From an optimization exercise on the open Yosys and OpenROAD flow, aimed at small area and a short achievable clock period; shortcuts taken in it are not production practice.
At most, simulation tests tie the RTL to the original design; equivalence was not proved.
The series may have gaps, and a smaller design here may also do less where the tests do not look.
Function not checked in runs 1 and 3 to 6: the RTL went through the layout flow alone.

Figure 1. Signal routing as the flow saved it (run 1).
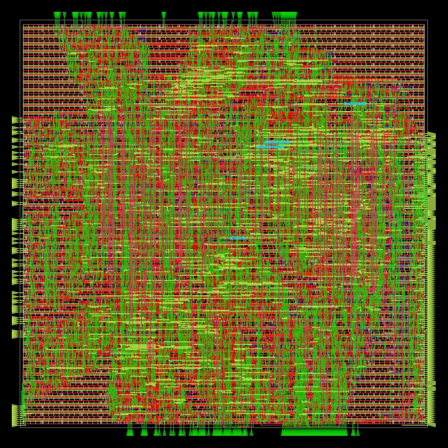
Figure 2. Cell classes on the final placement (run 1).
The bar under the picture is 100 um long.
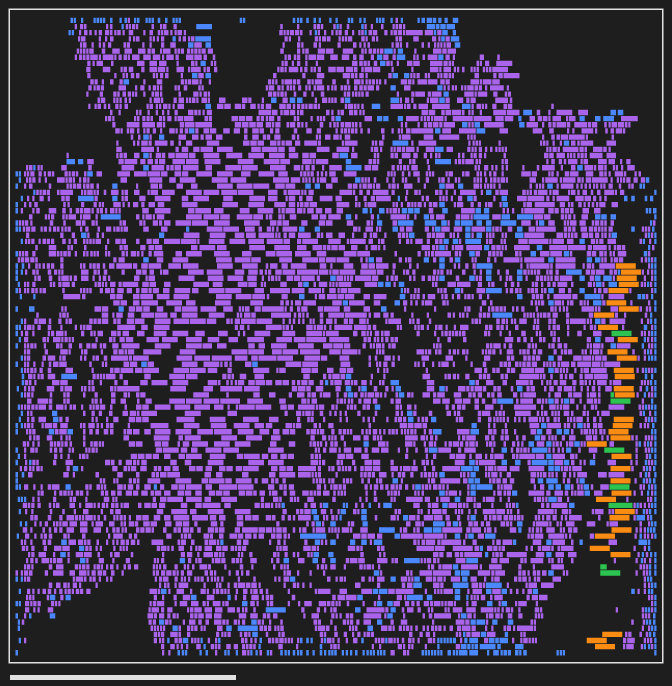
Figure 3. Signal wires by layer (run 1).
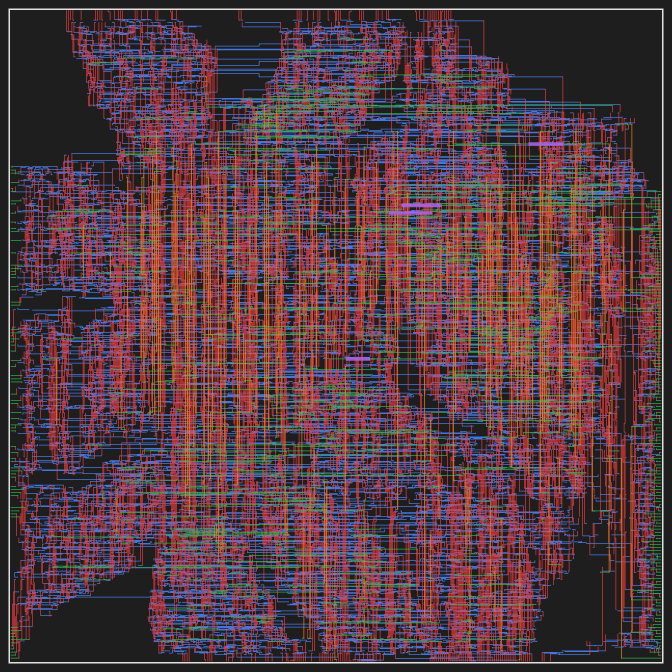
## flow/design.v in outline (module list and top-level ports)
// module full_adder: 10 lines
// module final_adder: 244 lines
// module fp32_unpacker: 20 lines
// module fp32_aligner: 18 lines
// module wallace_tree_8_inputs: 507 lines
// module fp32_normalizer_rounder: 329 lines
// module fp32_packer: 14 lines
// module fp32_adder_tree_8_inputs: 84 lines
module fp32_adder_tree_8_inputs (
    input wire clk,
    input wire rst_n,
    input wire [127:0] dvr_fp32addtree8to1_s0,
    input wire [127:0] dvr_fp32addtree8to1_s1,
    input wire [2:0] cru_fp32addtree8to1,
    output wire [127:0] dr_fp32addtree8to1_d
);
  // ...
==> flow/flow/run.sh <==
#!/bin/bash
# Layout flow: ORFS, with two changes to its synthesis script and a setup
# margin for timing repair.
#  - synthesis: Yosys's generic synth step runs without its quick ABC pass, so
#    the full adders written in the RTL reach extract_fa as written (no
#    inverters around them); the final ABC mapping uses flow/abc.script.
#  - layout: standard steps; repair_timing aims at SETUP_SLACK_MARGIN; the
#    port buffers are the platform's smallest buffer.
# Each tool's output goes to ORFS's own logs (orfs/logs/...); make's output to flow.log.
set -euo pipefail
HERE=$(pwd)
FL=$HERE/flow
source $FL/params.sh
sed -e 's#^source \$::env(SCRIPTS_DIR)/synth_preamble.tcl#&\nset abc_args [lreplace $abc_args 1 1 '"$FL"'/abc.script]#' \
    -e 's#synth -top \$::env(DESIGN_NAME) -run fine: {\*}\$synth_full_args#& -noabc#' \
    $FLOW_HOME/scripts/synth.tcl > $HERE/my_synth.tcl
grep -q -- '-noabc' $HERE/my_synth.tcl
grep -q 'abc.script\]' $HERE/my_synth.tcl
sed -e "s#source \$::env(SCRIPTS_DIR)/synth.tcl#source $HERE/my_synth.tcl#" synth_recipe.tcl > my_synth_recipe.tcl
grep -q my_synth.tcl my_synth_recipe.tcl
sed -e "s#SYNTH_SCRIPT=[^ ]*#SYNTH_SCRIPT=$HERE/my_synth_recipe.tcl#" standard.sh > my_standard.sh
grep -q my_synth_recipe.tcl my_standard.sh
export SETUP_SLACK_MARGIN=$MARGIN
# every port still gets a buffer, the smallest one
export BUFFER_PORTS_ARGS="${PORTBUF:--buffer_cell sky130_fd_sc_hd__buf_1}"
bash my_standard.sh finish > flow.log 2>&1
==> flow/flow/abc.script <==
strash
dch
map -B 0.9
topo
stime -c
buffer -c
upsize -c
dnsize -c
==> flow/flow/params.sh <==
MARGIN=37
==> flow/standard.sh <==
#!/bin/bash
# synth_recipe.tcl (not shown) runs the flow's synth.tcl, then flattens the netlist and writes it again
# the make line also repeats each setting of config.mk as NAME=value (left out here)
make -C /OpenROAD-flow-scripts/flow DESIGN_CONFIG=/design/flow/config.mk WORK_HOME=/design/flow/orfs CLKGATE_MAP_FILE= SYNTH_SCRIPT=/design/flow/synth_recipe.tcl "${@:-finish}"
==> flow/config.mk <==
export PLATFORM = sky130hd
export DESIGN_NAME = fp32_adder_tree_8_inputs
export DESIGN_NICKNAME = fp32_adder_tree_8_inputs
export VERILOG_FILES = /design/flow/design.v
export SDC_FILE = /design/flow/constraint.sdc
export NUM_CORES = 8
export LEC_CHECK = 0
export ABC_AREA = 1
export CAP_MARGIN = 20
export CORE_MARGIN = 2
export CORE_UTILIZATION = 40
export SLEW_MARGIN = 20
==> flow/constraint.sdc <==
create_clock -name core_clock -period 64.0 [get_ports {clk}]
set_input_delay 12.8000 -clock core_clock [delete_from_list [all_inputs] [get_ports {clk}]]
set_output_delay 12.8000 -clock core_clock [all_outputs]
set_load 0.01 [all_outputs]
==> impl_metrics.yaml, run 1 <==
outcome:
  status: "complete, no violations"
finish:
  syn_to_final_growth_pct: 28.0
  fin_area_um2: 41500
  nFillCells: 8351
  largest_register_ffs: 32
  nets: 6614
  drive_above_1_share_pct: 19.3
yosys:
  syn_avg_cell_area_um2: 5.93
  async_flop_share_pct: 100
  synth.most_common_cell: "nand2_1"
  yosys.area.top_type_share_pct: 16.8
  synth.distinct_cells: 62
  synth-seq-area-share_pct: 2.70
  ys.flop_type: "dfrtp_1"
  yosys_warnings: 1
  synth_common_cells: "nand2_1, inv_1, o21ai_0, nor2_1, nand3_1"
  synth_top_cells_by_area: "nand2_1, fa_1, o21ai_0"
  ys_ff_latch: 35
  synth_area_um2: 32500
floorplan:
  core_um2: 80400
  num_rows: 104
  start_util_pct: 40.4
  dieArea_um2: 83400
  die_width_um: 289
  die_y_um: 289
  ioPinCount: 389
global_routing:
  antenna_found_initial: 9
  grt_pass1_vias: 35298
  grt_usage_pct: 33.4
  grt_overflow_total: 0
setup_path:
  cp-end-kind: "flop"
  worst-setup-path-type: "input port to flop"
  cp_slowest_cell: "fa_2"
  cpMostUsedCell: "nand2_1"
  startpoint_type: "input port"
clocking:
  cts_tree: "yes"
  htreeDepth: 2
  clkSlewWorstSetupHoldPaths_ps: 50
  holdBufCountCts: 0
sta:
  fmax_mhz: 37.2
  period_share_pct: 42.0
  setup_viol: 0
  slew_headroom_pct: 27.6
  hold_violations: 0
  fin_tns_setup_ps: 0
  drv_slew: 0
  grt_setup_unrepaired: "yes"
  worst_pin_slew_ps: 1080
placed_design:
  finalWeightedCongestion: 1.01
  hpwl_mm: 118
drt:
  drt-initial-drc-count: 4088
hold_path:
  hold_path.class: "input port to asynchronous set/reset pin"
flow_run:
  drv_cap: 0
Notes on Figure 1 above:
WL met1: 61.4 mm
Vias: 39526
met3 wire len: 11.0 mm
final WL: 150 mm
met2 wire len: 67.8 mm

Notes on Figure 2 above:
Key: all other logic = purple [cells 5215, share of their area 85%]; other buffers and delay cells = blue [cells 738, share of their area 12%]; clock drivers and dummy loads = green [cells 8, share of their area 0.42%]; flip-flops = orange [cells 35, share of their area 2.2%]

Notes on Figure 3 above:
Key: met5 = purple [wire length 56.1 um]; met3 = green [wire length 11000 um]; met1 = blue [wire length 61.4 mm]; met4 = orange [wire length 9840 um]; met2 = red [wire length 67.8 mm]

[run 1: metrics by stage]
| step | utilization [%] | std cells | setup WS (ps) |
|---|---|---|---|
| floorplan | - | 5470 | 37100 |
| global placement | 43.0 | 6693 | 32720 |
| CTS | 47.0 | 6885 | 37000 |
| global route | 51.7 | 7060 | 36340 |
| finish | 51.7 | 7061 | 37090 |
| detailed placement | 43.0 | 6695 | 32570 |
[run 1: routing by layer]
metal  wire, um  part of all wire (%)  vias up  GRT usage, %
li1           -                     -    18973             -
met1      61400                    41    18383          42.5
met2      67800                    45     1813          55.0
met3      11000                   7.3      349          3.68
met4       9840                   6.6        8          18.6
met5         56                 0.037        -             0
[run 1: cells by family after synthesis]
logic type,after synthesis,synth area share (%)
and+or+nand+nor,2710,36.6
AOI/OAI and AO/OA,931,16.0
buffers and inverters,894,10.9
xor gates and xnor gates,386,10.4
adders and majority gates,358,18.6
muxes,156,4.81
DFF,35,2.70
[run 1: repair_timing]
item                       in CTS  in global routing
pin swaps                      84                208
setup endpoints to repair      32                 31
buffers inserted              131                149
cloned                         51                 21
gates resized for setup       401                603
[run 1: cell type report]
type,count,area [um2],area share [%]
multi-input cells,4561,31600,76.1
repair buffers,738,4800,11.6
inverters,618,2520,6.06
well taps,1060,1330,3.19
flip-flops and latches,35,876,2.11
repair inverters,36,243,0.584
clock buffers,5,125,0.301
clock inverters,3,43.8,0.105
diodes,5,12.5,0.0301
[run 1: critical path: cells and delay by family]
family          cells  cell delay (ps)
fa+ha+maj           7             3250
buf+inv            19             2420
xor+xnor            4              730
mux                 1              130
compound gates     15             2370
simple gates       56             5380
[run 1: placed cells by master (no fill, tap or decap), types with 112 or more instances in the layout]
cell and instances:
buf_4 277, nor2_1 372, fa_1 187, inv_1 534, mux2i_1 146, o211ai_1 112
buf_1 333, nand2_1 1357, nand3_1 370, o21ai_0 478, ha_1 114, xor2_1 280
Figure 4. Nets reached from selected ports (run 1).
The bar under the picture is 100 um long.
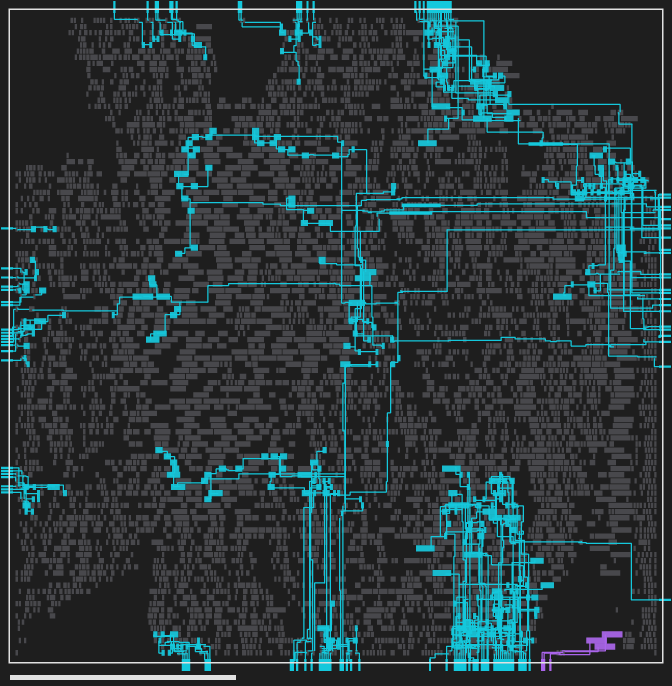

--- run 2 (diff from run 1) ---
--- a/flow/design.v
+++ b/flow/design.v
@@ -1008,6 +1008,10 @@
     wire st = |(mag[8:0] & (9'h1ff >> sh));
     wire rnd = g & (r | st | nn[11]);
-    wire [8:0] x3 = {1'b0, exp_in} + 9'd3 - {3'b0, sh};
-    wire [8:0] x4 = {1'b0, exp_in} + 9'd4 - {3'b0, sh};
+    wire [8:0] e3 = {1'b0, exp_in} + 9'd3;
+    wire [8:0] e4 = {1'b0, exp_in} + 9'd4;
+    wire [8:0] nsh = ~{3'b0, sh};
+    wire [8:0] x3, x4;
+    assign x3 = e3 - {3'b0, sh};
+    assign x4 = e4 - {3'b0, sh};
     wire ov3 = x3 >= 9'd255;
     wire ov4 = x4 >= 9'd255;
@@ -1183,4 +1187,37 @@
     wire [7:0] m47 = max2(m45, m67);
     wire [7:0] emax = max2(m03, m47);
+    wire [7:0] dif [0:7];
+    wire [7:0] nx0 = ~ex[0];
+    wire [7:0] d0;
+    assign d0 = emax - ex[0];
+    assign dif[0] = d0;
+    wire [7:0] nx1 = ~ex[1];
+    wire [7:0] d1;
+    assign d1 = emax - ex[1];
+    assign dif[1] = d1;
+    wire [7:0] nx2 = ~ex[2];
+    wire [7:0] d2;
+    assign d2 = emax - ex[2];
+    assign dif[2] = d2;
+    wire [7:0] nx3 = ~ex[3];
+    wire [7:0] d3;
+    assign d3 = emax - ex[3];
+    assign dif[3] = d3;
+    wire [7:0] nx4 = ~ex[4];
+    wire [7:0] d4;
+    assign d4 = emax - ex[4];
+    assign dif[4] = d4;
+    wire [7:0] nx5 = ~ex[5];
+    wire [7:0] d5;
+    assign d5 = emax - ex[5];
+    assign dif[5] = d5;
+    wire [7:0] nx6 = ~ex[6];
+    wire [7:0] d6;
+    assign d6 = emax - ex[6];
+    assign dif[6] = d6;
+    wire [7:0] nx7 = ~ex[7];
+    wire [7:0] d7;
+    assign d7 = emax - ex[7];
+    assign dif[7] = d7;
     wire [255:0] aligned;
     generate
@@ -1188,5 +1225,5 @@
             fp32_aligner a (
                 .sign(sgn[i]), .hidden(hid[i]), .mantissa(man[i]),
-                .diff(emax - ex[i]),
+                .diff(dif[i]),
                 .aligned(aligned[32*i +: 32]));
         end
==> flow/flow/params.sh (replaced) <==
MARGIN=35
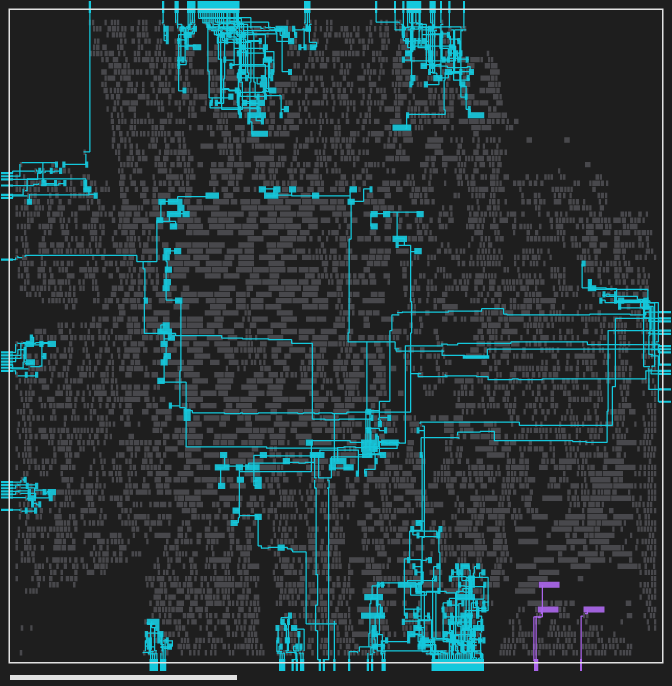
Figure 5: run 2, nets reached from selected ports.
The bar under the picture is 100 um long.
Key: dvr_fp32addtree8to1_s1 = cyan [bits 128, direction input, end cells 377, buffers 131, wire 7570 um]; cru_fp32addtree8to1 = purple [bits 3, direction input, end cells 3, buffers 3, wire 85.2 um]
number of I/O port buffers: 388
I/O pin cnt: 389

==> run 2 against run 1 <==
Critical endpoint is now sum_q[15]$_DFF_PN0_. Sequential cell count is the same. Still clean. Highest routed layer unchanged. Worst setup slack worse by 1300 ps. Utilization shrank 5.8 points. First-iteration DRC count shrank 12%. Non-clock buffer count shrank 202. Clock-buffer cell count unchanged. Largest cell class unchanged. Sequential share of layout area is 0.30 points higher.
==> impl_metrics.yaml, run 2 <==
outcome:
  status: "complete, no violations"
setup_path:
  cp_slowest_cell: "fa_1"
  cpMostUsedCell: "nand2_1"
  worst-setup-path-type: "input port to flop"
  cp-end-kind: "flop"
finish:
  syn_to_final_growth_pct: 13.3
  drive_above_1_share_pct: 9.60
  largest_register_ffs: 32
  nFillCells: 8670
global_routing:
  grt_overflow_total: 0
  grt_usage_pct: 30.5
placed_design:
  finalWeightedCongestion: 1.04
sta:
  slew_headroom_pct: 24.9
  drv_slew: 0
  hold_violations: 0
  setup_viol: 0
  period_share_pct: 44.1
clocking:
  cts_tree: "yes"
floorplan:
  num_rows: 103
  die_y_um: 287
  core_um2: 79100
yosys:
  async_flop_share_pct: 100
  ys.flop_type: "dfrtp_1"
  synth_area_um2: 32000
drt:
  drt-initial-drc-count: 3582
  vias: 37122
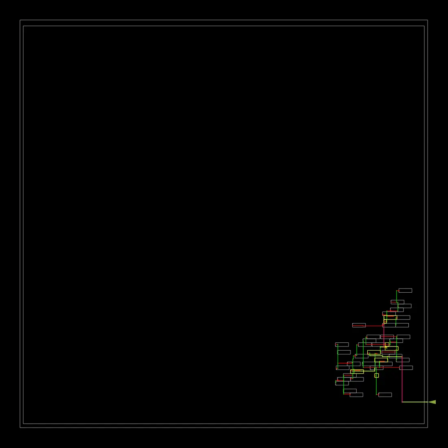
Figure 6: run 2, clock nets.
FF+latch count: 35
CTS buffer count: 5

## run 2: cell count changes in the layout (fill, tap and decap cells not counted), moves of 36 or more
cell | before | now
nor2_4 | 55 | 18
buf_4 | 277 | 123
o21ai_0 | 478 | 557
buf_1 | 333 | 375
o21ai_1 | 87 | 42
nand2_2 | 93 | 40
nand2_1 | 1357 | 1466
xor2_1 | 280 | 316
## run 2: per-layer routing
metal  vias up  wire length (um)  track usage [%]
met5         -                10                0
met4         2              5460             10.5
met3       198              9190             3.39
met2      1462             61900             51.1
met1     17269             57600             40.7
li1      18191                 -                -
## run 2: metrics by stage
step	util, %	instances	hold WS (ps)	cell area [um2]
final	45.9	6730	12620	36300
after global routing	45.9	6730	12630	36300
after CTS	43.9	6645	12610	34800
after detailed placement	43.2	6611	12900	34100
after global placement	43.1	6611	12900	34100
after floorplan	-	5387	12500	32000
## run 2: kinds of logic (layout without fill, tap and decap cells)
family,count (synthesis),in the layout,synth area share (%)
and+or+nand+nor,2652,2659,36.0
AOI/OAI and AO/OA,948,948,16.7
buffers and inverters,873,1155,10.9
xor gates and xnor gates,385,387,10.5
adders and majority gates,358,358,18.8
muxes,136,136,4.25
DFF,35,35,2.73
other,0,2,0
## run 2: cell type report
type / instances / area, um2 / share of cell area [%]
Antenna cell: 2 / 5.00 / 0.0138
Clock buffer: 5 / 125 / 0.345
Clock inverter: 3 / 20.0 / 0.0551
Inverter: 601 / 2360 / 6.51
Multi-Input combinational cell: 4488 / 28800 / 79.3
Sequential cell: 35 / 876 / 2.41
Tap cell: 1050 / 1310 / 3.62
Timing Repair Buffer: 536 / 2760 / 7.60
Timing Repair inverter: 10 / 65.1 / 0.179
## run 2: critical path, delay by kind of cell
| kind | cells | cell delay (ps) |
|---|---|---|
| xor gates and xnor gates | 4 | 890 |
| and+or+nand+nor | 50 | 5530 |
| buffers and inverters | 12 | 1800 |
| AOI/OAI and AO/OA | 17 | 3940 |
| adders and majority gates | 9 | 3370 |
## run 2: repair_timing
item                                    CTS  global route
gates cloned                             10            14
endpoints found under the setup margin   31            31
setup buffers                            16            69
pin swaps                                 7            46
gates resized for setup                  73           207
hold buffers                              0             0
Figure 7. Signal routing as the flow saved it (run 2).
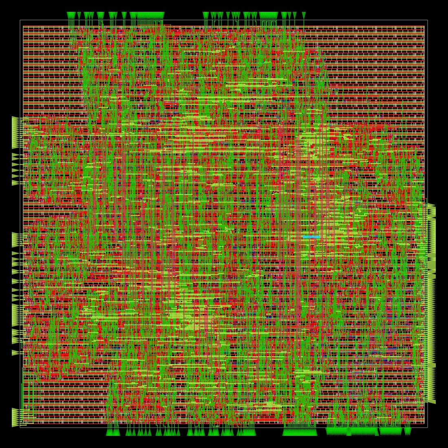

--- run 3 (diff from run 2) ---
--- a/flow/design.v
+++ b/flow/design.v
@@ -1012,6 +1012,144 @@
     wire [8:0] nsh = ~{3'b0, sh};
     wire [8:0] x3, x4;
-    assign x3 = e3 - {3'b0, sh};
-    assign x4 = e4 - {3'b0, sh};
+    wire xe_1 = e3[0] & nsh[0];
+    wire xe_2 = e3[1] & nsh[1];
+    wire xe_3 = e3[2] & nsh[2];
+    wire xe_4 = e3[3] & nsh[3];
+    wire xe_5 = e3[4] & nsh[4];
+    wire xe_6 = e3[5] & nsh[5];
+    wire xe_7 = e3[6] & nsh[6];
+    wire xe_8 = e3[7] & nsh[7];
+    wire xe_9 = e3[8] & nsh[8];
+    wire xe_10 = e3[0] ^ nsh[0];
+    wire xe_11 = e3[1] ^ nsh[1];
+    wire xe_12 = e3[2] ^ nsh[2];
+    wire xe_13 = e3[3] ^ nsh[3];
+    wire xe_14 = e3[4] ^ nsh[4];
+    wire xe_15 = e3[5] ^ nsh[5];
+    wire xe_16 = e3[6] ^ nsh[6];
+    wire xe_17 = e3[7] ^ nsh[7];
+    wire xe_18 = e3[8] ^ nsh[8];
+    wire xe_19 = xe_1 | (xe_10 & 1'b1);
+    wire xe_20 = xe_2 | (xe_11 & xe_19);
+    wire xe_21 = xe_11 & xe_10;
+    wire xe_22 = xe_3 | (xe_12 & xe_2);
+    wire xe_23 = xe_12 & xe_11;
+    wire xe_24 = xe_4 | (xe_13 & xe_3);
+    wire xe_25 = xe_13 & xe_12;
+    wire xe_26 = xe_5 | (xe_14 & xe_4);
+    wire xe_27 = xe_14 & xe_13;
+    wire xe_28 = xe_6 | (xe_15 & xe_5);
+    wire xe_29 = xe_15 & xe_14;
+    wire xe_30 = xe_7 | (xe_16 & xe_6);
+    wire xe_31 = xe_16 & xe_15;
+    wire xe_32 = xe_8 | (xe_17 & xe_7);
+    wire xe_33 = xe_17 & xe_16;
+    wire xe_34 = xe_9 | (xe_18 & xe_8);
+    wire xe_35 = xe_18 & xe_17;
+    wire xe_36 = xe_22 | (xe_23 & xe_19);
+    wire xe_37 = xe_23 & xe_10;
+    wire xe_38 = xe_24 | (xe_25 & xe_20);
+    wire xe_39 = xe_25 & xe_21;
+    wire xe_40 = xe_26 | (xe_27 & xe_22);
+    wire xe_41 = xe_27 & xe_23;
+    wire xe_42 = xe_28 | (xe_29 & xe_24);
+    wire xe_43 = xe_29 & xe_25;
+    wire xe_44 = xe_30 | (xe_31 & xe_26);
+    wire xe_45 = xe_31 & xe_27;
+    wire xe_46 = xe_32 | (xe_33 & xe_28);
+    wire xe_47 = xe_33 & xe_29;
+    wire xe_48 = xe_34 | (xe_35 & xe_30);
+    wire xe_49 = xe_35 & xe_31;
+    wire xe_50 = xe_40 | (xe_41 & xe_19);
+    wire xe_51 = xe_41 & xe_10;
+    wire xe_52 = xe_42 | (xe_43 & xe_20);
+    wire xe_53 = xe_43 & xe_21;
+    wire xe_54 = xe_44 | (xe_45 & xe_36);
+    wire xe_55 = xe_45 & xe_37;
+    wire xe_56 = xe_46 | (xe_47 & xe_38);
+    wire xe_57 = xe_47 & xe_39;
+    wire xe_58 = xe_48 | (xe_49 & xe_40);
+    wire xe_59 = xe_49 & xe_41;
+    wire xe_60 = xe_58 | (xe_59 & xe_19);
+    wire xe_61 = xe_59 & xe_10;
+    assign x3[0] = xe_10 ^ 1'b1;
+    assign x3[1] = xe_11 ^ xe_19;
+    assign x3[2] = xe_12 ^ xe_20;
+    assign x3[3] = xe_13 ^ xe_36;
+    assign x3[4] = xe_14 ^ xe_38;
+    assign x3[5] = xe_15 ^ xe_50;
+    assign x3[6] = xe_16 ^ xe_52;
+    assign x3[7] = xe_17 ^ xe_54;
+    assign x3[8] = xe_18 ^ xe_56;
+    wire xe_62 = e4[0] & nsh[0];
+    wire xe_63 = e4[1] & nsh[1];
+    wire xe_64 = e4[2] & nsh[2];
+    wire xe_65 = e4[3] & nsh[3];
+    wire xe_66 = e4[4] & nsh[4];
+    wire xe_67 = e4[5] & nsh[5];
+    wire xe_68 = e4[6] & nsh[6];
+    wire xe_69 = e4[7] & nsh[7];
+    wire xe_70 = e4[8] & nsh[8];
+    wire xe_71 = e4[0] ^ nsh[0];
+    wire xe_72 = e4[1] ^ nsh[1];
+    wire xe_73 = e4[2] ^ nsh[2];
+    wire xe_74 = e4[3] ^ nsh[3];
+    wire xe_75 = e4[4] ^ nsh[4];
+    wire xe_76 = e4[5] ^ nsh[5];
+    wire xe_77 = e4[6] ^ nsh[6];
+    wire xe_78 = e4[7] ^ nsh[7];
+    wire xe_79 = e4[8] ^ nsh[8];
+    wire xe_80 = xe_62 | (xe_71 & 1'b1);
+    wire xe_81 = xe_63 | (xe_72 & xe_80);
+    wire xe_82 = xe_72 & xe_71;
+    wire xe_83 = xe_64 | (xe_73 & xe_63);
+    wire xe_84 = xe_73 & xe_72;
+    wire xe_85 = xe_65 | (xe_74 & xe_64);
+    wire xe_86 = xe_74 & xe_73;
+    wire xe_87 = xe_66 | (xe_75 & xe_65);
+    wire xe_88 = xe_75 & xe_74;
+    wire xe_89 = xe_67 | (xe_76 & xe_66);
+    wire xe_90 = xe_76 & xe_75;
+    wire xe_91 = xe_68 | (xe_77 & xe_67);
+    wire xe_92 = xe_77 & xe_76;
+    wire xe_93 = xe_69 | (xe_78 & xe_68);
+    wire xe_94 = xe_78 & xe_77;
+    wire xe_95 = xe_70 | (xe_79 & xe_69);
+    wire xe_96 = xe_79 & xe_78;
+    wire xe_97 = xe_83 | (xe_84 & xe_80);
+    wire xe_98 = xe_84 & xe_71;
+    wire xe_99 = xe_85 | (xe_86 & xe_81);
+    wire xe_100 = xe_86 & xe_82;
+    wire xe_101 = xe_87 | (xe_88 & xe_83);
+    wire xe_102 = xe_88 & xe_84;
+    wire xe_103 = xe_89 | (xe_90 & xe_85);
+    wire xe_104 = xe_90 & xe_86;
+    wire xe_105 = xe_91 | (xe_92 & xe_87);
+    wire xe_106 = xe_92 & xe_88;
+    wire xe_107 = xe_93 | (xe_94 & xe_89);
+    wire xe_108 = xe_94 & xe_90;
+    wire xe_109 = xe_95 | (xe_96 & xe_91);
+    wire xe_110 = xe_96 & xe_92;
+    wire xe_111 = xe_101 | (xe_102 & xe_80);
+    wire xe_112 = xe_102 & xe_71;
+    wire xe_113 = xe_103 | (xe_104 & xe_81);
+    wire xe_114 = xe_104 & xe_82;
+    wire xe_115 = xe_105 | (xe_106 & xe_97);
+    wire xe_116 = xe_106 & xe_98;
+    wire xe_117 = xe_107 | (xe_108 & xe_99);
+    wire xe_118 = xe_108 & xe_100;
+    wire xe_119 = xe_109 | (xe_110 & xe_101);
+    wire xe_120 = xe_110 & xe_102;
+    wire xe_121 = xe_119 | (xe_120 & xe_80);
+    wire xe_122 = xe_120 & xe_71;
+    assign x4[0] = xe_71 ^ 1'b1;
+    assign x4[1] = xe_72 ^ xe_80;
+    assign x4[2] = xe_73 ^ xe_81;
+    assign x4[3] = xe_74 ^ xe_97;
+    assign x4[4] = xe_75 ^ xe_99;
+    assign x4[5] = xe_76 ^ xe_111;
+    assign x4[6] = xe_77 ^ xe_113;
+    assign x4[7] = xe_78 ^ xe_115;
+    assign x4[8] = xe_79 ^ xe_117;
     wire ov3 = x3 >= 9'd255;
     wire ov4 = x4 >= 9'd255;
@@ -1170,53 +1308,293 @@
     wire res_inf = pinf | ninf;
     wire all_neg = &sgn;
-    function [7:0] max2(input [7:0] a, input [7:0] b);
-        reg c;
-        integer k;
-        begin
-            c = 1'b1;
-            for (k = 0; k < 8; k = k + 1)
-                c = (a[k] & ~b[k]) | ((a[k] | ~b[k]) & c);
-            max2 = c ? a : b;
-        end
-    endfunction
-    wire [7:0] m01 = max2(ex[0], ex[1]);
-    wire [7:0] m23 = max2(ex[2], ex[3]);
-    wire [7:0] m45 = max2(ex[4], ex[5]);
-    wire [7:0] m67 = max2(ex[6], ex[7]);
-    wire [7:0] m03 = max2(m01, m23);
-    wire [7:0] m47 = max2(m45, m67);
-    wire [7:0] emax = max2(m03, m47);
+    wire [7:0] x0 = ex[0];
+    wire [7:0] x1 = ex[1];
+    wire [7:0] x2 = ex[2];
+    wire [7:0] x3 = ex[3];
+    wire [7:0] x4 = ex[4];
+    wire [7:0] x5 = ex[5];
+    wire [7:0] x6 = ex[6];
+    wire [7:0] x7 = ex[7];
+    wire mx_1 = x0[0] & ~x1[0];
+    wire mx_2 = x0[1] & ~x1[1];
+    wire mx_3 = x0[2] & ~x1[2];
+    wire mx_4 = x0[3] & ~x1[3];
+    wire mx_5 = x0[4] & ~x1[4];
+    wire mx_6 = x0[5] & ~x1[5];
+    wire mx_7 = x0[6] & ~x1[6];
+    wire mx_8 = x0[7] & ~x1[7];
+    wire mx_9 = x0[0] | ~x1[0];
+    wire mx_10 = x0[1] | ~x1[1];
+    wire mx_11 = x0[2] | ~x1[2];
+    wire mx_12 = x0[3] | ~x1[3];
+    wire mx_13 = x0[4] | ~x1[4];
+    wire mx_14 = x0[5] | ~x1[5];
+    wire mx_15 = x0[6] | ~x1[6];
+    wire mx_16 = x0[7] | ~x1[7];
+    wire mx_17 = mx_2 | (mx_10 & mx_1);
+    wire mx_18 = mx_10 & mx_9;
+    wire mx_19 = mx_4 | (mx_12 & mx_3);
+    wire mx_20 = mx_12 & mx_11;
+    wire mx_21 = mx_6 | (mx_14 & mx_5);
+    wire mx_22 = mx_14 & mx_13;
+    wire mx_23 = mx_8 | (mx_16 & mx_7);
+    wire mx_24 = mx_16 & mx_15;
+    wire mx_25 = mx_19 | (mx_20 & mx_17);
+    wire mx_26 = mx_20 & mx_18;
+    wire mx_27 = mx_23 | (mx_24 & mx_21);
+    wire mx_28 = mx_24 & mx_22;
+    wire mx_29 = mx_27 | (mx_28 & mx_25);
+    wire mx_30 = mx_28 & mx_26;
+    wire mx_31 = mx_29 | mx_30;
+    wire [7:0] mx0_0 = mx_31 ? x0 : x1;
+    wire mx_32 = x2[0] & ~x3[0];
+    wire mx_33 = x2[1] & ~x3[1];
+    wire mx_34 = x2[2] & ~x3[2];
+    wire mx_35 = x2[3] & ~x3[3];
+    wire mx_36 = x2[4] & ~x3[4];
+    wire mx_37 = x2[5] & ~x3[5];
+    wire mx_38 = x2[6] & ~x3[6];
+    wire mx_39 = x2[7] & ~x3[7];
+    wire mx_40 = x2[0] | ~x3[0];
+    wire mx_41 = x2[1] | ~x3[1];
+    wire mx_42 = x2[2] | ~x3[2];
+    wire mx_43 = x2[3] | ~x3[3];
+    wire mx_44 = x2[4] | ~x3[4];
+    wire mx_45 = x2[5] | ~x3[5];
+    wire mx_46 = x2[6] | ~x3[6];
+    wire mx_47 = x2[7] | ~x3[7];
+    wire mx_48 = mx_33 | (mx_41 & mx_32);
+    wire mx_49 = mx_41 & mx_40;
+    wire mx_50 = mx_35 | (mx_43 & mx_34);
+    wire mx_51 = mx_43 & mx_42;
+    wire mx_52 = mx_37 | (mx_45 & mx_36);
+    wire mx_53 = mx_45 & mx_44;
+    wire mx_54 = mx_39 | (mx_47 & mx_38);
+    wire mx_55 = mx_47 & mx_46;
+    wire mx_56 = mx_50 | (mx_51 & mx_48);
+    wire mx_57 = mx_51 & mx_49;
+    wire mx_58 = mx_54 | (mx_55 & mx_52);
+    wire mx_59 = mx_55 & mx_53;
+    wire mx_60 = mx_58 | (mx_59 & mx_56);
+    wire mx_61 = mx_59 & mx_57;
+    wire mx_62 = mx_60 | mx_61;
+    wire [7:0] mx0_1 = mx_62 ? x2 : x3;
+    wire mx_63 = x4[0] & ~x5[0];
+    wire mx_64 = x4[1] & ~x5[1];
+    wire mx_65 = x4[2] & ~x5[2];
+    wire mx_66 = x4[3] & ~x5[3];
+    wire mx_67 = x4[4] & ~x5[4];
+    wire mx_68 = x4[5] & ~x5[5];
+    wire mx_69 = x4[6] & ~x5[6];
+    wire mx_70 = x4[7] & ~x5[7];
+    wire mx_71 = x4[0] | ~x5[0];
+    wire mx_72 = x4[1] | ~x5[1];
+    wire mx_73 = x4[2] | ~x5[2];
+    wire mx_74 = x4[3] | ~x5[3];
+    wire mx_75 = x4[4] | ~x5[4];
+    wire mx_76 = x4[5] | ~x5[5];
+    wire mx_77 = x4[6] | ~x5[6];
+    wire mx_78 = x4[7] | ~x5[7];
+    wire mx_79 = mx_64 | (mx_72 & mx_63);
+    wire mx_80 = mx_72 & mx_71;
+    wire mx_81 = mx_66 | (mx_74 & mx_65);
+    wire mx_82 = mx_74 & mx_73;
+    wire mx_83 = mx_68 | (mx_76 & mx_67);
+    wire mx_84 = mx_76 & mx_75;
+    wire mx_85 = mx_70 | (mx_78 & mx_69);
+    wire mx_86 = mx_78 & mx_77;
+    wire mx_87 = mx_81 | (mx_82 & mx_79);
+    wire mx_88 = mx_82 & mx_80;
+    wire mx_89 = mx_85 | (mx_86 & mx_83);
+    wire mx_90 = mx_86 & mx_84;
+    wire mx_91 = mx_89 | (mx_90 & mx_87);
+    wire mx_92 = mx_90 & mx_88;
+    wire mx_93 = mx_91 | mx_92;
+    wire [7:0] mx0_2 = mx_93 ? x4 : x5;
+    wire mx_94 = x6[0] & ~x7[0];
+    wire mx_95 = x6[1] & ~x7[1];
+    wire mx_96 = x6[2] & ~x7[2];
+    wire mx_97 = x6[3] & ~x7[3];
+    wire mx_98 = x6[4] & ~x7[4];
+    wire mx_99 = x6[5] & ~x7[5];
+    wire mx_100 = x6[6] & ~x7[6];
+    wire mx_101 = x6[7] & ~x7[7];
+    wire mx_102 = x6[0] | ~x7[0];
+    wire mx_103 = x6[1] | ~x7[1];
+    wire mx_104 = x6[2] | ~x7[2];
+    wire mx_105 = x6[3] | ~x7[3];
+    wire mx_106 = x6[4] | ~x7[4];
+    wire mx_107 = x6[5] | ~x7[5];
+    wire mx_108 = x6[6] | ~x7[6];
+    wire mx_109 = x6[7] | ~x7[7];
+    wire mx_110 = mx_95 | (mx_103 & mx_94);
+    wire mx_111 = mx_103 & mx_102;
+    wire mx_112 = mx_97 | (mx_105 & mx_96);
+    wire mx_113 = mx_105 & mx_104;
+    wire mx_114 = mx_99 | (mx_107 & mx_98);
+    wire mx_115 = mx_107 & mx_106;
+    wire mx_116 = mx_101 | (mx_109 & mx_100);
+    wire mx_117 = mx_109 & mx_108;
+    wire mx_118 = mx_112 | (mx_113 & mx_110);
+    wire mx_119 = mx_113 & mx_111;
+    wire mx_120 = mx_116 | (mx_117 & mx_114);
+    wire mx_121 = mx_117 & mx_115;
+    wire mx_122 = mx_120 | (mx_121 & mx_118);
+    wire mx_123 = mx_121 & mx_119;
+    wire mx_124 = mx_122 | mx_123;
+    wire [7:0] mx0_3 = mx_124 ? x6 : x7;
+    wire mx_125 = mx0_0[0] & ~mx0_1[0];
+    wire mx_126 = mx0_0[1] & ~mx0_1[1];
+    wire mx_127 = mx0_0[2] & ~mx0_1[2];
+    wire mx_128 = mx0_0[3] & ~mx0_1[3];
+    wire mx_129 = mx0_0[4] & ~mx0_1[4];
+    wire mx_130 = mx0_0[5] & ~mx0_1[5];
+    wire mx_131 = mx0_0[6] & ~mx0_1[6];
+    wire mx_132 = mx0_0[7] & ~mx0_1[7];
+    wire mx_133 = mx0_0[0] | ~mx0_1[0];
+    wire mx_134 = mx0_0[1] | ~mx0_1[1];
+    wire mx_135 = mx0_0[2] | ~mx0_1[2];
+    wire mx_136 = mx0_0[3] | ~mx0_1[3];
+    wire mx_137 = mx0_0[4] | ~mx0_1[4];
+    wire mx_138 = mx0_0[5] | ~mx0_1[5];
+    wire mx_139 = mx0_0[6] | ~mx0_1[6];
+    wire mx_140 = mx0_0[7] | ~mx0_1[7];
+    wire mx_141 = mx_126 | (mx_134 & mx_125);
+    wire mx_142 = mx_134 & mx_133;
+    wire mx_143 = mx_128 | (mx_136 & mx_127);
+    wire mx_144 = mx_136 & mx_135;
+    wire mx_145 = mx_130 | (mx_138 & mx_129);
+    wire mx_146 = mx_138 & mx_137;
+    wire mx_147 = mx_132 | (mx_140 & mx_131);
+    wire mx_148 = mx_140 & mx_139;
+    wire mx_149 = mx_143 | (mx_144 & mx_141);
+    wire mx_150 = mx_144 & mx_142;
+    wire mx_151 = mx_147 | (mx_148 & mx_145);
+    wire mx_152 = mx_148 & mx_146;
+    wire mx_153 = mx_151 | (mx_152 & mx_149);
+    wire mx_154 = mx_152 & mx_150;
+    wire mx_155 = mx_153 | mx_154;
+    wire [7:0] mx1_0 = mx_155 ? mx0_0 : mx0_1;
+    wire mx_156 = mx0_2[0] & ~mx0_3[0];
+    wire mx_157 = mx0_2[1] & ~mx0_3[1];
+    wire mx_158 = mx0_2[2] & ~mx0_3[2];
+    wire mx_159 = mx0_2[3] & ~mx0_3[3];
+    wire mx_160 = mx0_2[4] & ~mx0_3[4];
+    wire mx_161 = mx0_2[5] & ~mx0_3[5];
+    wire mx_162 = mx0_2[6] & ~mx0_3[6];
+    wire mx_163 = mx0_2[7] & ~mx0_3[7];
+    wire mx_164 = mx0_2[0] | ~mx0_3[0];
+    wire mx_165 = mx0_2[1] | ~mx0_3[1];
+    wire mx_166 = mx0_2[2] | ~mx0_3[2];
+    wire mx_167 = mx0_2[3] | ~mx0_3[3];
+    wire mx_168 = mx0_2[4] | ~mx0_3[4];
+    wire mx_169 = mx0_2[5] | ~mx0_3[5];
+    wire mx_170 = mx0_2[6] | ~mx0_3[6];
+    wire mx_171 = mx0_2[7] | ~mx0_3[7];
+    wire mx_172 = mx_157 | (mx_165 & mx_156);
+    wire mx_173 = mx_165 & mx_164;
+    wire mx_174 = mx_159 | (mx_167 & mx_158);
+    wire mx_175 = mx_167 & mx_166;
+    wire mx_176 = mx_161 | (mx_169 & mx_160);
+    wire mx_177 = mx_169 & mx_168;
+    wire mx_178 = mx_163 | (mx_171 & mx_162);
+    wire mx_179 = mx_171 & mx_170;
+    wire mx_180 = mx_174 | (mx_175 & mx_172);
+    wire mx_181 = mx_175 & mx_173;
+    wire mx_182 = mx_178 | (mx_179 & mx_176);
+    wire mx_183 = mx_179 & mx_177;
+    wire mx_184 = mx_182 | (mx_183 & mx_180);
+    wire mx_185 = mx_183 & mx_181;
+    wire mx_186 = mx_184 | mx_185;
+    wire [7:0] mx1_1 = mx_186 ? mx0_2 : mx0_3;
+    wire mx_187 = mx1_0[0] & ~mx1_1[0];
+    wire mx_188 = mx1_0[1] & ~mx1_1[1];
+    wire mx_189 = mx1_0[2] & ~mx1_1[2];
+    wire mx_190 = mx1_0[3] & ~mx1_1[3];
+    wire mx_191 = mx1_0[4] & ~mx1_1[4];
+    wire mx_192 = mx1_0[5] & ~mx1_1[5];
+    wire mx_193 = mx1_0[6] & ~mx1_1[6];
+    wire mx_194 = mx1_0[7] & ~mx1_1[7];
+    wire mx_195 = mx1_0[0] | ~mx1_1[0];
+    wire mx_196 = mx1_0[1] | ~mx1_1[1];
+    wire mx_197 = mx1_0[2] | ~mx1_1[2];
+    wire mx_198 = mx1_0[3] | ~mx1_1[3];
+    wire mx_199 = mx1_0[4] | ~mx1_1[4];
+    wire mx_200 = mx1_0[5] | ~mx1_1[5];
+    wire mx_201 = mx1_0[6] | ~mx1_1[6];
+    wire mx_202 = mx1_0[7] | ~mx1_1[7];
+    wire mx_203 = mx_188 | (mx_196 & mx_187);
+    wire mx_204 = mx_196 & mx_195;
+    wire mx_205 = mx_190 | (mx_198 & mx_189);
+    wire mx_206 = mx_198 & mx_197;
+    wire mx_207 = mx_192 | (mx_200 & mx_191);
+    wire mx_208 = mx_200 & mx_199;
+    wire mx_209 = mx_194 | (mx_202 & mx_193);
+    wire mx_210 = mx_202 & mx_201;
+    wire mx_211 = mx_205 | (mx_206 & mx_203);
+    wire mx_212 = mx_206 & mx_204;
+    wire mx_213 = mx_209 | (mx_210 & mx_207);
+    wire mx_214 = mx_210 & mx_208;
+    wire mx_215 = mx_213 | (mx_214 & mx_211);
+    wire mx_216 = mx_214 & mx_212;
+    wire mx_217 = mx_215 | mx_216;
+    wire [7:0] mx2_0 = mx_217 ? mx1_0 : mx1_1;
+    wire [7:0] emax = mx2_0;
     wire [7:0] dif [0:7];
     wire [7:0] nx0 = ~ex[0];
     wire [7:0] d0;
-    assign d0 = emax - ex[0];
+    wire [5:0] dl0 = {1'b0, emax[4:0]} - {1'b0, ex[0][4:0]};
+    wire [2:0] dh0 = emax[7:5] - ex[0][7:5];
+    wire big0 = (dh0 >= 3'd2) | ((dh0 == 3'd1) & ~dl0[5]);
+    assign d0 = {2'b00, big0, dl0[4:0]};
     assign dif[0] = d0;
     wire [7:0] nx1 = ~ex[1];
     wire [7:0] d1;
-    assign d1 = emax - ex[1];
+    wire [5:0] dl1 = {1'b0, emax[4:0]} - {1'b0, ex[1][4:0]};
+    wire [2:0] dh1 = emax[7:5] - ex[1][7:5];
+    wire big1 = (dh1 >= 3'd2) | ((dh1 == 3'd1) & ~dl1[5]);
+    assign d1 = {2'b00, big1, dl1[4:0]};
     assign dif[1] = d1;
     wire [7:0] nx2 = ~ex[2];
     wire [7:0] d2;
-    assign d2 = emax - ex[2];
+    wire [5:0] dl2 = {1'b0, emax[4:0]} - {1'b0, ex[2][4:0]};
+    wire [2:0] dh2 = emax[7:5] - ex[2][7:5];
+    wire big2 = (dh2 >= 3'd2) | ((dh2 == 3'd1) & ~dl2[5]);
+    assign d2 = {2'b00, big2, dl2[4:0]};
     assign dif[2] = d2;
     wire [7:0] nx3 = ~ex[3];
     wire [7:0] d3;
-    assign d3 = emax - ex[3];
+    wire [5:0] dl3 = {1'b0, emax[4:0]} - {1'b0, ex[3][4:0]};
+    wire [2:0] dh3 = emax[7:5] - ex[3][7:5];
+    wire big3 = (dh3 >= 3'd2) | ((dh3 == 3'd1) & ~dl3[5]);
+    assign d3 = {2'b00, big3, dl3[4:0]};
     assign dif[3] = d3;
     wire [7:0] nx4 = ~ex[4];
     wire [7:0] d4;
-    assign d4 = emax - ex[4];
+    wire [5:0] dl4 = {1'b0, emax[4:0]} - {1'b0, ex[4][4:0]};
+    wire [2:0] dh4 = emax[7:5] - ex[4][7:5];
+    wire big4 = (dh4 >= 3'd2) | ((dh4 == 3'd1) & ~dl4[5]);
+    assign d4 = {2'b00, big4, dl4[4:0]};
     assign dif[4] = d4;
     wire [7:0] nx5 = ~ex[5];
     wire [7:0] d5;
-    assign d5 = emax - ex[5];
+    wire [5:0] dl5 = {1'b0, emax[4:0]} - {1'b0, ex[5][4:0]};
+    wire [2:0] dh5 = emax[7:5] - ex[5][7:5];
+    wire big5 = (dh5 >= 3'd2) | ((dh5 == 3'd1) & ~dl5[5]);
+    assign d5 = {2'b00, big5, dl5[4:0]};
     assign dif[5] = d5;
     wire [7:0] nx6 = ~ex[6];
     wire [7:0] d6;
-    assign d6 = emax - ex[6];
+    wire [5:0] dl6 = {1'b0, emax[4:0]} - {1'b0, ex[6][4:0]};
+    wire [2:0] dh6 = emax[7:5] - ex[6][7:5];
+    wire big6 = (dh6 >= 3'd2) | ((dh6 == 3'd1) & ~dl6[5]);
+    assign d6 = {2'b00, big6, dl6[4:0]};
     assign dif[6] = d6;
     wire [7:0] nx7 = ~ex[7];
     wire [7:0] d7;
-    assign d7 = emax - ex[7];
+    wire [5:0] dl7 = {1'b0, emax[4:0]} - {1'b0, ex[7][4:0]};
+    wire [2:0] dh7 = emax[7:5] - ex[7][7:5];
+    wire big7 = (dh7 >= 3'd2) | ((dh7 == 3'd1) & ~dl7[5]);
+    assign d7 = {2'b00, big7, dl7[4:0]};
     assign dif[7] = d7;
     wire [255:0] aligned;
@@ -1231,33 +1609,43 @@
     wire [35:0] row_a, row_b, sum;
     wallace_tree_8_inputs tree (.data_in(aligned), .sgn(sgn), .row_a(row_a), .row_b(row_b));
-    final_adder cpa (.a(row_a), .b(row_b), .sum(sum));
-    wire neg = sum[35];
-    wire [34:0] mag = sum[34:0] ^ {35{neg}};
+    reg [35:0] row_a_q;
+    reg [35:0] row_b_q;
+    reg [7:0] emax_q;
+    reg nan_q;
+    reg inf_q;
+    reg ninf_q;
+    reg allneg_q;
+    reg valid_q;
+    reg [1:0] seg_q;
+    always @(posedge clk or negedge rst_n) begin
+        if (!rst_n) valid_q <= 1'b0;
+        else valid_q <= cru_fp32addtree8to1[2];
+    end
+    always @(posedge clk) begin
+        row_a_q <= row_a;
+        row_b_q <= row_b;
+        emax_q <= emax;
+        nan_q <= res_nan;
+        inf_q <= res_inf;
+        ninf_q <= ninf;
+        allneg_q <= all_neg;
+        seg_q <= cru_fp32addtree8to1[1:0];
+    end
+    wire [35:0] sum_q;
+    final_adder cpa (.a(row_a_q), .b(row_b_q), .sum(sum_q));
+    wire neg = sum_q[35];
+    wire [34:0] mag = sum_q[34:0] ^ {35{neg}};
     wire zero = ~|mag;
-    wire sign = zero ? all_neg : neg;
+    wire sign = zero ? allneg_q : neg;
     wire [30:0] res;
     wire overflow;
-    fp32_normalizer_rounder nr (.mag(mag), .exp_in(emax), .res(res), .overflow(overflow));
+    fp32_normalizer_rounder nr (.mag(mag), .exp_in(emax_q), .res(res), .overflow(overflow));
     wire [31:0] fp_sum_result;
-    fp32_packer pk (.res_nan(res_nan), .res_inf(res_inf), .inf_sign(ninf),
+    fp32_packer pk (.res_nan(nan_q), .res_inf(inf_q), .inf_sign(ninf_q),
                     .overflow(overflow), .sign(sign), .res(res), .fp_out(fp_sum_result));
-    reg [31:0] sum_q;
-    reg        valid_q;
-    reg [1:0]  seg_q;
-    always @(posedge clk or negedge rst_n) begin
-        if (!rst_n) begin
-            sum_q   <= 32'b0;
-            valid_q <= 1'b0;
-            seg_q   <= 2'b0;
-        end else begin
-            sum_q   <= fp_sum_result;
-            valid_q <= cru_fp32addtree8to1[2];
-            seg_q   <= cru_fp32addtree8to1[1:0];
-        end
-    end
     assign dr_fp32addtree8to1_d = {
-        {32{valid_q & (seg_q == 2'b11)}} & sum_q,
-        {32{valid_q & (seg_q == 2'b10)}} & sum_q,
-        {32{valid_q & (seg_q == 2'b01)}} & sum_q,
-        {32{valid_q & (seg_q == 2'b00)}} & sum_q};
+        {32{valid_q & (seg_q == 2'b11)}} & fp_sum_result,
+        {32{valid_q & (seg_q == 2'b10)}} & fp_sum_result,
+        {32{valid_q & (seg_q == 2'b01)}} & fp_sum_result,
+        {32{valid_q & (seg_q == 2'b00)}} & fp_sum_result};
 endmodule
==> flow/flow/abc.script (replaced) <==
strash
dch
map -B 0.9 -a
topo
mfs
strash
dch
map -B 0.9
topo
mfs
strash
dch
map -B 0.9
topo
stime -c
==> flow/flow/params.sh (replaced) <==
MARGIN=42

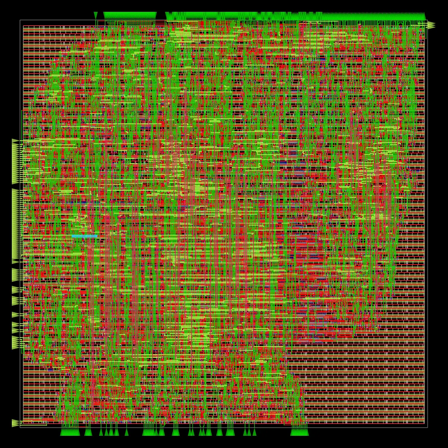
Figure 8: run 3, signal routing as the flow saved it.
WL met1: 53.8 mm
max layer used: met5
GR Util All Layers: 32.0%

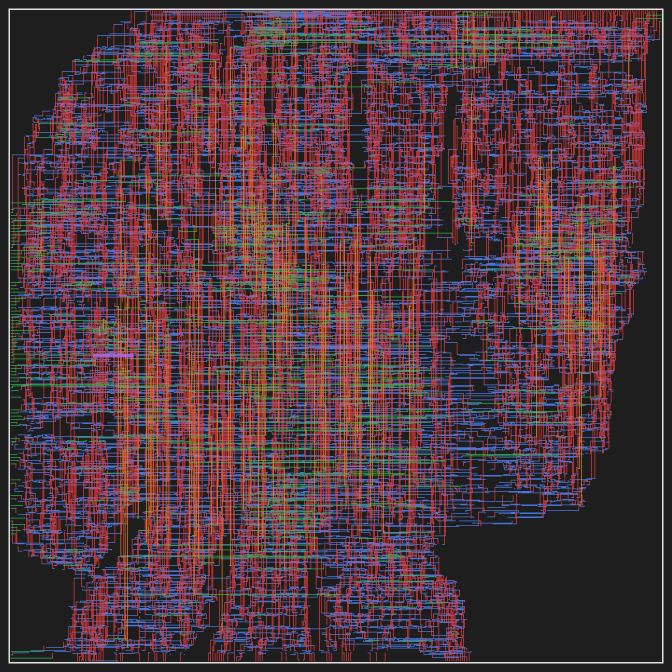
Figure 9: run 3, signal wires by layer.
Key: met2 = red [wire length 59.9 mm]; met3 = green [wire length 8940 um]; met4 = orange [wire length 7200 um]; met5 = purple [wire length 15.6 um]; met1 = blue [wire length 53.8 mm]
routed len/inst: 20.0 um
Vias: 36317
final WL: 130 mm

==> run 3 against run 2 <==
Worst setup slack better by 6700 ps. Via count is 2.2% lower. Die area is 5.8% lower. Utilization is 0.61 points higher. Synthesized area is 5.8% lower. Largest cell class unchanged. Non-clock buffer count is 73 lower. Maximum frequency is 31% higher. Critical path depth is 40 lower. Synthesized cell count is 6.4% lower. Worst hold slack worse by 430 ps. First-iteration DRC count is 5.4% lower. Critical endpoint is now row_a_q[4]$_DFF_P_. Still clean.
==> impl_metrics.yaml, run 3 <==
finish:
  largest_register_ffs: 36
  syn_to_final_growth_pct: 14.9
  fin_area_um2: 34700
  nFillCells: 8167
  final_util_pct: 46.5
  drive_above_1_share_pct: 5.27
sta:
  hold_ws_ps: 12190
  setup_viol: 0
  fmax_mhz: 46.3
  period_share_pct: 33.7
  slew_headroom_pct: 24.4
  hold_violations: 0
  drv_slew: 0
placed_design:
  finalWeightedCongestion: 1.03
  portBuffers: 388
global_routing:
  grt_overflow_total: 0
  grt_max_degree: 43
clocking:
  cts_tree: "yes"
  numCtsBuffers: 9
drt:
  drt-initial-drc-count: 3390
outcome:
  status: "complete, no violations"
floorplan:
  core_um2: 74600
  ioPinCount: 389
  die_y_um: 279
  num_rows: 100
setup_path:
  cp_slowest_cell: "nand2_1"
  cp-end-kind: "flop"
yosys:
  ys.flop_type: "dfxtp_1"
  async_flop_share_pct: 1.16
  synth_top_cells_by_area: "nand2_1, fa_1, o21ai_0"
  synth_area_um2: 30200
==> run 3: layout make-up <==
type / count / area [um2] / share of cell area (%)
Timing Repair inverter: 1 / 5.00 / 0.0144
Clock buffer: 9 / 225 / 0.649
Inverter: 582 / 2320 / 6.69
Multi-Input combinational cell: 4378 / 26900 / 77.7
Antenna cell: 2 / 5.00 / 0.0144
Sequential cell: 86 / 1730 / 4.98
Clock inverter: 7 / 75.1 / 0.216
Timing Repair Buffer: 463 / 2160 / 6.22
Tap cell: 969 / 1210 / 3.50
==> run 3: critical path, delay by kind of cell <==
kind | cells | cell delay, ps
simple gates | 25 | 3360
fa+ha+maj | 5 | 2530
xor+xnor | 1 | 280
buf+inv | 7 | 1100
compound gates | 14 | 1720
==> run 3: logic make-up after synthesis <==
kind of cell / count (synthesis) / share of synthesized area, %
adder cells (fa/ha/maj): 365 / 20.5
multiplexers: 96 / 3.18
AO/OA/AOI/OAI: 917 / 17.2
AND/OR/NAND/NOR: 2672 / 36.8
flip-flops: 86 / 5.72
XOR/XNOR: 323 / 9.38
buffers and inverters: 582 / 7.24
==> run 3: timing repair <==
action                                  in CTS  in global routing
endpoints found under the setup margin     192                192
gates cloned                                 1                  5
pin swaps                                    3                 17
hold buffers                                 0                  0
buffers inserted                             2                 23
resized for setup                          100                183
hold endpoints to repair                     0                  0
==> run 3: through the flow <==
step,cells,worst slack (ps)
after floorplan,5041,42050
after global placement,6448,39780
after detailed placement,6448,39560
after CTS,6467,41980
after global routing,6495,41850
final,6497,42420
==> run 3: routing by layer <==
| layer | share of wire, % | up-vias | track usage (%) |
|---|---|---|---|
| li1 | - | 17809 | - |
| met1 | 41 | 16741 | 40.8 |
| met2 | 46 | 1475 | 54.1 |
| met3 | 6.9 | 290 | 3.66 |
| met4 | 5.5 | 2 | 14.6 |
| met5 | 0.012 | - | 0 |
Figure 10. Clock nets (run 3).
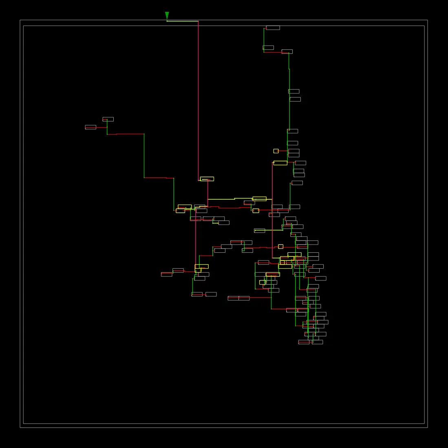

--- run 4 (diff from run 3) ---
--- a/flow/design.v
+++ b/flow/design.v
@@ -1544,57 +1544,401 @@
     wire [7:0] nx0 = ~ex[0];
     wire [7:0] d0;
-    wire [5:0] dl0 = {1'b0, emax[4:0]} - {1'b0, ex[0][4:0]};
-    wire [2:0] dh0 = emax[7:5] - ex[0][7:5];
-    wire big0 = (dh0 >= 3'd2) | ((dh0 == 3'd1) & ~dl0[5]);
-    assign d0 = {2'b00, big0, dl0[4:0]};
+    wire df_1 = emax[0] & nx0[0];
+    wire df_2 = emax[1] & nx0[1];
+    wire df_3 = emax[2] & nx0[2];
+    wire df_4 = emax[3] & nx0[3];
+    wire df_5 = emax[4] & nx0[4];
+    wire df_6 = emax[5] & nx0[5];
+    wire df_7 = emax[6] & nx0[6];
+    wire df_8 = emax[7] & nx0[7];
+    wire df_9 = emax[0] ^ nx0[0];
+    wire df_10 = emax[1] ^ nx0[1];
+    wire df_11 = emax[2] ^ nx0[2];
+    wire df_12 = emax[3] ^ nx0[3];
+    wire df_13 = emax[4] ^ nx0[4];
+    wire df_14 = emax[5] ^ nx0[5];
+    wire df_15 = emax[6] ^ nx0[6];
+    wire df_16 = emax[7] ^ nx0[7];
+    wire df_17 = df_1 | (df_9 & 1'b1);
+    wire df_18 = df_2 | (df_10 & df_17);
+    wire df_19 = df_10 & df_9;
+    wire df_20 = df_4 | (df_12 & df_3);
+    wire df_21 = df_12 & df_11;
+    wire df_22 = df_6 | (df_14 & df_5);
+    wire df_23 = df_14 & df_13;
+    wire df_24 = df_8 | (df_16 & df_7);
+    wire df_25 = df_16 & df_15;
+    wire df_26 = df_20 | (df_21 & df_18);
+    wire df_27 = df_21 & df_19;
+    wire df_28 = df_24 | (df_25 & df_22);
+    wire df_29 = df_25 & df_23;
+    wire df_30 = df_28 | (df_29 & df_26);
+    wire df_31 = df_29 & df_27;
+    wire df_32 = df_22 | (df_23 & df_26);
+    wire df_33 = df_23 & df_27;
+    wire df_34 = df_3 | (df_11 & df_18);
+    wire df_35 = df_11 & df_19;
+    wire df_36 = df_5 | (df_13 & df_26);
+    wire df_37 = df_13 & df_27;
+    wire df_38 = df_7 | (df_15 & df_32);
+    wire df_39 = df_15 & df_33;
+    assign d0[0] = df_9 ^ 1'b1;
+    assign d0[1] = df_10 ^ df_17;
+    assign d0[2] = df_11 ^ df_18;
+    assign d0[3] = df_12 ^ df_34;
+    assign d0[4] = df_13 ^ df_26;
+    assign d0[5] = df_14 ^ df_36;
+    assign d0[6] = df_15 ^ df_32;
+    assign d0[7] = df_16 ^ df_38;
     assign dif[0] = d0;
     wire [7:0] nx1 = ~ex[1];
     wire [7:0] d1;
-    wire [5:0] dl1 = {1'b0, emax[4:0]} - {1'b0, ex[1][4:0]};
-    wire [2:0] dh1 = emax[7:5] - ex[1][7:5];
-    wire big1 = (dh1 >= 3'd2) | ((dh1 == 3'd1) & ~dl1[5]);
-    assign d1 = {2'b00, big1, dl1[4:0]};
+    wire df_40 = emax[0] & nx1[0];
+    wire df_41 = emax[1] & nx1[1];
+    wire df_42 = emax[2] & nx1[2];
+    wire df_43 = emax[3] & nx1[3];
+    wire df_44 = emax[4] & nx1[4];
+    wire df_45 = emax[5] & nx1[5];
+    wire df_46 = emax[6] & nx1[6];
+    wire df_47 = emax[7] & nx1[7];
+    wire df_48 = emax[0] ^ nx1[0];
+    wire df_49 = emax[1] ^ nx1[1];
+    wire df_50 = emax[2] ^ nx1[2];
+    wire df_51 = emax[3] ^ nx1[3];
+    wire df_52 = emax[4] ^ nx1[4];
+    wire df_53 = emax[5] ^ nx1[5];
+    wire df_54 = emax[6] ^ nx1[6];
+    wire df_55 = emax[7] ^ nx1[7];
+    wire df_56 = df_40 | (df_48 & 1'b1);
+    wire df_57 = df_41 | (df_49 & df_56);
+    wire df_58 = df_49 & df_48;
+    wire df_59 = df_43 | (df_51 & df_42);
+    wire df_60 = df_51 & df_50;
+    wire df_61 = df_45 | (df_53 & df_44);
+    wire df_62 = df_53 & df_52;
+    wire df_63 = df_47 | (df_55 & df_46);
+    wire df_64 = df_55 & df_54;
+    wire df_65 = df_59 | (df_60 & df_57);
+    wire df_66 = df_60 & df_58;
+    wire df_67 = df_63 | (df_64 & df_61);
+    wire df_68 = df_64 & df_62;
+    wire df_69 = df_67 | (df_68 & df_65);
+    wire df_70 = df_68 & df_66;
+    wire df_71 = df_61 | (df_62 & df_65);
+    wire df_72 = df_62 & df_66;
+    wire df_73 = df_42 | (df_50 & df_57);
+    wire df_74 = df_50 & df_58;
+    wire df_75 = df_44 | (df_52 & df_65);
+    wire df_76 = df_52 & df_66;
+    wire df_77 = df_46 | (df_54 & df_71);
+    wire df_78 = df_54 & df_72;
+    assign d1[0] = df_48 ^ 1'b1;
+    assign d1[1] = df_49 ^ df_56;
+    assign d1[2] = df_50 ^ df_57;
+    assign d1[3] = df_51 ^ df_73;
+    assign d1[4] = df_52 ^ df_65;
+    assign d1[5] = df_53 ^ df_75;
+    assign d1[6] = df_54 ^ df_71;
+    assign d1[7] = df_55 ^ df_77;
     assign dif[1] = d1;
     wire [7:0] nx2 = ~ex[2];
     wire [7:0] d2;
-    wire [5:0] dl2 = {1'b0, emax[4:0]} - {1'b0, ex[2][4:0]};
-    wire [2:0] dh2 = emax[7:5] - ex[2][7:5];
-    wire big2 = (dh2 >= 3'd2) | ((dh2 == 3'd1) & ~dl2[5]);
-    assign d2 = {2'b00, big2, dl2[4:0]};
+    wire df_79 = emax[0] & nx2[0];
+    wire df_80 = emax[1] & nx2[1];
+    wire df_81 = emax[2] & nx2[2];
+    wire df_82 = emax[3] & nx2[3];
+    wire df_83 = emax[4] & nx2[4];
+    wire df_84 = emax[5] & nx2[5];
+    wire df_85 = emax[6] & nx2[6];
+    wire df_86 = emax[7] & nx2[7];
+    wire df_87 = emax[0] ^ nx2[0];
+    wire df_88 = emax[1] ^ nx2[1];
+    wire df_89 = emax[2] ^ nx2[2];
+    wire df_90 = emax[3] ^ nx2[3];
+    wire df_91 = emax[4] ^ nx2[4];
+    wire df_92 = emax[5] ^ nx2[5];
+    wire df_93 = emax[6] ^ nx2[6];
+    wire df_94 = emax[7] ^ nx2[7];
+    wire df_95 = df_79 | (df_87 & 1'b1);
+    wire df_96 = df_80 | (df_88 & df_95);
+    wire df_97 = df_88 & df_87;
+    wire df_98 = df_82 | (df_90 & df_81);
+    wire df_99 = df_90 & df_89;
+    wire df_100 = df_84 | (df_92 & df_83);
+    wire df_101 = df_92 & df_91;
+    wire df_102 = df_86 | (df_94 & df_85);
+    wire df_103 = df_94 & df_93;
+    wire df_104 = df_98 | (df_99 & df_96);
+    wire df_105 = df_99 & df_97;
+    wire df_106 = df_102 | (df_103 & df_100);
+    wire df_107 = df_103 & df_101;
+    wire df_108 = df_106 | (df_107 & df_104);
+    wire df_109 = df_107 & df_105;
+    wire df_110 = df_100 | (df_101 & df_104);
+    wire df_111 = df_101 & df_105;
+    wire df_112 = df_81 | (df_89 & df_96);
+    wire df_113 = df_89 & df_97;
+    wire df_114 = df_83 | (df_91 & df_104);
+    wire df_115 = df_91 & df_105;
+    wire df_116 = df_85 | (df_93 & df_110);
+    wire df_117 = df_93 & df_111;
+    assign d2[0] = df_87 ^ 1'b1;
+    assign d2[1] = df_88 ^ df_95;
+    assign d2[2] = df_89 ^ df_96;
+    assign d2[3] = df_90 ^ df_112;
+    assign d2[4] = df_91 ^ df_104;
+    assign d2[5] = df_92 ^ df_114;
+    assign d2[6] = df_93 ^ df_110;
+    assign d2[7] = df_94 ^ df_116;
     assign dif[2] = d2;
     wire [7:0] nx3 = ~ex[3];
     wire [7:0] d3;
-    wire [5:0] dl3 = {1'b0, emax[4:0]} - {1'b0, ex[3][4:0]};
-    wire [2:0] dh3 = emax[7:5] - ex[3][7:5];
-    wire big3 = (dh3 >= 3'd2) | ((dh3 == 3'd1) & ~dl3[5]);
-    assign d3 = {2'b00, big3, dl3[4:0]};
+    wire df_118 = emax[0] & nx3[0];
+    wire df_119 = emax[1] & nx3[1];
+    wire df_120 = emax[2] & nx3[2];
+    wire df_121 = emax[3] & nx3[3];
+    wire df_122 = emax[4] & nx3[4];
+    wire df_123 = emax[5] & nx3[5];
+    wire df_124 = emax[6] & nx3[6];
+    wire df_125 = emax[7] & nx3[7];
+    wire df_126 = emax[0] ^ nx3[0];
+    wire df_127 = emax[1] ^ nx3[1];
+    wire df_128 = emax[2] ^ nx3[2];
+    wire df_129 = emax[3] ^ nx3[3];
+    wire df_130 = emax[4] ^ nx3[4];
+    wire df_131 = emax[5] ^ nx3[5];
+    wire df_132 = emax[6] ^ nx3[6];
+    wire df_133 = emax[7] ^ nx3[7];
+    wire df_134 = df_118 | (df_126 & 1'b1);
+    wire df_135 = df_119 | (df_127 & df_134);
+    wire df_136 = df_127 & df_126;
+    wire df_137 = df_121 | (df_129 & df_120);
+    wire df_138 = df_129 & df_128;
+    wire df_139 = df_123 | (df_131 & df_122);
+    wire df_140 = df_131 & df_130;
+    wire df_141 = df_125 | (df_133 & df_124);
+    wire df_142 = df_133 & df_132;
+    wire df_143 = df_137 | (df_138 & df_135);
+    wire df_144 = df_138 & df_136;
+    wire df_145 = df_141 | (df_142 & df_139);
+    wire df_146 = df_142 & df_140;
+    wire df_147 = df_145 | (df_146 & df_143);
+    wire df_148 = df_146 & df_144;
+    wire df_149 = df_139 | (df_140 & df_143);
+    wire df_150 = df_140 & df_144;
+    wire df_151 = df_120 | (df_128 & df_135);
+    wire df_152 = df_128 & df_136;
+    wire df_153 = df_122 | (df_130 & df_143);
+    wire df_154 = df_130 & df_144;
+    wire df_155 = df_124 | (df_132 & df_149);
+    wire df_156 = df_132 & df_150;
+    assign d3[0] = df_126 ^ 1'b1;
+    assign d3[1] = df_127 ^ df_134;
+    assign d3[2] = df_128 ^ df_135;
+    assign d3[3] = df_129 ^ df_151;
+    assign d3[4] = df_130 ^ df_143;
+    assign d3[5] = df_131 ^ df_153;
+    assign d3[6] = df_132 ^ df_149;
+    assign d3[7] = df_133 ^ df_155;
     assign dif[3] = d3;
     wire [7:0] nx4 = ~ex[4];
     wire [7:0] d4;
-    wire [5:0] dl4 = {1'b0, emax[4:0]} - {1'b0, ex[4][4:0]};
-    wire [2:0] dh4 = emax[7:5] - ex[4][7:5];
-    wire big4 = (dh4 >= 3'd2) | ((dh4 == 3'd1) & ~dl4[5]);
-    assign d4 = {2'b00, big4, dl4[4:0]};
+    wire df_157 = emax[0] & nx4[0];
+    wire df_158 = emax[1] & nx4[1];
+    wire df_159 = emax[2] & nx4[2];
+    wire df_160 = emax[3] & nx4[3];
+    wire df_161 = emax[4] & nx4[4];
+    wire df_162 = emax[5] & nx4[5];
+    wire df_163 = emax[6] & nx4[6];
+    wire df_164 = emax[7] & nx4[7];
+    wire df_165 = emax[0] ^ nx4[0];
+    wire df_166 = emax[1] ^ nx4[1];
+    wire df_167 = emax[2] ^ nx4[2];
+    wire df_168 = emax[3] ^ nx4[3];
+    wire df_169 = emax[4] ^ nx4[4];
+    wire df_170 = emax[5] ^ nx4[5];
+    wire df_171 = emax[6] ^ nx4[6];
+    wire df_172 = emax[7] ^ nx4[7];
+    wire df_173 = df_157 | (df_165 & 1'b1);
+    wire df_174 = df_158 | (df_166 & df_173);
+    wire df_175 = df_166 & df_165;
+    wire df_176 = df_160 | (df_168 & df_159);
+    wire df_177 = df_168 & df_167;
+    wire df_178 = df_162 | (df_170 & df_161);
+    wire df_179 = df_170 & df_169;
+    wire df_180 = df_164 | (df_172 & df_163);
+    wire df_181 = df_172 & df_171;
+    wire df_182 = df_176 | (df_177 & df_174);
+    wire df_183 = df_177 & df_175;
+    wire df_184 = df_180 | (df_181 & df_178);
+    wire df_185 = df_181 & df_179;
+    wire df_186 = df_184 | (df_185 & df_182);
+    wire df_187 = df_185 & df_183;
+    wire df_188 = df_178 | (df_179 & df_182);
+    wire df_189 = df_179 & df_183;
+    wire df_190 = df_159 | (df_167 & df_174);
+    wire df_191 = df_167 & df_175;
+    wire df_192 = df_161 | (df_169 & df_182);
+    wire df_193 = df_169 & df_183;
+    wire df_194 = df_163 | (df_171 & df_188);
+    wire df_195 = df_171 & df_189;
+    assign d4[0] = df_165 ^ 1'b1;
+    assign d4[1] = df_166 ^ df_173;
+    assign d4[2] = df_167 ^ df_174;
+    assign d4[3] = df_168 ^ df_190;
+    assign d4[4] = df_169 ^ df_182;
+    assign d4[5] = df_170 ^ df_192;
+    assign d4[6] = df_171 ^ df_188;
+    assign d4[7] = df_172 ^ df_194;
     assign dif[4] = d4;
     wire [7:0] nx5 = ~ex[5];
     wire [7:0] d5;
-    wire [5:0] dl5 = {1'b0, emax[4:0]} - {1'b0, ex[5][4:0]};
-    wire [2:0] dh5 = emax[7:5] - ex[5][7:5];
-    wire big5 = (dh5 >= 3'd2) | ((dh5 == 3'd1) & ~dl5[5]);
-    assign d5 = {2'b00, big5, dl5[4:0]};
+    wire df_196 = emax[0] & nx5[0];
+    wire df_197 = emax[1] & nx5[1];
+    wire df_198 = emax[2] & nx5[2];
+    wire df_199 = emax[3] & nx5[3];
+    wire df_200 = emax[4] & nx5[4];
+    wire df_201 = emax[5] & nx5[5];
+    wire df_202 = emax[6] & nx5[6];
+    wire df_203 = emax[7] & nx5[7];
+    wire df_204 = emax[0] ^ nx5[0];
+    wire df_205 = emax[1] ^ nx5[1];
+    wire df_206 = emax[2] ^ nx5[2];
+    wire df_207 = emax[3] ^ nx5[3];
+    wire df_208 = emax[4] ^ nx5[4];
+    wire df_209 = emax[5] ^ nx5[5];
+    wire df_210 = emax[6] ^ nx5[6];
+    wire df_211 = emax[7] ^ nx5[7];
+    wire df_212 = df_196 | (df_204 & 1'b1);
+    wire df_213 = df_197 | (df_205 & df_212);
+    wire df_214 = df_205 & df_204;
+    wire df_215 = df_199 | (df_207 & df_198);
+    wire df_216 = df_207 & df_206;
+    wire df_217 = df_201 | (df_209 & df_200);
+    wire df_218 = df_209 & df_208;
+    wire df_219 = df_203 | (df_211 & df_202);
+    wire df_220 = df_211 & df_210;
+    wire df_221 = df_215 | (df_216 & df_213);
+    wire df_222 = df_216 & df_214;
+    wire df_223 = df_219 | (df_220 & df_217);
+    wire df_224 = df_220 & df_218;
+    wire df_225 = df_223 | (df_224 & df_221);
+    wire df_226 = df_224 & df_222;
+    wire df_227 = df_217 | (df_218 & df_221);
+    wire df_228 = df_218 & df_222;
+    wire df_229 = df_198 | (df_206 & df_213);
+    wire df_230 = df_206 & df_214;
+    wire df_231 = df_200 | (df_208 & df_221);
+    wire df_232 = df_208 & df_222;
+    wire df_233 = df_202 | (df_210 & df_227);
+    wire df_234 = df_210 & df_228;
+    assign d5[0] = df_204 ^ 1'b1;
+    assign d5[1] = df_205 ^ df_212;
+    assign d5[2] = df_206 ^ df_213;
+    assign d5[3] = df_207 ^ df_229;
+    assign d5[4] = df_208 ^ df_221;
+    assign d5[5] = df_209 ^ df_231;
+    assign d5[6] = df_210 ^ df_227;
+    assign d5[7] = df_211 ^ df_233;
     assign dif[5] = d5;
     wire [7:0] nx6 = ~ex[6];
     wire [7:0] d6;
-    wire [5:0] dl6 = {1'b0, emax[4:0]} - {1'b0, ex[6][4:0]};
-    wire [2:0] dh6 = emax[7:5] - ex[6][7:5];
-    wire big6 = (dh6 >= 3'd2) | ((dh6 == 3'd1) & ~dl6[5]);
-    assign d6 = {2'b00, big6, dl6[4:0]};
+    wire df_235 = emax[0] & nx6[0];
+    wire df_236 = emax[1] & nx6[1];
+    wire df_237 = emax[2] & nx6[2];
+    wire df_238 = emax[3] & nx6[3];
+    wire df_239 = emax[4] & nx6[4];
+    wire df_240 = emax[5] & nx6[5];
+    wire df_241 = emax[6] & nx6[6];
+    wire df_242 = emax[7] & nx6[7];
+    wire df_243 = emax[0] ^ nx6[0];
+    wire df_244 = emax[1] ^ nx6[1];
+    wire df_245 = emax[2] ^ nx6[2];
+    wire df_246 = emax[3] ^ nx6[3];
+    wire df_247 = emax[4] ^ nx6[4];
+    wire df_248 = emax[5] ^ nx6[5];
+    wire df_249 = emax[6] ^ nx6[6];
+    wire df_250 = emax[7] ^ nx6[7];
+    wire df_251 = df_235 | (df_243 & 1'b1);
+    wire df_252 = df_236 | (df_244 & df_251);
+    wire df_253 = df_244 & df_243;
+    wire df_254 = df_238 | (df_246 & df_237);
+    wire df_255 = df_246 & df_245;
+    wire df_256 = df_240 | (df_248 & df_239);
+    wire df_257 = df_248 & df_247;
+    wire df_258 = df_242 | (df_250 & df_241);
+    wire df_259 = df_250 & df_249;
+    wire df_260 = df_254 | (df_255 & df_252);
+    wire df_261 = df_255 & df_253;
+    wire df_262 = df_258 | (df_259 & df_256);
+    wire df_263 = df_259 & df_257;
+    wire df_264 = df_262 | (df_263 & df_260);
+    wire df_265 = df_263 & df_261;
+    wire df_266 = df_256 | (df_257 & df_260);
+    wire df_267 = df_257 & df_261;
+    wire df_268 = df_237 | (df_245 & df_252);
+    wire df_269 = df_245 & df_253;
+    wire df_270 = df_239 | (df_247 & df_260);
+    wire df_271 = df_247 & df_261;
+    wire df_272 = df_241 | (df_249 & df_266);
+    wire df_273 = df_249 & df_267;
+    assign d6[0] = df_243 ^ 1'b1;
+    assign d6[1] = df_244 ^ df_251;
+    assign d6[2] = df_245 ^ df_252;
+    assign d6[3] = df_246 ^ df_268;
+    assign d6[4] = df_247 ^ df_260;
+    assign d6[5] = df_248 ^ df_270;
+    assign d6[6] = df_249 ^ df_266;
+    assign d6[7] = df_250 ^ df_272;
     assign dif[6] = d6;
     wire [7:0] nx7 = ~ex[7];
     wire [7:0] d7;
-    wire [5:0] dl7 = {1'b0, emax[4:0]} - {1'b0, ex[7][4:0]};
-    wire [2:0] dh7 = emax[7:5] - ex[7][7:5];
-    wire big7 = (dh7 >= 3'd2) | ((dh7 == 3'd1) & ~dl7[5]);
-    assign d7 = {2'b00, big7, dl7[4:0]};
+    wire df_274 = emax[0] & nx7[0];
+    wire df_275 = emax[1] & nx7[1];
+    wire df_276 = emax[2] & nx7[2];
+    wire df_277 = emax[3] & nx7[3];
+    wire df_278 = emax[4] & nx7[4];
+    wire df_279 = emax[5] & nx7[5];
+    wire df_280 = emax[6] & nx7[6];
+    wire df_281 = emax[7] & nx7[7];
+    wire df_282 = emax[0] ^ nx7[0];
+    wire df_283 = emax[1] ^ nx7[1];
+    wire df_284 = emax[2] ^ nx7[2];
+    wire df_285 = emax[3] ^ nx7[3];
+    wire df_286 = emax[4] ^ nx7[4];
+    wire df_287 = emax[5] ^ nx7[5];
+    wire df_288 = emax[6] ^ nx7[6];
+    wire df_289 = emax[7] ^ nx7[7];
+    wire df_290 = df_274 | (df_282 & 1'b1);
+    wire df_291 = df_275 | (df_283 & df_290);
+    wire df_292 = df_283 & df_282;
+    wire df_293 = df_277 | (df_285 & df_276);
+    wire df_294 = df_285 & df_284;
+    wire df_295 = df_279 | (df_287 & df_278);
+    wire df_296 = df_287 & df_286;
+    wire df_297 = df_281 | (df_289 & df_280);
+    wire df_298 = df_289 & df_288;
+    wire df_299 = df_293 | (df_294 & df_291);
+    wire df_300 = df_294 & df_292;
+    wire df_301 = df_297 | (df_298 & df_295);
+    wire df_302 = df_298 & df_296;
+    wire df_303 = df_301 | (df_302 & df_299);
+    wire df_304 = df_302 & df_300;
+    wire df_305 = df_295 | (df_296 & df_299);
+    wire df_306 = df_296 & df_300;
+    wire df_307 = df_276 | (df_284 & df_291);
+    wire df_308 = df_284 & df_292;
+    wire df_309 = df_278 | (df_286 & df_299);
+    wire df_310 = df_286 & df_300;
+    wire df_311 = df_280 | (df_288 & df_305);
+    wire df_312 = df_288 & df_306;
+    assign d7[0] = df_282 ^ 1'b1;
+    assign d7[1] = df_283 ^ df_290;
+    assign d7[2] = df_284 ^ df_291;
+    assign d7[3] = df_285 ^ df_307;
+    assign d7[4] = df_286 ^ df_299;
+    assign d7[5] = df_287 ^ df_309;
+    assign d7[6] = df_288 ^ df_305;
+    assign d7[7] = df_289 ^ df_311;
     assign dif[7] = d7;
     wire [255:0] aligned;
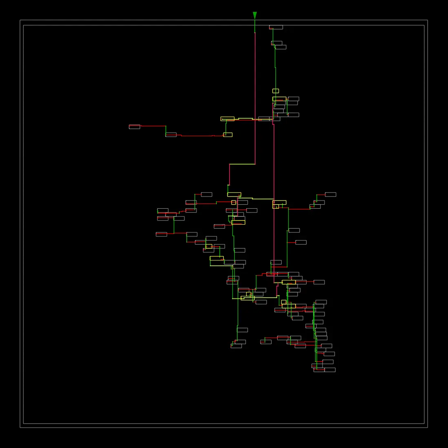
Figure 11: run 4, clock nets.
FF+latch count: 86

==> run 4 against run 3 <==
Still clean on timing, DRC and antenna. Final cell count grew 0.38%. First-iteration DRC count grew 2.0%. Global-route usage grew 0.74 points. Routed wire length grew 1.6%. Via count shrank 1.0%. Utilization grew 0.41 points. Worst hold slack gained 0.50 ps. Critical path type unchanged.
==> impl_metrics.yaml, run 4 <==
floorplan:
  die_y_um: 278
  core_um2: 74400
  num_rows: 100
outcome:
  status: "complete, no violations"
setup_path:
  cp-end-kind: "flop"
  cp_slowest_cell: "fa_1"
finish:
  fin_cells: 6522
  syn_to_final_growth_pct: 16.1
  nFillCells: 8184
  regArea_um2: 1730
  largest_register_ffs: 36
  drive_above_1_share_pct: 6.85
sta:
  slew_headroom_pct: 30.3
  period_share_pct: 33.7
  hold_violations: 0
  drv_slew: 0
clocking:
  holdBufCountCts: 0
  numCtsBuffers: 9
drt:
  finalWirelength_mm: 132
  drt-initial-drc-count: 3457
yosys:
  synth_area_um2: 30100
  ys.flop_type: "dfxtp_1"
placed_design:
  finalWeightedCongestion: 1.03
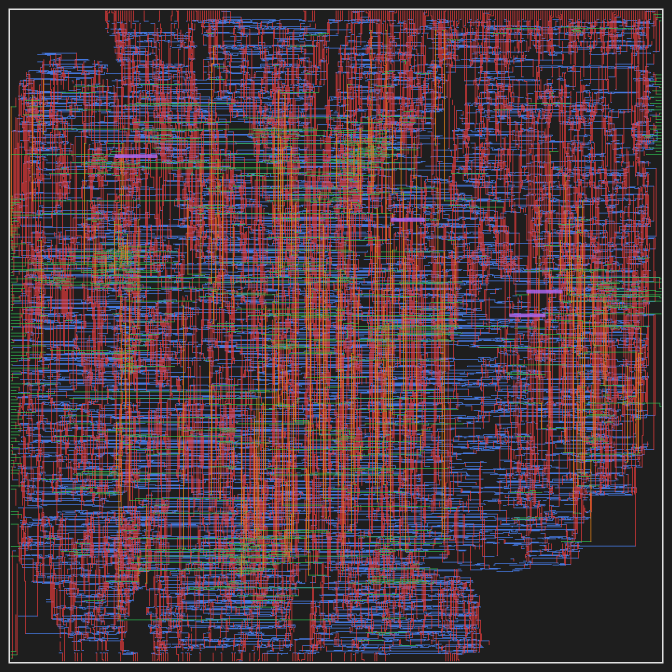
Figure 12: run 4, signal wires by layer.
Key: met3 = green [wire length 8610 um]; met4 = orange [wire length 6700 um]; met5 = purple [wire length 57.0 um]; met1 = blue [wire length 55.8 mm]; met2 = red [wire length 60.8 mm]
Vias: 35951
GR Util All Layers: 32.7%

[run 4: cell types whose count changed after synthesis, moves of 17 or more]
cell     before   now
a22oi_1     109    53
o22ai_1      27    46
nand3_1     358   341
nor2_1      381   428
nor3_1       69    51
nand2_1    1671  1593
o21ai_0     591   675
[run 4: area by class of cell]
class | count | share of cell area (%)
multi-input cells | 4359 | 77.1
repair buffers | 507 | 6.97
inverters | 571 | 6.53
flip-flops and latches | 86 | 4.94
well taps | 969 | 3.47
clock buffers | 9 | 0.645
clock inverters | 7 | 0.215
repair inverters | 6 | 0.100
diodes | 8 | 0.0573
[run 4: per-layer routing]
metal  vias to the layer above  GRT usage [%]  share of wire (%)  routed length (um)
met3                       291           3.33                6.5                8610
met5                         -              0              0.043                  57
met2                      1323           55.3                 46               60800
met4                         8           13.3                5.1                6700
li1                      17792              -                  -                   -
met1                     16537           42.7                 42               55800
[run 4: through the flow]
stage | setup slack, ps | cell area [um2] | util, % | hold slack (ps)
finish | 42410 | 34900 | 46.9 | 12190
global route | 41870 | 34900 | 46.9 | 12180
CTS | 42000 | 33800 | 45.4 | 12190
detailed placement | 39820 | 33300 | 44.7 | 12570
global placement | 39820 | 33300 | 44.7 | 12560
floorplan | 42020 | 30100 | - | 12500
[run 4: cell families after synthesis]
group	share of synthesized area, %
AO/OA/AOI/OAI	17.6
XOR/XNOR	9.52
adder cells (fa/ha/maj)	21.0
buffers and inverters	7.12
flip-flops	5.74
multiplexers	2.90
AND/OR/NAND/NOR	36.1
[run 4: timing repair]
item / 4_1_cts / 5_1_grt
setup buffers: 5 / 53
pin swaps: 7 / 35
setup endpoints to repair: 192 / 192
cloned: 1 / 8
gates resized for setup: 98 / 197
Figure 13. Power grid (run 4).
The bar under the picture is 100 um long. Pins as bars on the die edge.
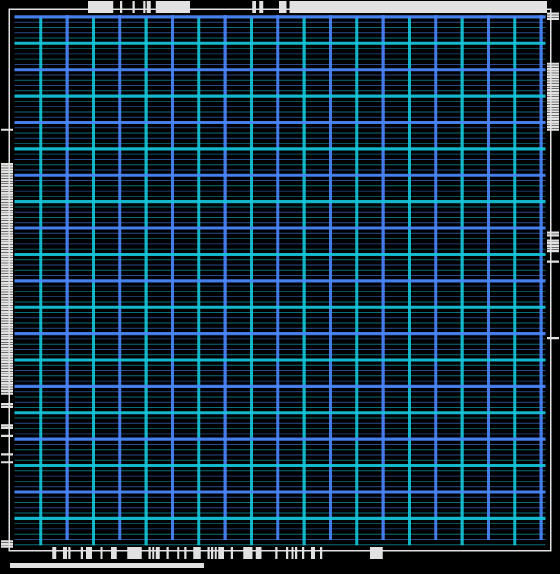

--- run 5 (diff from run 4) ---
==> flow/flow/abc.script (replaced) <==
strash
dch
map -B 0.9
topo
mfs
strash
dch
map -B 0.9
topo
mfs
strash
dch
map -B 0.9
topo
stime -c
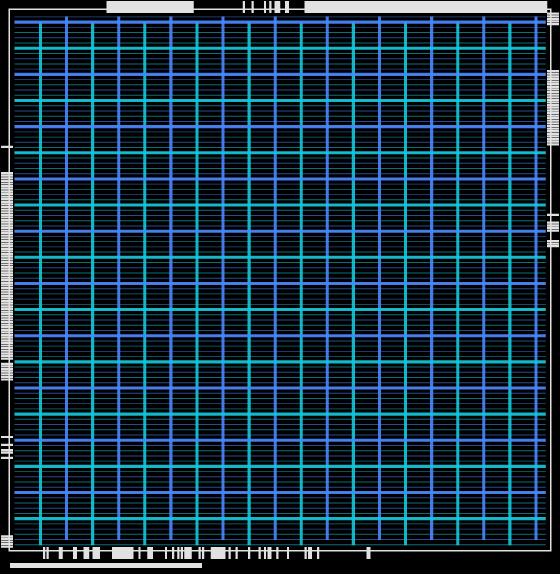
Figure 14: run 5, power grid.
The bar under the picture is 100 um long. Pins as bars on the die edge.
Key: VSS = cyan; VDD = blue
20 straps on met5. 20 straps on met4. The core has 101 rows. 102 met1 rails follow the rows.

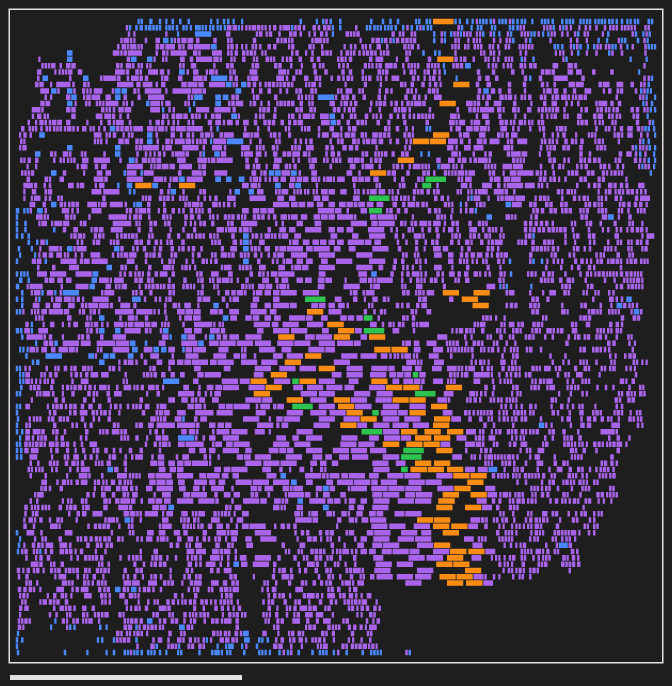
Figure 15: run 5, cell classes on the final placement.
The bar under the picture is 100 um long.
Key: clock drivers and dummy loads = green [cells 16, share of their area 0.87%]; flip-flops = orange [cells 86, share of their area 5.0%]; all other logic = purple [cells 5091, share of their area 87%]; other buffers and delay cells = blue [cells 509, share of their area 7.3%]

==> run 5 against run 4 <==
Still clean. Synthesized area up 2.0%. First-iteration DRC count decreased by 6.0%. Critical path depth decreased by 9. Synthesized cell count up 2.9%. Final cell count grew 3.3%. Global-route usage shrank 0.50 points. Largest cell class unchanged.
==> impl_metrics.yaml, run 5 <==
global_routing:
  grt_pass1_vias: 33631
  use_met2_pct: 53.4
  global_route.usage.met1_pct: 41.8
  grt_usage_pct: 32.2
  grt_pass1_wl_mm: 197
  use_met3_pct: 3.15
  busiest_layer: "met2"
clocking:
  clock_path_buffers: 2
  holdBufCountCts: 0
  numCtsBuffers: 9
  clkSlewWorstSetupHoldPaths_ps: 80
drt:
  vias: 37246
  finalWirelength_mm: 133
  antenna_left: 0
  drt-initial-drc-count: 3250
  route.detailed.wl_per_inst_um: 19.8
setup_path:
  cp-end-kind: "flop"
  cp_slowest_cell: "fa_1"
  worst-setup-path-type: "input port to flop"
floorplan:
  die_y_um: 281
  num_rows: 101
  core_um2: 75900
  die_width_um: 281
finish:
  drive_above_1_share_pct: 6.37
  fin_cells: 6739
  syn_to_final_growth_pct: 16.1
  largest_register_ffs: 36
yosys:
  synth.distinct_cells: 44
  synth_top_cell_by_area: "nand2_1"
  synth_area_um2: 30700
  ys.flop_type: "dfxtp_1"
  synth_common_cells: "nand2_1, o21ai_0, clkinv_1, nor2_1, nand3_1"
  syn_nets: 5785
flow_run:
  drv_cap: 0
sta:
  slew_headroom_pct: 31.6
  finalCriticalPeriod_ps: 21610
  drv_slew: 0
  hold_violations: 0
  fin_ws_ps: 42390
placed_design:
  finalWeightedCongestion: 1.03
  dp_slack_ps: 39380
  hpwl_mm: 113
outcome:
  status: "complete, no violations"
## run 5: kinds of logic after synthesis
group	Yosys count	share of synthesized area [%]
AOI/OAI and AO/OA	990	17.8
adders and majority gates	366	20.6
and+or+nand+nor	2747	37.4
DFF	86	5.62
muxes	84	2.74
xor gates and xnor gates	305	8.70
buffers and inverters	581	7.10
## run 5: cell type report
cell class              instances  area, um2  area share (%)
diodes                          7       17.5          0.0491
clock buffers                   9        225           0.632
clock inverters                 7       72.6           0.204
inverters                     581       2270            6.36
multi-input cells            4509      27600            77.3
flip-flops and latches         86       1730            4.84
well taps                    1030       1290            3.61
repair buffers                509       2490            6.99
repair inverters                1       5.00          0.0140
## run 5: metrics by stage
stage                     area (um2)  hold slack, ps
after CTS                      34600           12170
after floorplan                30800           12500
after detailed placement       33900           12570
after global routing           35600           12180
after global placement         33900           12570
final                          35700           12180
## run 5: what timing repair did
item / CTS / global route
pin swaps: 15 / 43
buffers inserted: 17 / 57
endpoints found under the setup margin: 192 / 192
cloned: 8 / 10
resized for setup: 94 / 139
## run 5: layer usage
layer | share of wire, % | vias up
met5 | 0.040 | -
met1 | 42 | 17121
li1 | - | 18383
met4 | 5.8 | 8
met3 | 6.1 | 303
met2 | 46 | 1431
Figure 16. Signal wires by layer (run 5).
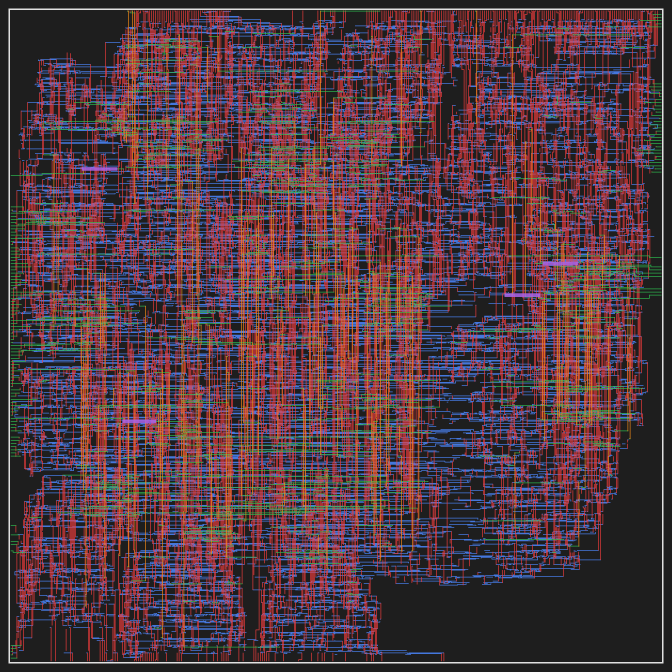

--- run 6 (diff from run 5) ---
==> flow/flow/params.sh (replaced) <==
MARGIN=42.5

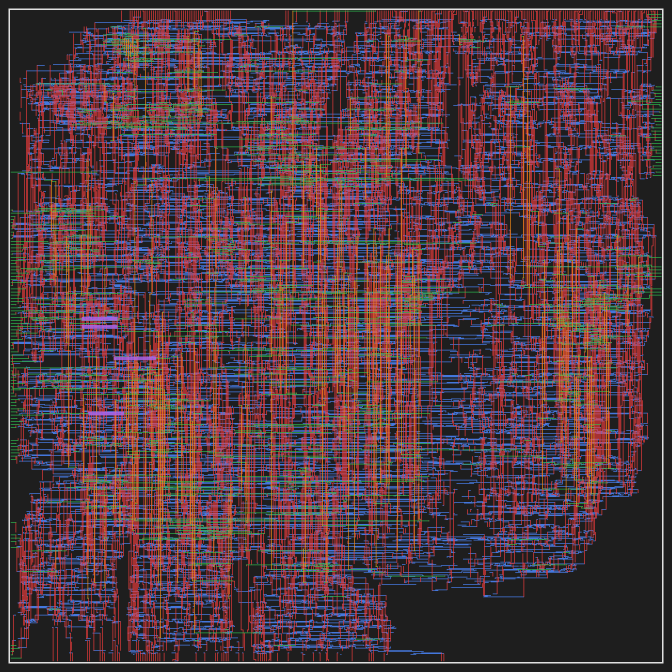
Figure 17: run 6, signal wires by layer.
Key: met2 = red [wire length 62.6 mm]; met1 = blue [wire length 55.8 mm]; met3 = green [wire length 9020 um]; met5 = purple [wire length 58.0 um]; met4 = orange [wire length 7670 um]

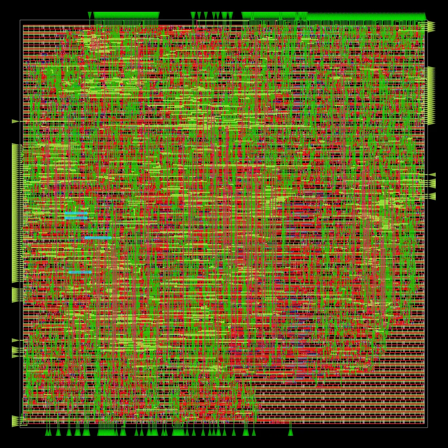
Figure 18: run 6, signal routing as the flow saved it.
WL met1: 55.8 mm
routed len/inst: 20.0 um

==> run 6 against run 5 <==
Synthesized cell count stayed put. Sequential share of layout area is 0.095 points lower. Largest cell class unchanged. Synthesized area stayed put. Maximum frequency is 1.6% higher.
==> impl_metrics.yaml, run 6 <==
outcome:
  status: "complete, no violations"
clocking:
  clkSlewWorstSetupHoldPaths_ps: 80
  numCtsBuffers: 9
  clock_path_buffers: 2
yosys:
  yosys_warnings: 1
  synth.distinct_cells: 44
  synth_common_cells: "nand2_1, o21ai_0, clkinv_1, nor2_1, nand3_1"
  synth_top_cell_by_area: "nand2_1"
sta:
  drv_slew: 0
  slew_headroom_pct: 15.0
  finalCriticalPeriod_ps: 21280
  hold_violations: 0
finish:
  fin_cells: 6757
  drive_above_1_share_pct: 8.91
  largest_register_ffs: 36
  syn_to_final_growth_pct: 18.5
global_routing:
  grt_usage_pct: 32.8
  grt_pass1_vias: 33926
  grt_pass1_wl_mm: 199
setup_path:
  cp-end-kind: "flop"
  worst-setup-path-type: "input port to flop"
placed_design:
  hpwl_mm: 113
floorplan:
  num_rows: 101
  die_width_um: 281
  die_y_um: 281
drt:
  drt-initial-drc-count: 3054
  vias: 37407
-- run 6: metrics by stage --
| stage | cell area (um2) | worst slack (ps) | utilization (%) | hold slack, ps |
|---|---|---|---|---|
| floorplan | 30900 | 42530 | - | 12500 |
| global placement | 33900 | 40030 | 44.7 | 12560 |
| detailed placement | 33900 | 39900 | 44.7 | 12570 |
| CTS | 34900 | 42500 | 46.0 | 12160 |
| global route | 36400 | 42320 | 47.9 | 12170 |
| finish | 36400 | 42720 | 47.9 | 12170 |
-- run 6: repair_timing --
item / in CTS / in global routing
hold buffers: 0 / 0
resized for setup: 129 / 248
endpoints found under the setup margin: 192 / 192
setup buffers: 31 / 63
gates cloned: 10 / 11
pin swaps: 32 / 98
-- run 6: routing by layer --
layer,vias up,share of wire [%],global-route usage (%)
li1,18402,-,-
met1,17191,41,41.8
met2,1491,46,55.3
met3,315,6.7,3.52
met4,8,5.7,15.2
met5,-,0.042,0
-- run 6: critical path, delay by kind of cell --
kind / cells / cell delay (ps)
AO/OA/AOI/OAI: 11 / 1760
buffers and inverters: 6 / 910
AND/OR/NAND/NOR: 19 / 2640
adder cells (fa/ha/maj): 7 / 3060
XOR/XNOR: 1 / 350
-- run 6: cells by family after synthesis --
| kind of cell | count (synthesis) | synth area share, % |
|---|---|---|
| flip-flops | 86 | 5.62 |
| AO/OA/AOI/OAI | 990 | 17.8 |
| XOR/XNOR | 305 | 8.70 |
| buffers and inverters | 581 | 7.10 |
| adder cells (fa/ha/maj) | 366 | 20.6 |
| AND/OR/NAND/NOR | 2747 | 37.4 |
| multiplexers | 84 | 2.74 |
-- run 6: area by class of cell --
| cell class | instances | area [um2] |
|---|---|---|
| Antenna cell | 4 | 10.0 |
| Clock buffer | 9 | 225 |
| Clock inverter | 7 | 80.1 |
| Fill cell | 8283 | 39600 |
| Inverter | 581 | 2300 |
| Multi-Input combinational cell | 4510 | 28100 |
| Sequential cell | 86 | 1730 |
| Tap cell | 1030 | 1290 |
| Timing Repair Buffer | 527 | 2660 |
| Timing Repair inverter | 3 | 15.0 |
Figure 19. Nets reached from selected ports (run 6).
The bar under the picture is 100 um long.
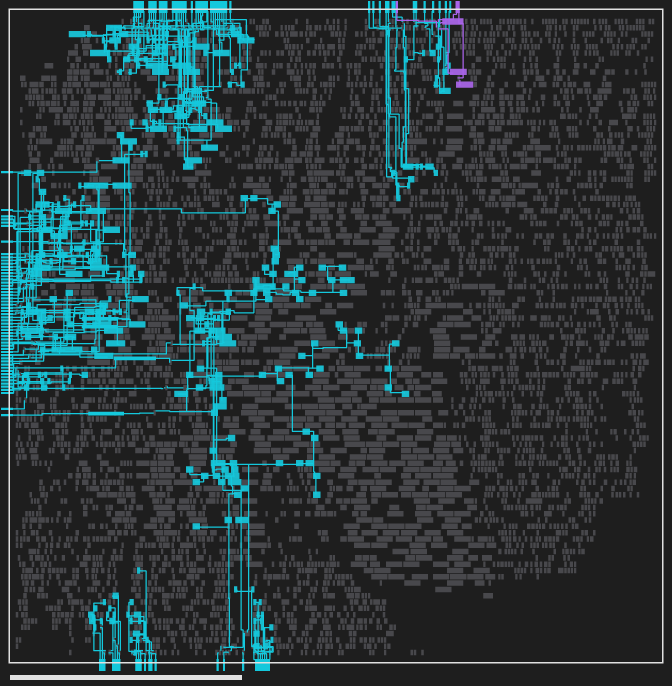

--- run 7: outline of the changes from run 6 ---
flow/design.v: 1995 -> 2125 lines; modules unchanged: 7
  fp32_adder_tree_8_inputs: edited, 711 -> 841 lines
==> flow/flow/abc.script (replaced) <==
strash
dch
map -B 0.9
strash
dch
map -B 0.9
topo
stime -c
buffer -c
upsize -c
dnsize -c
==> flow/flow/params.sh (replaced) <==
MARGIN=34
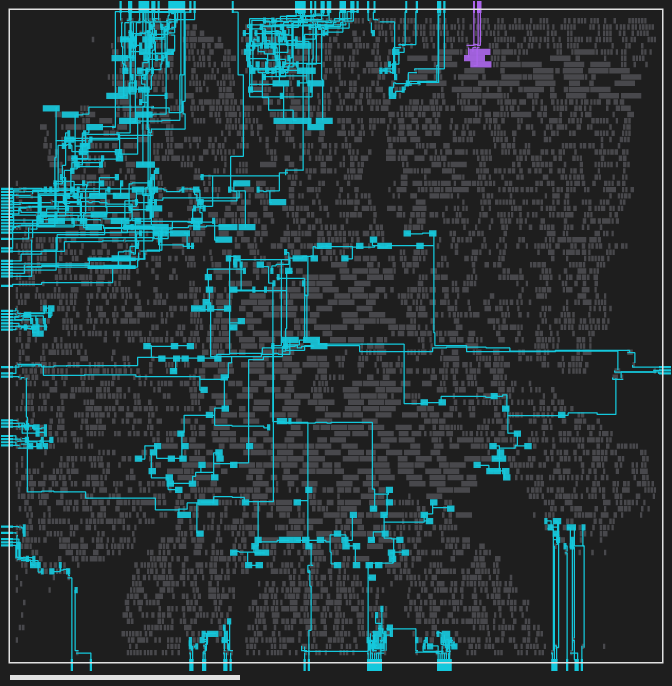
Figure 20: run 7, nets reached from selected ports.
The bar under the picture is 100 um long.
Key: cru_fp32addtree8to1 = purple [bits 3, direction input, end cells 3, buffers 3, wire 69.6 um]; dvr_fp32addtree8to1_s1 = cyan [bits 128, direction input, end cells 449, buffers 136, wire 9240 um]

==> run 7 against run 6 <==
Still clean on timing, DRC and antenna. Synthesized area is 1.8% higher. Worst setup slack worse by 7500 ps. Sequential cell count is 51 lower. Critical path depth is 44 higher. Clock-buffer cell count is 3 lower. Sequential share of layout area is 2.2 points lower. Global-route usage is 1.7 points lower. Non-clock buffer count is 45 lower. Cell area is 6.1% lower. Critical path type unchanged.
==> impl_metrics.yaml, run 7 <==
sta:
  worst_pin_slew_ps: 1040
  fin_tns_setup_ps: 0
  fin_ws_ps: 35230
  setup_viol: 0
  finalCriticalPeriod_ps: 28770
  hold_ws_ps: 12620
  period_share_pct: 45.0
  slew_headroom_pct: 29.0
  drv_slew: 0
  hold_violations: 0
yosys:
  syn_nets: 5927
  yosys_warnings: 1
  synth_common_cells: "nand2_1, o21ai_0, nor2_1, inv_1, xor2_1"
  synth_top_cell_by_area: "nand2_1"
  synth.distinct_cells: 65
  netlist_instances: 5301
  ys.flop_type: "dfrtp_1"
  synth_area_um2: 31200
finish:
  final_cell_mix: "nand2_1, o21ai_0, nor2_1"
  largest_register_ffs: 32
  drive_above_1_share_pct: 6.21
  syn_to_final_growth_pct: 9.28
setup_path:
  critPathBufInv: 10
  cp-end-kind: "flop"
  worst-setup-path-type: "input port to flop"
  path_delay_family: "simple AND/OR/NAND/NOR gates"
  worstSetupPathDepth: 88
  cp_slowest_cell: "fa_1"
outcome:
  status: "complete, no violations"
clocking:
  numCtsBuffers: 5
  clock_path_buffers: 2
  clkSlewWorstSetupHoldPaths_ps: 50
  holdBufCountCts: 0
global_routing:
  grt_pass1_wl_mm: 197
  antenna_found_initial: 7
  grt_pass1_vias: 33103
  grt_usage_pct: 31.0
floorplan:
  ioPinCount: 389
  die_width_um: 283
  num_rows: 102
  die_y_um: 283
hold_path:
  hold_path.class: "input port to asynchronous set/reset pin"
placed_design:
  dp_slack_ps: 32980
  hpwl_mm: 112
drt:
  drt-initial-drc-count: 3742
  vias: 36288
  route.detailed.wl_per_inst_um: 20.2
  via_per_inst: 5.51
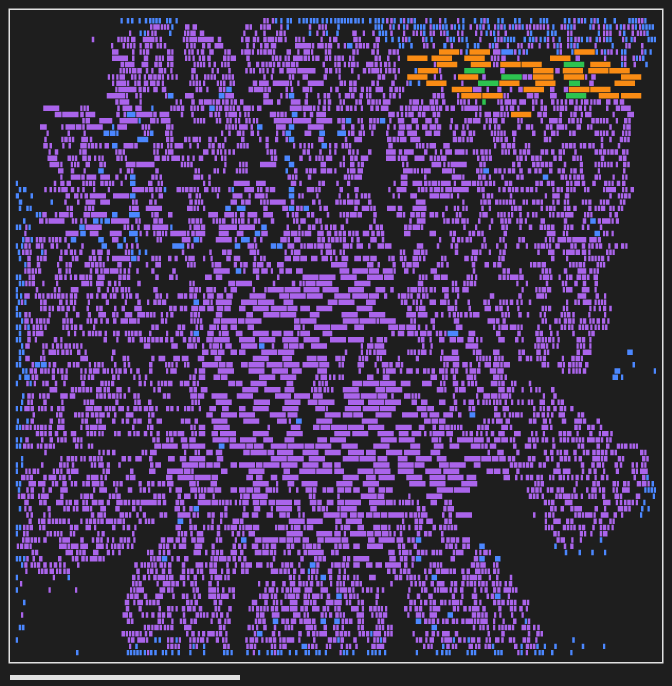
Figure 21: run 7, cell classes on the final placement.
The bar under the picture is 100 um long.
Key: other buffers and delay cells = blue [cells 482, share of their area 6.8%]; flip-flops = orange [cells 35, share of their area 2.7%]; clock drivers and dummy loads = green [cells 7, share of their area 0.44%]; all other logic = purple [cells 5016, share of their area 90%]

==> run 7: cell count changes in the layout (fill, tap and decap cells not counted), moves of 34 or more <==
cell      before   now
mux2i_1       84   119
dfxtp_1       85     0
buf_4        121    84
a21oi_1       84   188
nand3_1      386   305
xor2_1       261   322
dfrtp_1        1    35
nor2_1       394   513
inv_1          0   439
o21ai_0      639   721
a22oi_1       52    12
clkinv_1     523     2
nand2_1     1619  1444
==> run 7: metrics by stage <==
step,util [%],instance area (um2),std cells
final,44.1,34100,6583
after global routing,44.1,34100,6581
after CTS,43.1,33400,6512
after detailed placement,42.9,33200,6505
after global placement,42.9,33200,6504
after floorplan,-,31200,5301
==> run 7: layer usage <==
layer / vias up / GRT usage [%] / routed length [um]
met5: - / 0 / 49
met4: 6 / 9.60 / 5960
met3: 224 / 3.59 / 9620
met2: 1396 / 51.7 / 59600
met1: 16856 / 41.9 / 57600
li1: 17806 / - / -
==> run 7: area by class of cell <==
class | count | area (um2)
antenna | 3 | 7.51
clock buffer | 6 | 139
clock inverter | 1 | 5.00
fill | 8568 | 43200
inverter | 500 | 1990
multi-input combinational | 4498 | 27500
sequential | 35 | 876
tap | 1040 | 1300
timing repair buffer | 482 | 2220
timing repair inverter | 18 | 108
==> run 7: cell families (layout without fill, tap and decap cells) <==
| family | Yosys count | after routing | synth area share [%] |
|---|---|---|---|
| AOI/OAI and AO/OA | 1069 | 1069 | 18.2 |
| buffers and inverters | 770 | 1007 | 9.84 |
| other | 0 | 3 | 0 |
| and+or+nand+nor | 2588 | 2590 | 35.2 |
| xor gates and xnor gates | 355 | 355 | 9.95 |
| muxes | 119 | 119 | 3.81 |
| DFF | 35 | 35 | 2.80 |
| adders and majority gates | 365 | 365 | 20.2 |
==> run 7: what timing repair did <==
action | CTS | global route
pin swaps | 0 | 12
endpoints found under the setup margin | 31 | 31
gates cloned | 0 | 20
setup buffers | 0 | 48
gates resized for setup | 15 | 95
Figure 22. Signal wires by layer (run 7).
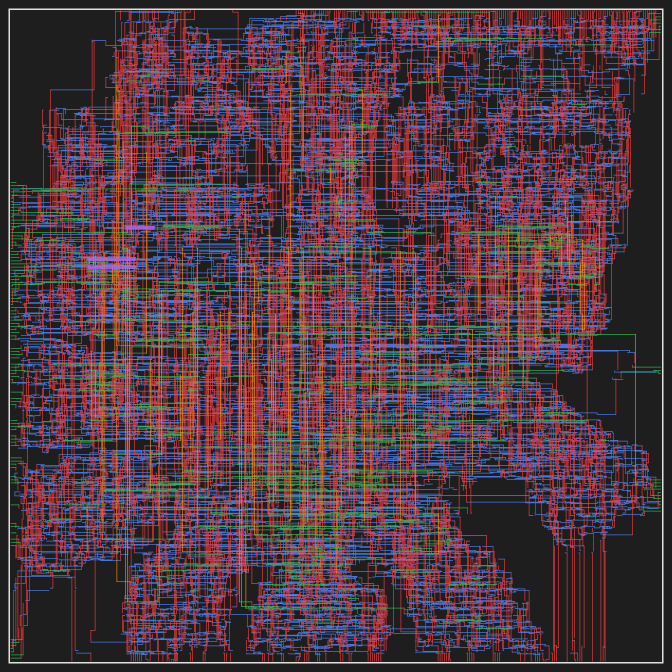

--- run 8 (diff from run 7) ---
==> flow/flow/params.sh (replaced) <==
MARGIN=35
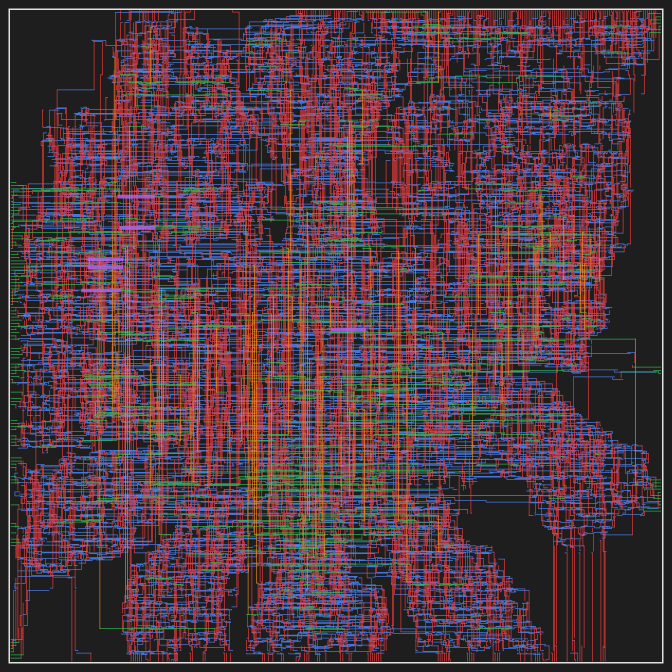
Figure 23: run 8, signal wires by layer.
Key: met3 = green [wire length 9740 um]; met4 = orange [wire length 5170 um]; met2 = red [wire length 60.5 mm]; met1 = blue [wire length 57.3 mm]; met5 = purple [wire length 85.6 um]
final WL: 133 mm
Vias: 36400
routed len/inst: 20.2 um
GR Util All Layers: 31.3%

==> run 8 against run 7 <==
Still clean on timing, DRC and antenna. Final cell count about the same. Maximum frequency grew 2.8%. Worst setup slack better by 800 ps. Routed wire length hardly changed. Die area stayed put. Synthesized area did not move. Non-clock buffer count increased by 6. Cell area grew 0.72%. Critical path depth decreased by 4. Critical path type unchanged. Largest cell class unchanged.
==> impl_metrics.yaml, run 8 <==
global_routing:
  grt_pass1_vias: 33358
  grt_pass1_wl_mm: 198
  antenna_found_initial: 7
finish:
  drive_above_1_share_pct: 6.67
  nFillCells: 8557
  fin_area_um2: 34400
  largest_register_ffs: 32
setup_path:
  cp-end-kind: "flop"
  worst-setup-path-type: "input port to flop"
yosys:
  netlist_instances: 5301
  synth.distinct_cells: 65
  synth_top_cell_by_area: "nand2_1"
  syn_nets: 5927
  synth_common_cells: "nand2_1, o21ai_0, nor2_1, inv_1, xor2_1"
placed_design:
  dp_slack_ps: 32980
  place_area_um2: 33200
  hpwl_mm: 112
sta:
  period_share_pct: 43.7
  fin_ws_ps: 36020
  finalCriticalPeriod_ps: 27980
  slew_headroom_pct: 22.5
  setup_viol: 0
  worst_pin_slew_ps: 1130
hold_path:
  hold_path.class: "input port to asynchronous set/reset pin"
floorplan:
  die_width_um: 283
  die_y_um: 283
outcome:
  status: "complete, no violations"
drt:
  drt-initial-drc-count: 3862
  via_per_inst: 5.53
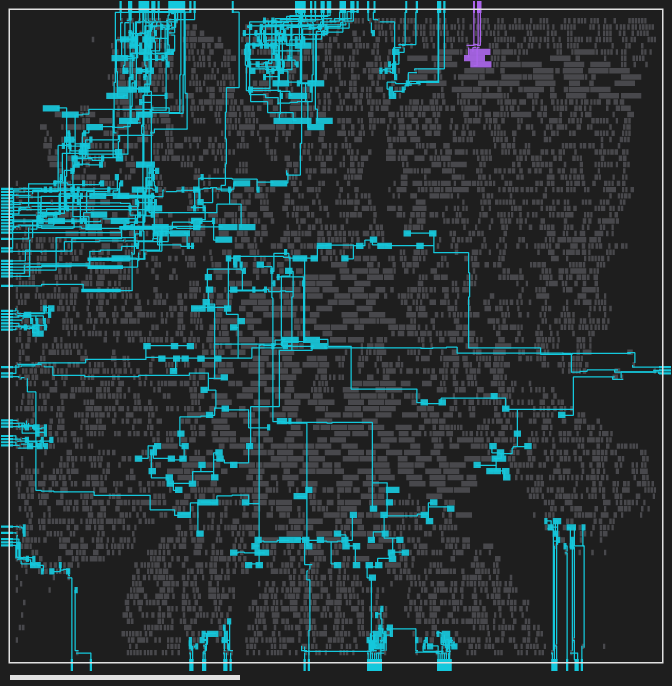
Figure 24: run 8, nets reached from selected ports.
The bar under the picture is 100 um long.
Key: dvr_fp32addtree8to1_s1 = cyan [bits 128, direction input, end cells 449, buffers 136, wire 9180 um]; cru_fp32addtree8to1 = purple [bits 3, direction input, end cells 3, buffers 3, wire 69.6 um]

==> run 8: stage by stage <==
stage | utilization [%] | cells | hold WS, ps
CTS | 43.5 | 6533 | 12620
detailed placement | 42.9 | 6505 | 12900
global placement | 42.9 | 6504 | 12900
global route | 44.5 | 6587 | 12620
finish | 44.5 | 6587 | 12620
floorplan | - | 5301 | 12500
==> run 8: cells by family (layout without fill, tap and decap cells) <==
family	Yosys count	after routing	synth area share, %
DFF	35	35	2.80
buffers and inverters	770	1013	9.84
and+or+nand+nor	2588	2590	35.2
xor gates and xnor gates	355	355	9.95
adders and majority gates	365	365	20.2
other	0	1	0
muxes	119	119	3.81
AOI/OAI and AO/OA	1069	1069	18.2
==> run 8: final cells by class <==
type	count	area [um2]	area share, %
multi-input combinational	4498	27600	80.4
timing repair buffer	488	2280	6.64
inverter	500	2010	5.85
tap	1040	1300	3.78
sequential	35	876	2.55
clock buffer	6	139	0.404
timing repair inverter	18	120	0.349
clock inverter	1	5.00	0.0146
antenna	1	2.50	0.00728
==> run 8: what timing repair did <==
item | in CTS | in global routing
setup buffers | 13 | 41
cloned | 8 | 12
hold buffers | 0 | 0
setup endpoints to repair | 31 | 31
gates resized for setup | 53 | 125
pin swaps | 5 | 13
==> run 8: worst max-delay path, delay by kind of cell <==
| family | cells | cell delay, ps |
|---|---|---|
| and+or+nand+nor | 55 | 6540 |
| AOI/OAI and AO/OA | 10 | 2530 |
| xor gates and xnor gates | 2 | 480 |
| buffers and inverters | 8 | 1670 |
| adders and majority gates | 9 | 4020 |
==> run 8: routing by layer <==
metal,track usage (%),part of all wire (%),up-vias
li1,-,-,17814
met1,42.2,43,16935
met2,52.3,46,1419
met3,3.54,7.3,220
met4,9.64,3.9,12
met5,0,0.064,-
Figure 25. Clock nets (run 8).
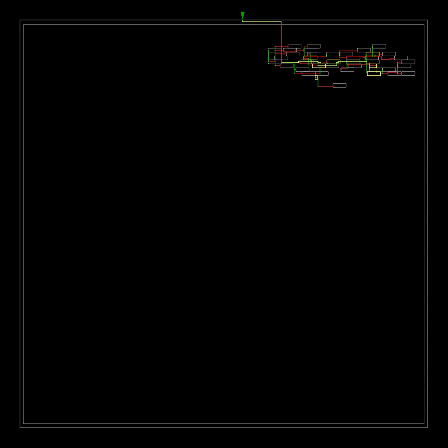

--- run 9 (diff from run 8) ---
==> flow/flow/params.sh (replaced) <==
MARGIN=36
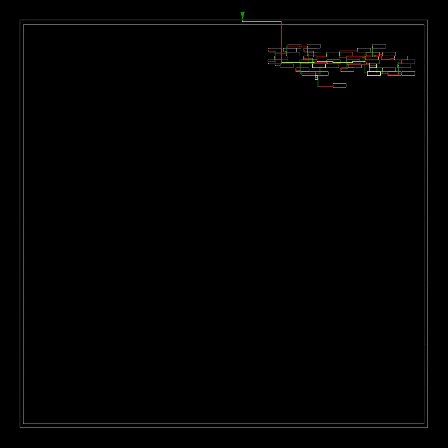
Figure 26: run 9, clock nets.
FF+latch count: 35
clock sink count: 35
Clock Buffer Count: 6

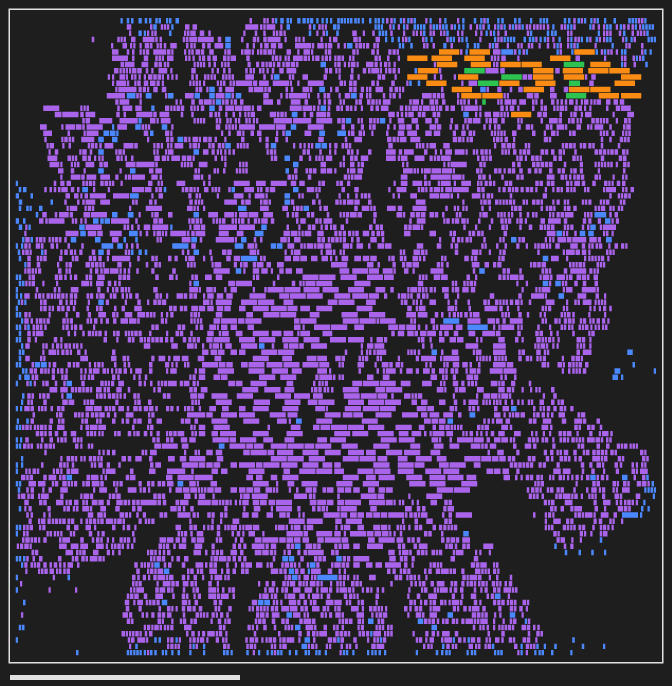
Figure 27: run 9, cell classes on the final placement.
The bar under the picture is 100 um long.
Key: other buffers and delay cells = blue [cells 525, share of their area 7.8%]; flip-flops = orange [cells 35, share of their area 2.6%]; all other logic = purple [cells 5022, share of their area 89%]; clock drivers and dummy loads = green [cells 7, share of their area 0.42%]
Final Util: 45.5%
Seq area share: 2.49%
# rows: 102

==> run 9 against run 8 <==
Largest cell class unchanged. Cell area up 2.3%. Global-route usage up 0.29 points. Still clean. Sequential cell count unchanged. Non-clock buffer count up 37. Synthesized cell count unchanged. Routed wire length up 0.86%. Critical endpoint is now sum_qn[3]$_DFF_PN0_.
==> impl_metrics.yaml, run 9 <==
floorplan:
  die_width_um: 283
  die_y_um: 283
setup_path:
  cp-end-kind: "flop"
  worst-setup-path-type: "input port to flop"
yosys:
  synthMuxAreaShare_pct: 3.81
  synth_fa_ha_area_share_pct: 20.2
  netlist_instances: 5301
  synth.distinct_cells: 65
  synth_top_family_by_area: "simple AND/OR/NAND/NOR gates"
  synth_xor_area_share_pct: 9.95
global_routing:
  grt_usage_pct: 31.6
hold_path:
  hold_path.class: "input port to asynchronous set/reset pin"
drt:
  drt-initial-drc-count: 3917
  vias: 36653
  route.detailed.wl_per_inst_um: 20.2
  via_per_inst: 5.53
sta:
  period_share_pct: 42.5
  finalCriticalPeriod_ps: 27230
  setup_viol: 0
  worst_pin_slew_ps: 1150
finish:
  fin_cells: 6632
outcome:
  status: "complete, no violations"
placed_design:
  placed_cells: 6505
-- run 9: stage by stage --
stage	instance area (um2)	utilization, %
6_report	35200	45.5
3_3_place_gp	33200	42.9
3_5_place_dp	33200	42.9
2_1_floorplan	31200	-
4_1_cts	34000	43.9
5_1_grt	35200	45.5
-- run 9: cell families after synthesis --
family          after synthesis
compound gates             1069
xor+xnor                    355
fa+ha+maj                   365
buf+inv                     770
flops                        35
mux                         119
simple gates               2588
-- run 9: worst max-delay path: cells and delay by family --
family	cells	cell delay, ps
and+or+nand+nor	53	6610
adders and majority gates	8	3470
AOI/OAI and AO/OA	9	1940
buffers and inverters	10	1910
xor gates and xnor gates	3	490
-- run 9: cell type report --
cell class / count / area (um2) / share of cell area [%]
Timing Repair inverter: 20 / 133 / 0.377
Antenna cell: 3 / 7.51 / 0.0213
Inverter: 500 / 2050 / 5.84
Timing Repair Buffer: 525 / 2650 / 7.53
Clock inverter: 1 / 5.00 / 0.0142
Multi-Input combinational cell: 4502 / 28000 / 79.6
Tap cell: 1040 / 1300 / 3.70
Clock buffer: 6 / 139 / 0.395
Sequential cell: 35 / 876 / 2.49
-- run 9: repair_timing --
item / in CTS / in global routing
setup endpoints to repair: 32 / 31
resized for setup: 107 / 194
buffers inserted: 32 / 57
endpoints found under the hold margin: 0 / 0
cloned: 14 / 14
hold buffers: 0 / 0
pin swaps: 13 / 25
-- run 9: metal layers --
layer  GRT usage (%)  share of wire, %  vias up
met4            9.58               4.1       10
met3            3.31               7.3      226
li1                -                 -    17907
met1            42.7                43    17001
met5               0             0.058        -
met2            53.0                45     1509

## Gallery

Cell classes on the final placement.
The bar under the picture is 100 um long.
shot_01.png
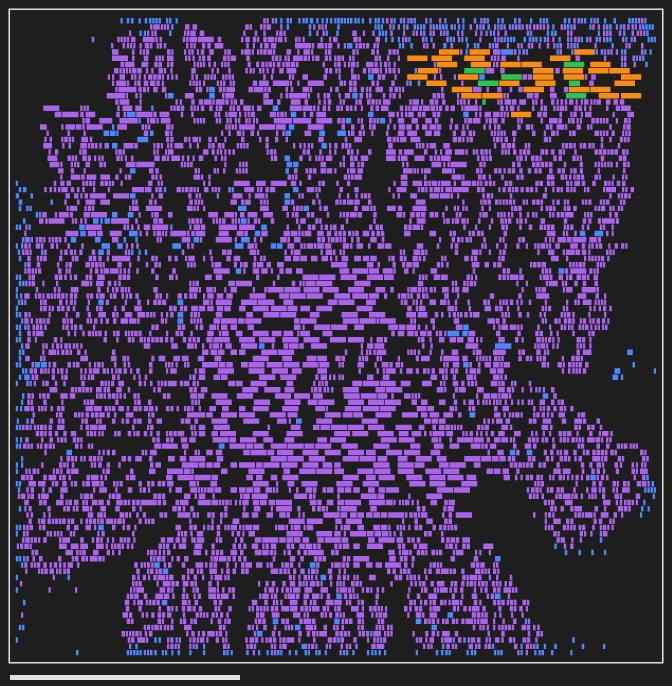
shot_02.png
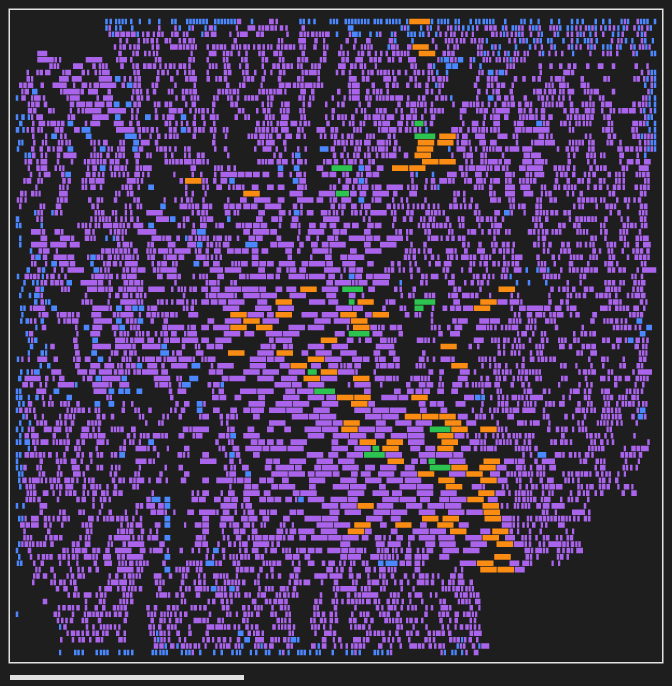
shot_03.png
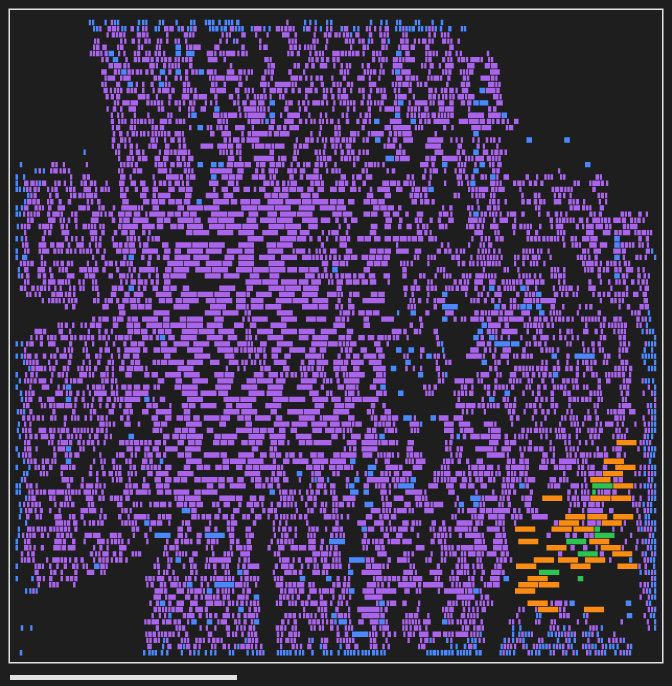
shot_03.png: run 2
shot_02.png: run 4
shot_01.png: run 8
- most sequential cells: shot_02.png


==> screenshots <==
Power grid.
The bar under the picture is 100 um long. Pins as bars on the die edge.
Plate I
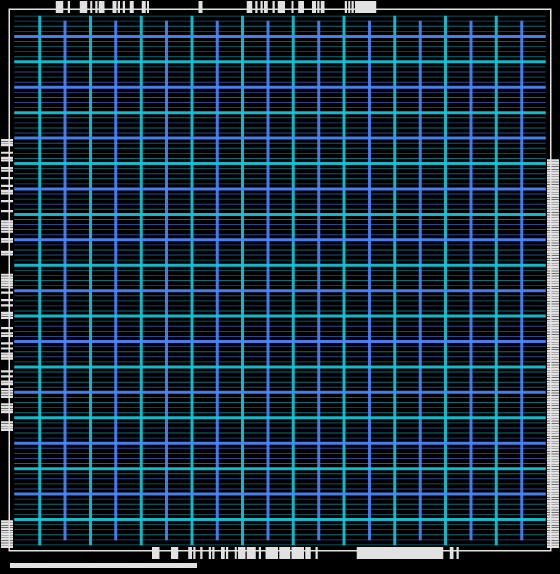
Plate II
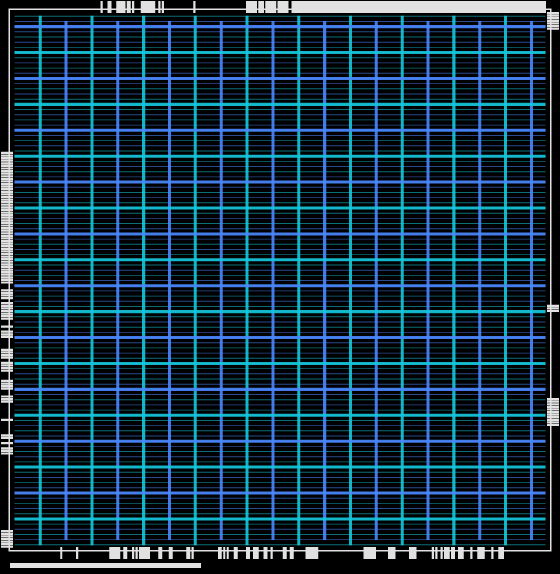
Plate III
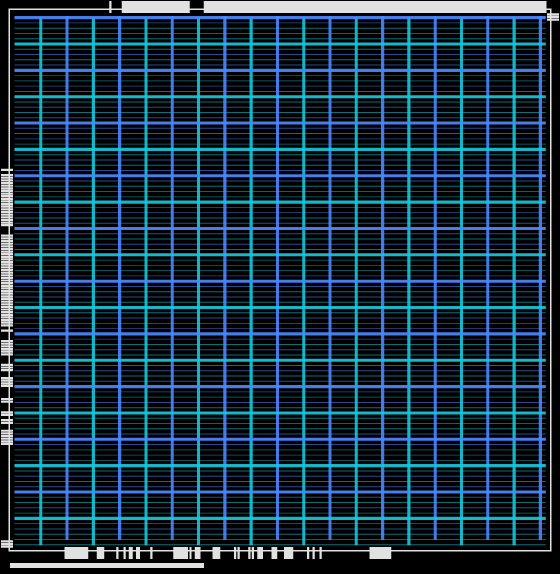
Run 7 is Plate II.
Run 3 is Plate III.
Run 1 is Plate I.

Key to Plate III:
Key: VSS = cyan; VDD = blue
20 straps on met4. 20 straps on met5. 101 met1 rails follow the rows.

[afterwards: timing with drivers on the ports]
How much do the figures lean on ideal ports? The routed layouts below were timed once more, with nothing changed but the port constraints. Step 1: set_driving_cell puts a clkbuf_16 on clk and a buf_2 on each other input, an assumption about the parent block. Step 2 times the ports against the registers' clock, not the clock port: input delays grow and output delays shrink by t, the midpoint of the rising clock arrivals with the driver on. Three values: ideal, step 1, step 2; two values: the first two.
run | t, ns | slack for setup (ns) | worst register clock-pin slew, ns | worst data-port slew with drivers (ns) | pins driven straight from the clock port
run 1 | 0.324 | 37.092 / 37.089 / 36.765 | 0.06 / 0.06 | 0.18 | 1
run 2 | 0.305 | 35.771 / 35.752 / 35.447 | 0.06 / 0.06 | 0.14 | 1
run 3 | 0.405 | 42.424 / 42.451 / 42.046 | 0.08 / 0.08 | 0.10 | 1
run 4 | 0.419 | 42.409 / 42.411 / 41.992 | 0.08 / 0.08 | 0.13 | 1
run 5 | 0.411 | 42.386 / 42.401 / 41.990 | 0.08 / 0.08 | 0.12 | 1
run 6 | 0.429 | 42.723 / 42.727 / 42.298 | 0.09 / 0.09 | 0.09 | 1
run 7 | 0.304 | 35.225 / 35.241 / 34.936 | 0.05 / 0.05 | 0.09 | 1
run 8 | 0.307 | 36.022 / 36.006 / 35.699 | 0.05 / 0.05 | 0.09 | 1
run 9 | 0.306 | 36.771 / 36.761 / 36.455 | 0.05 / 0.05 | 0.09 | 1
After both steps setup and hold are still met in every run listed. The setup slack of run 6, which loses most, moves by +0.004 ns with the drivers and by -0.425 ns with both steps.
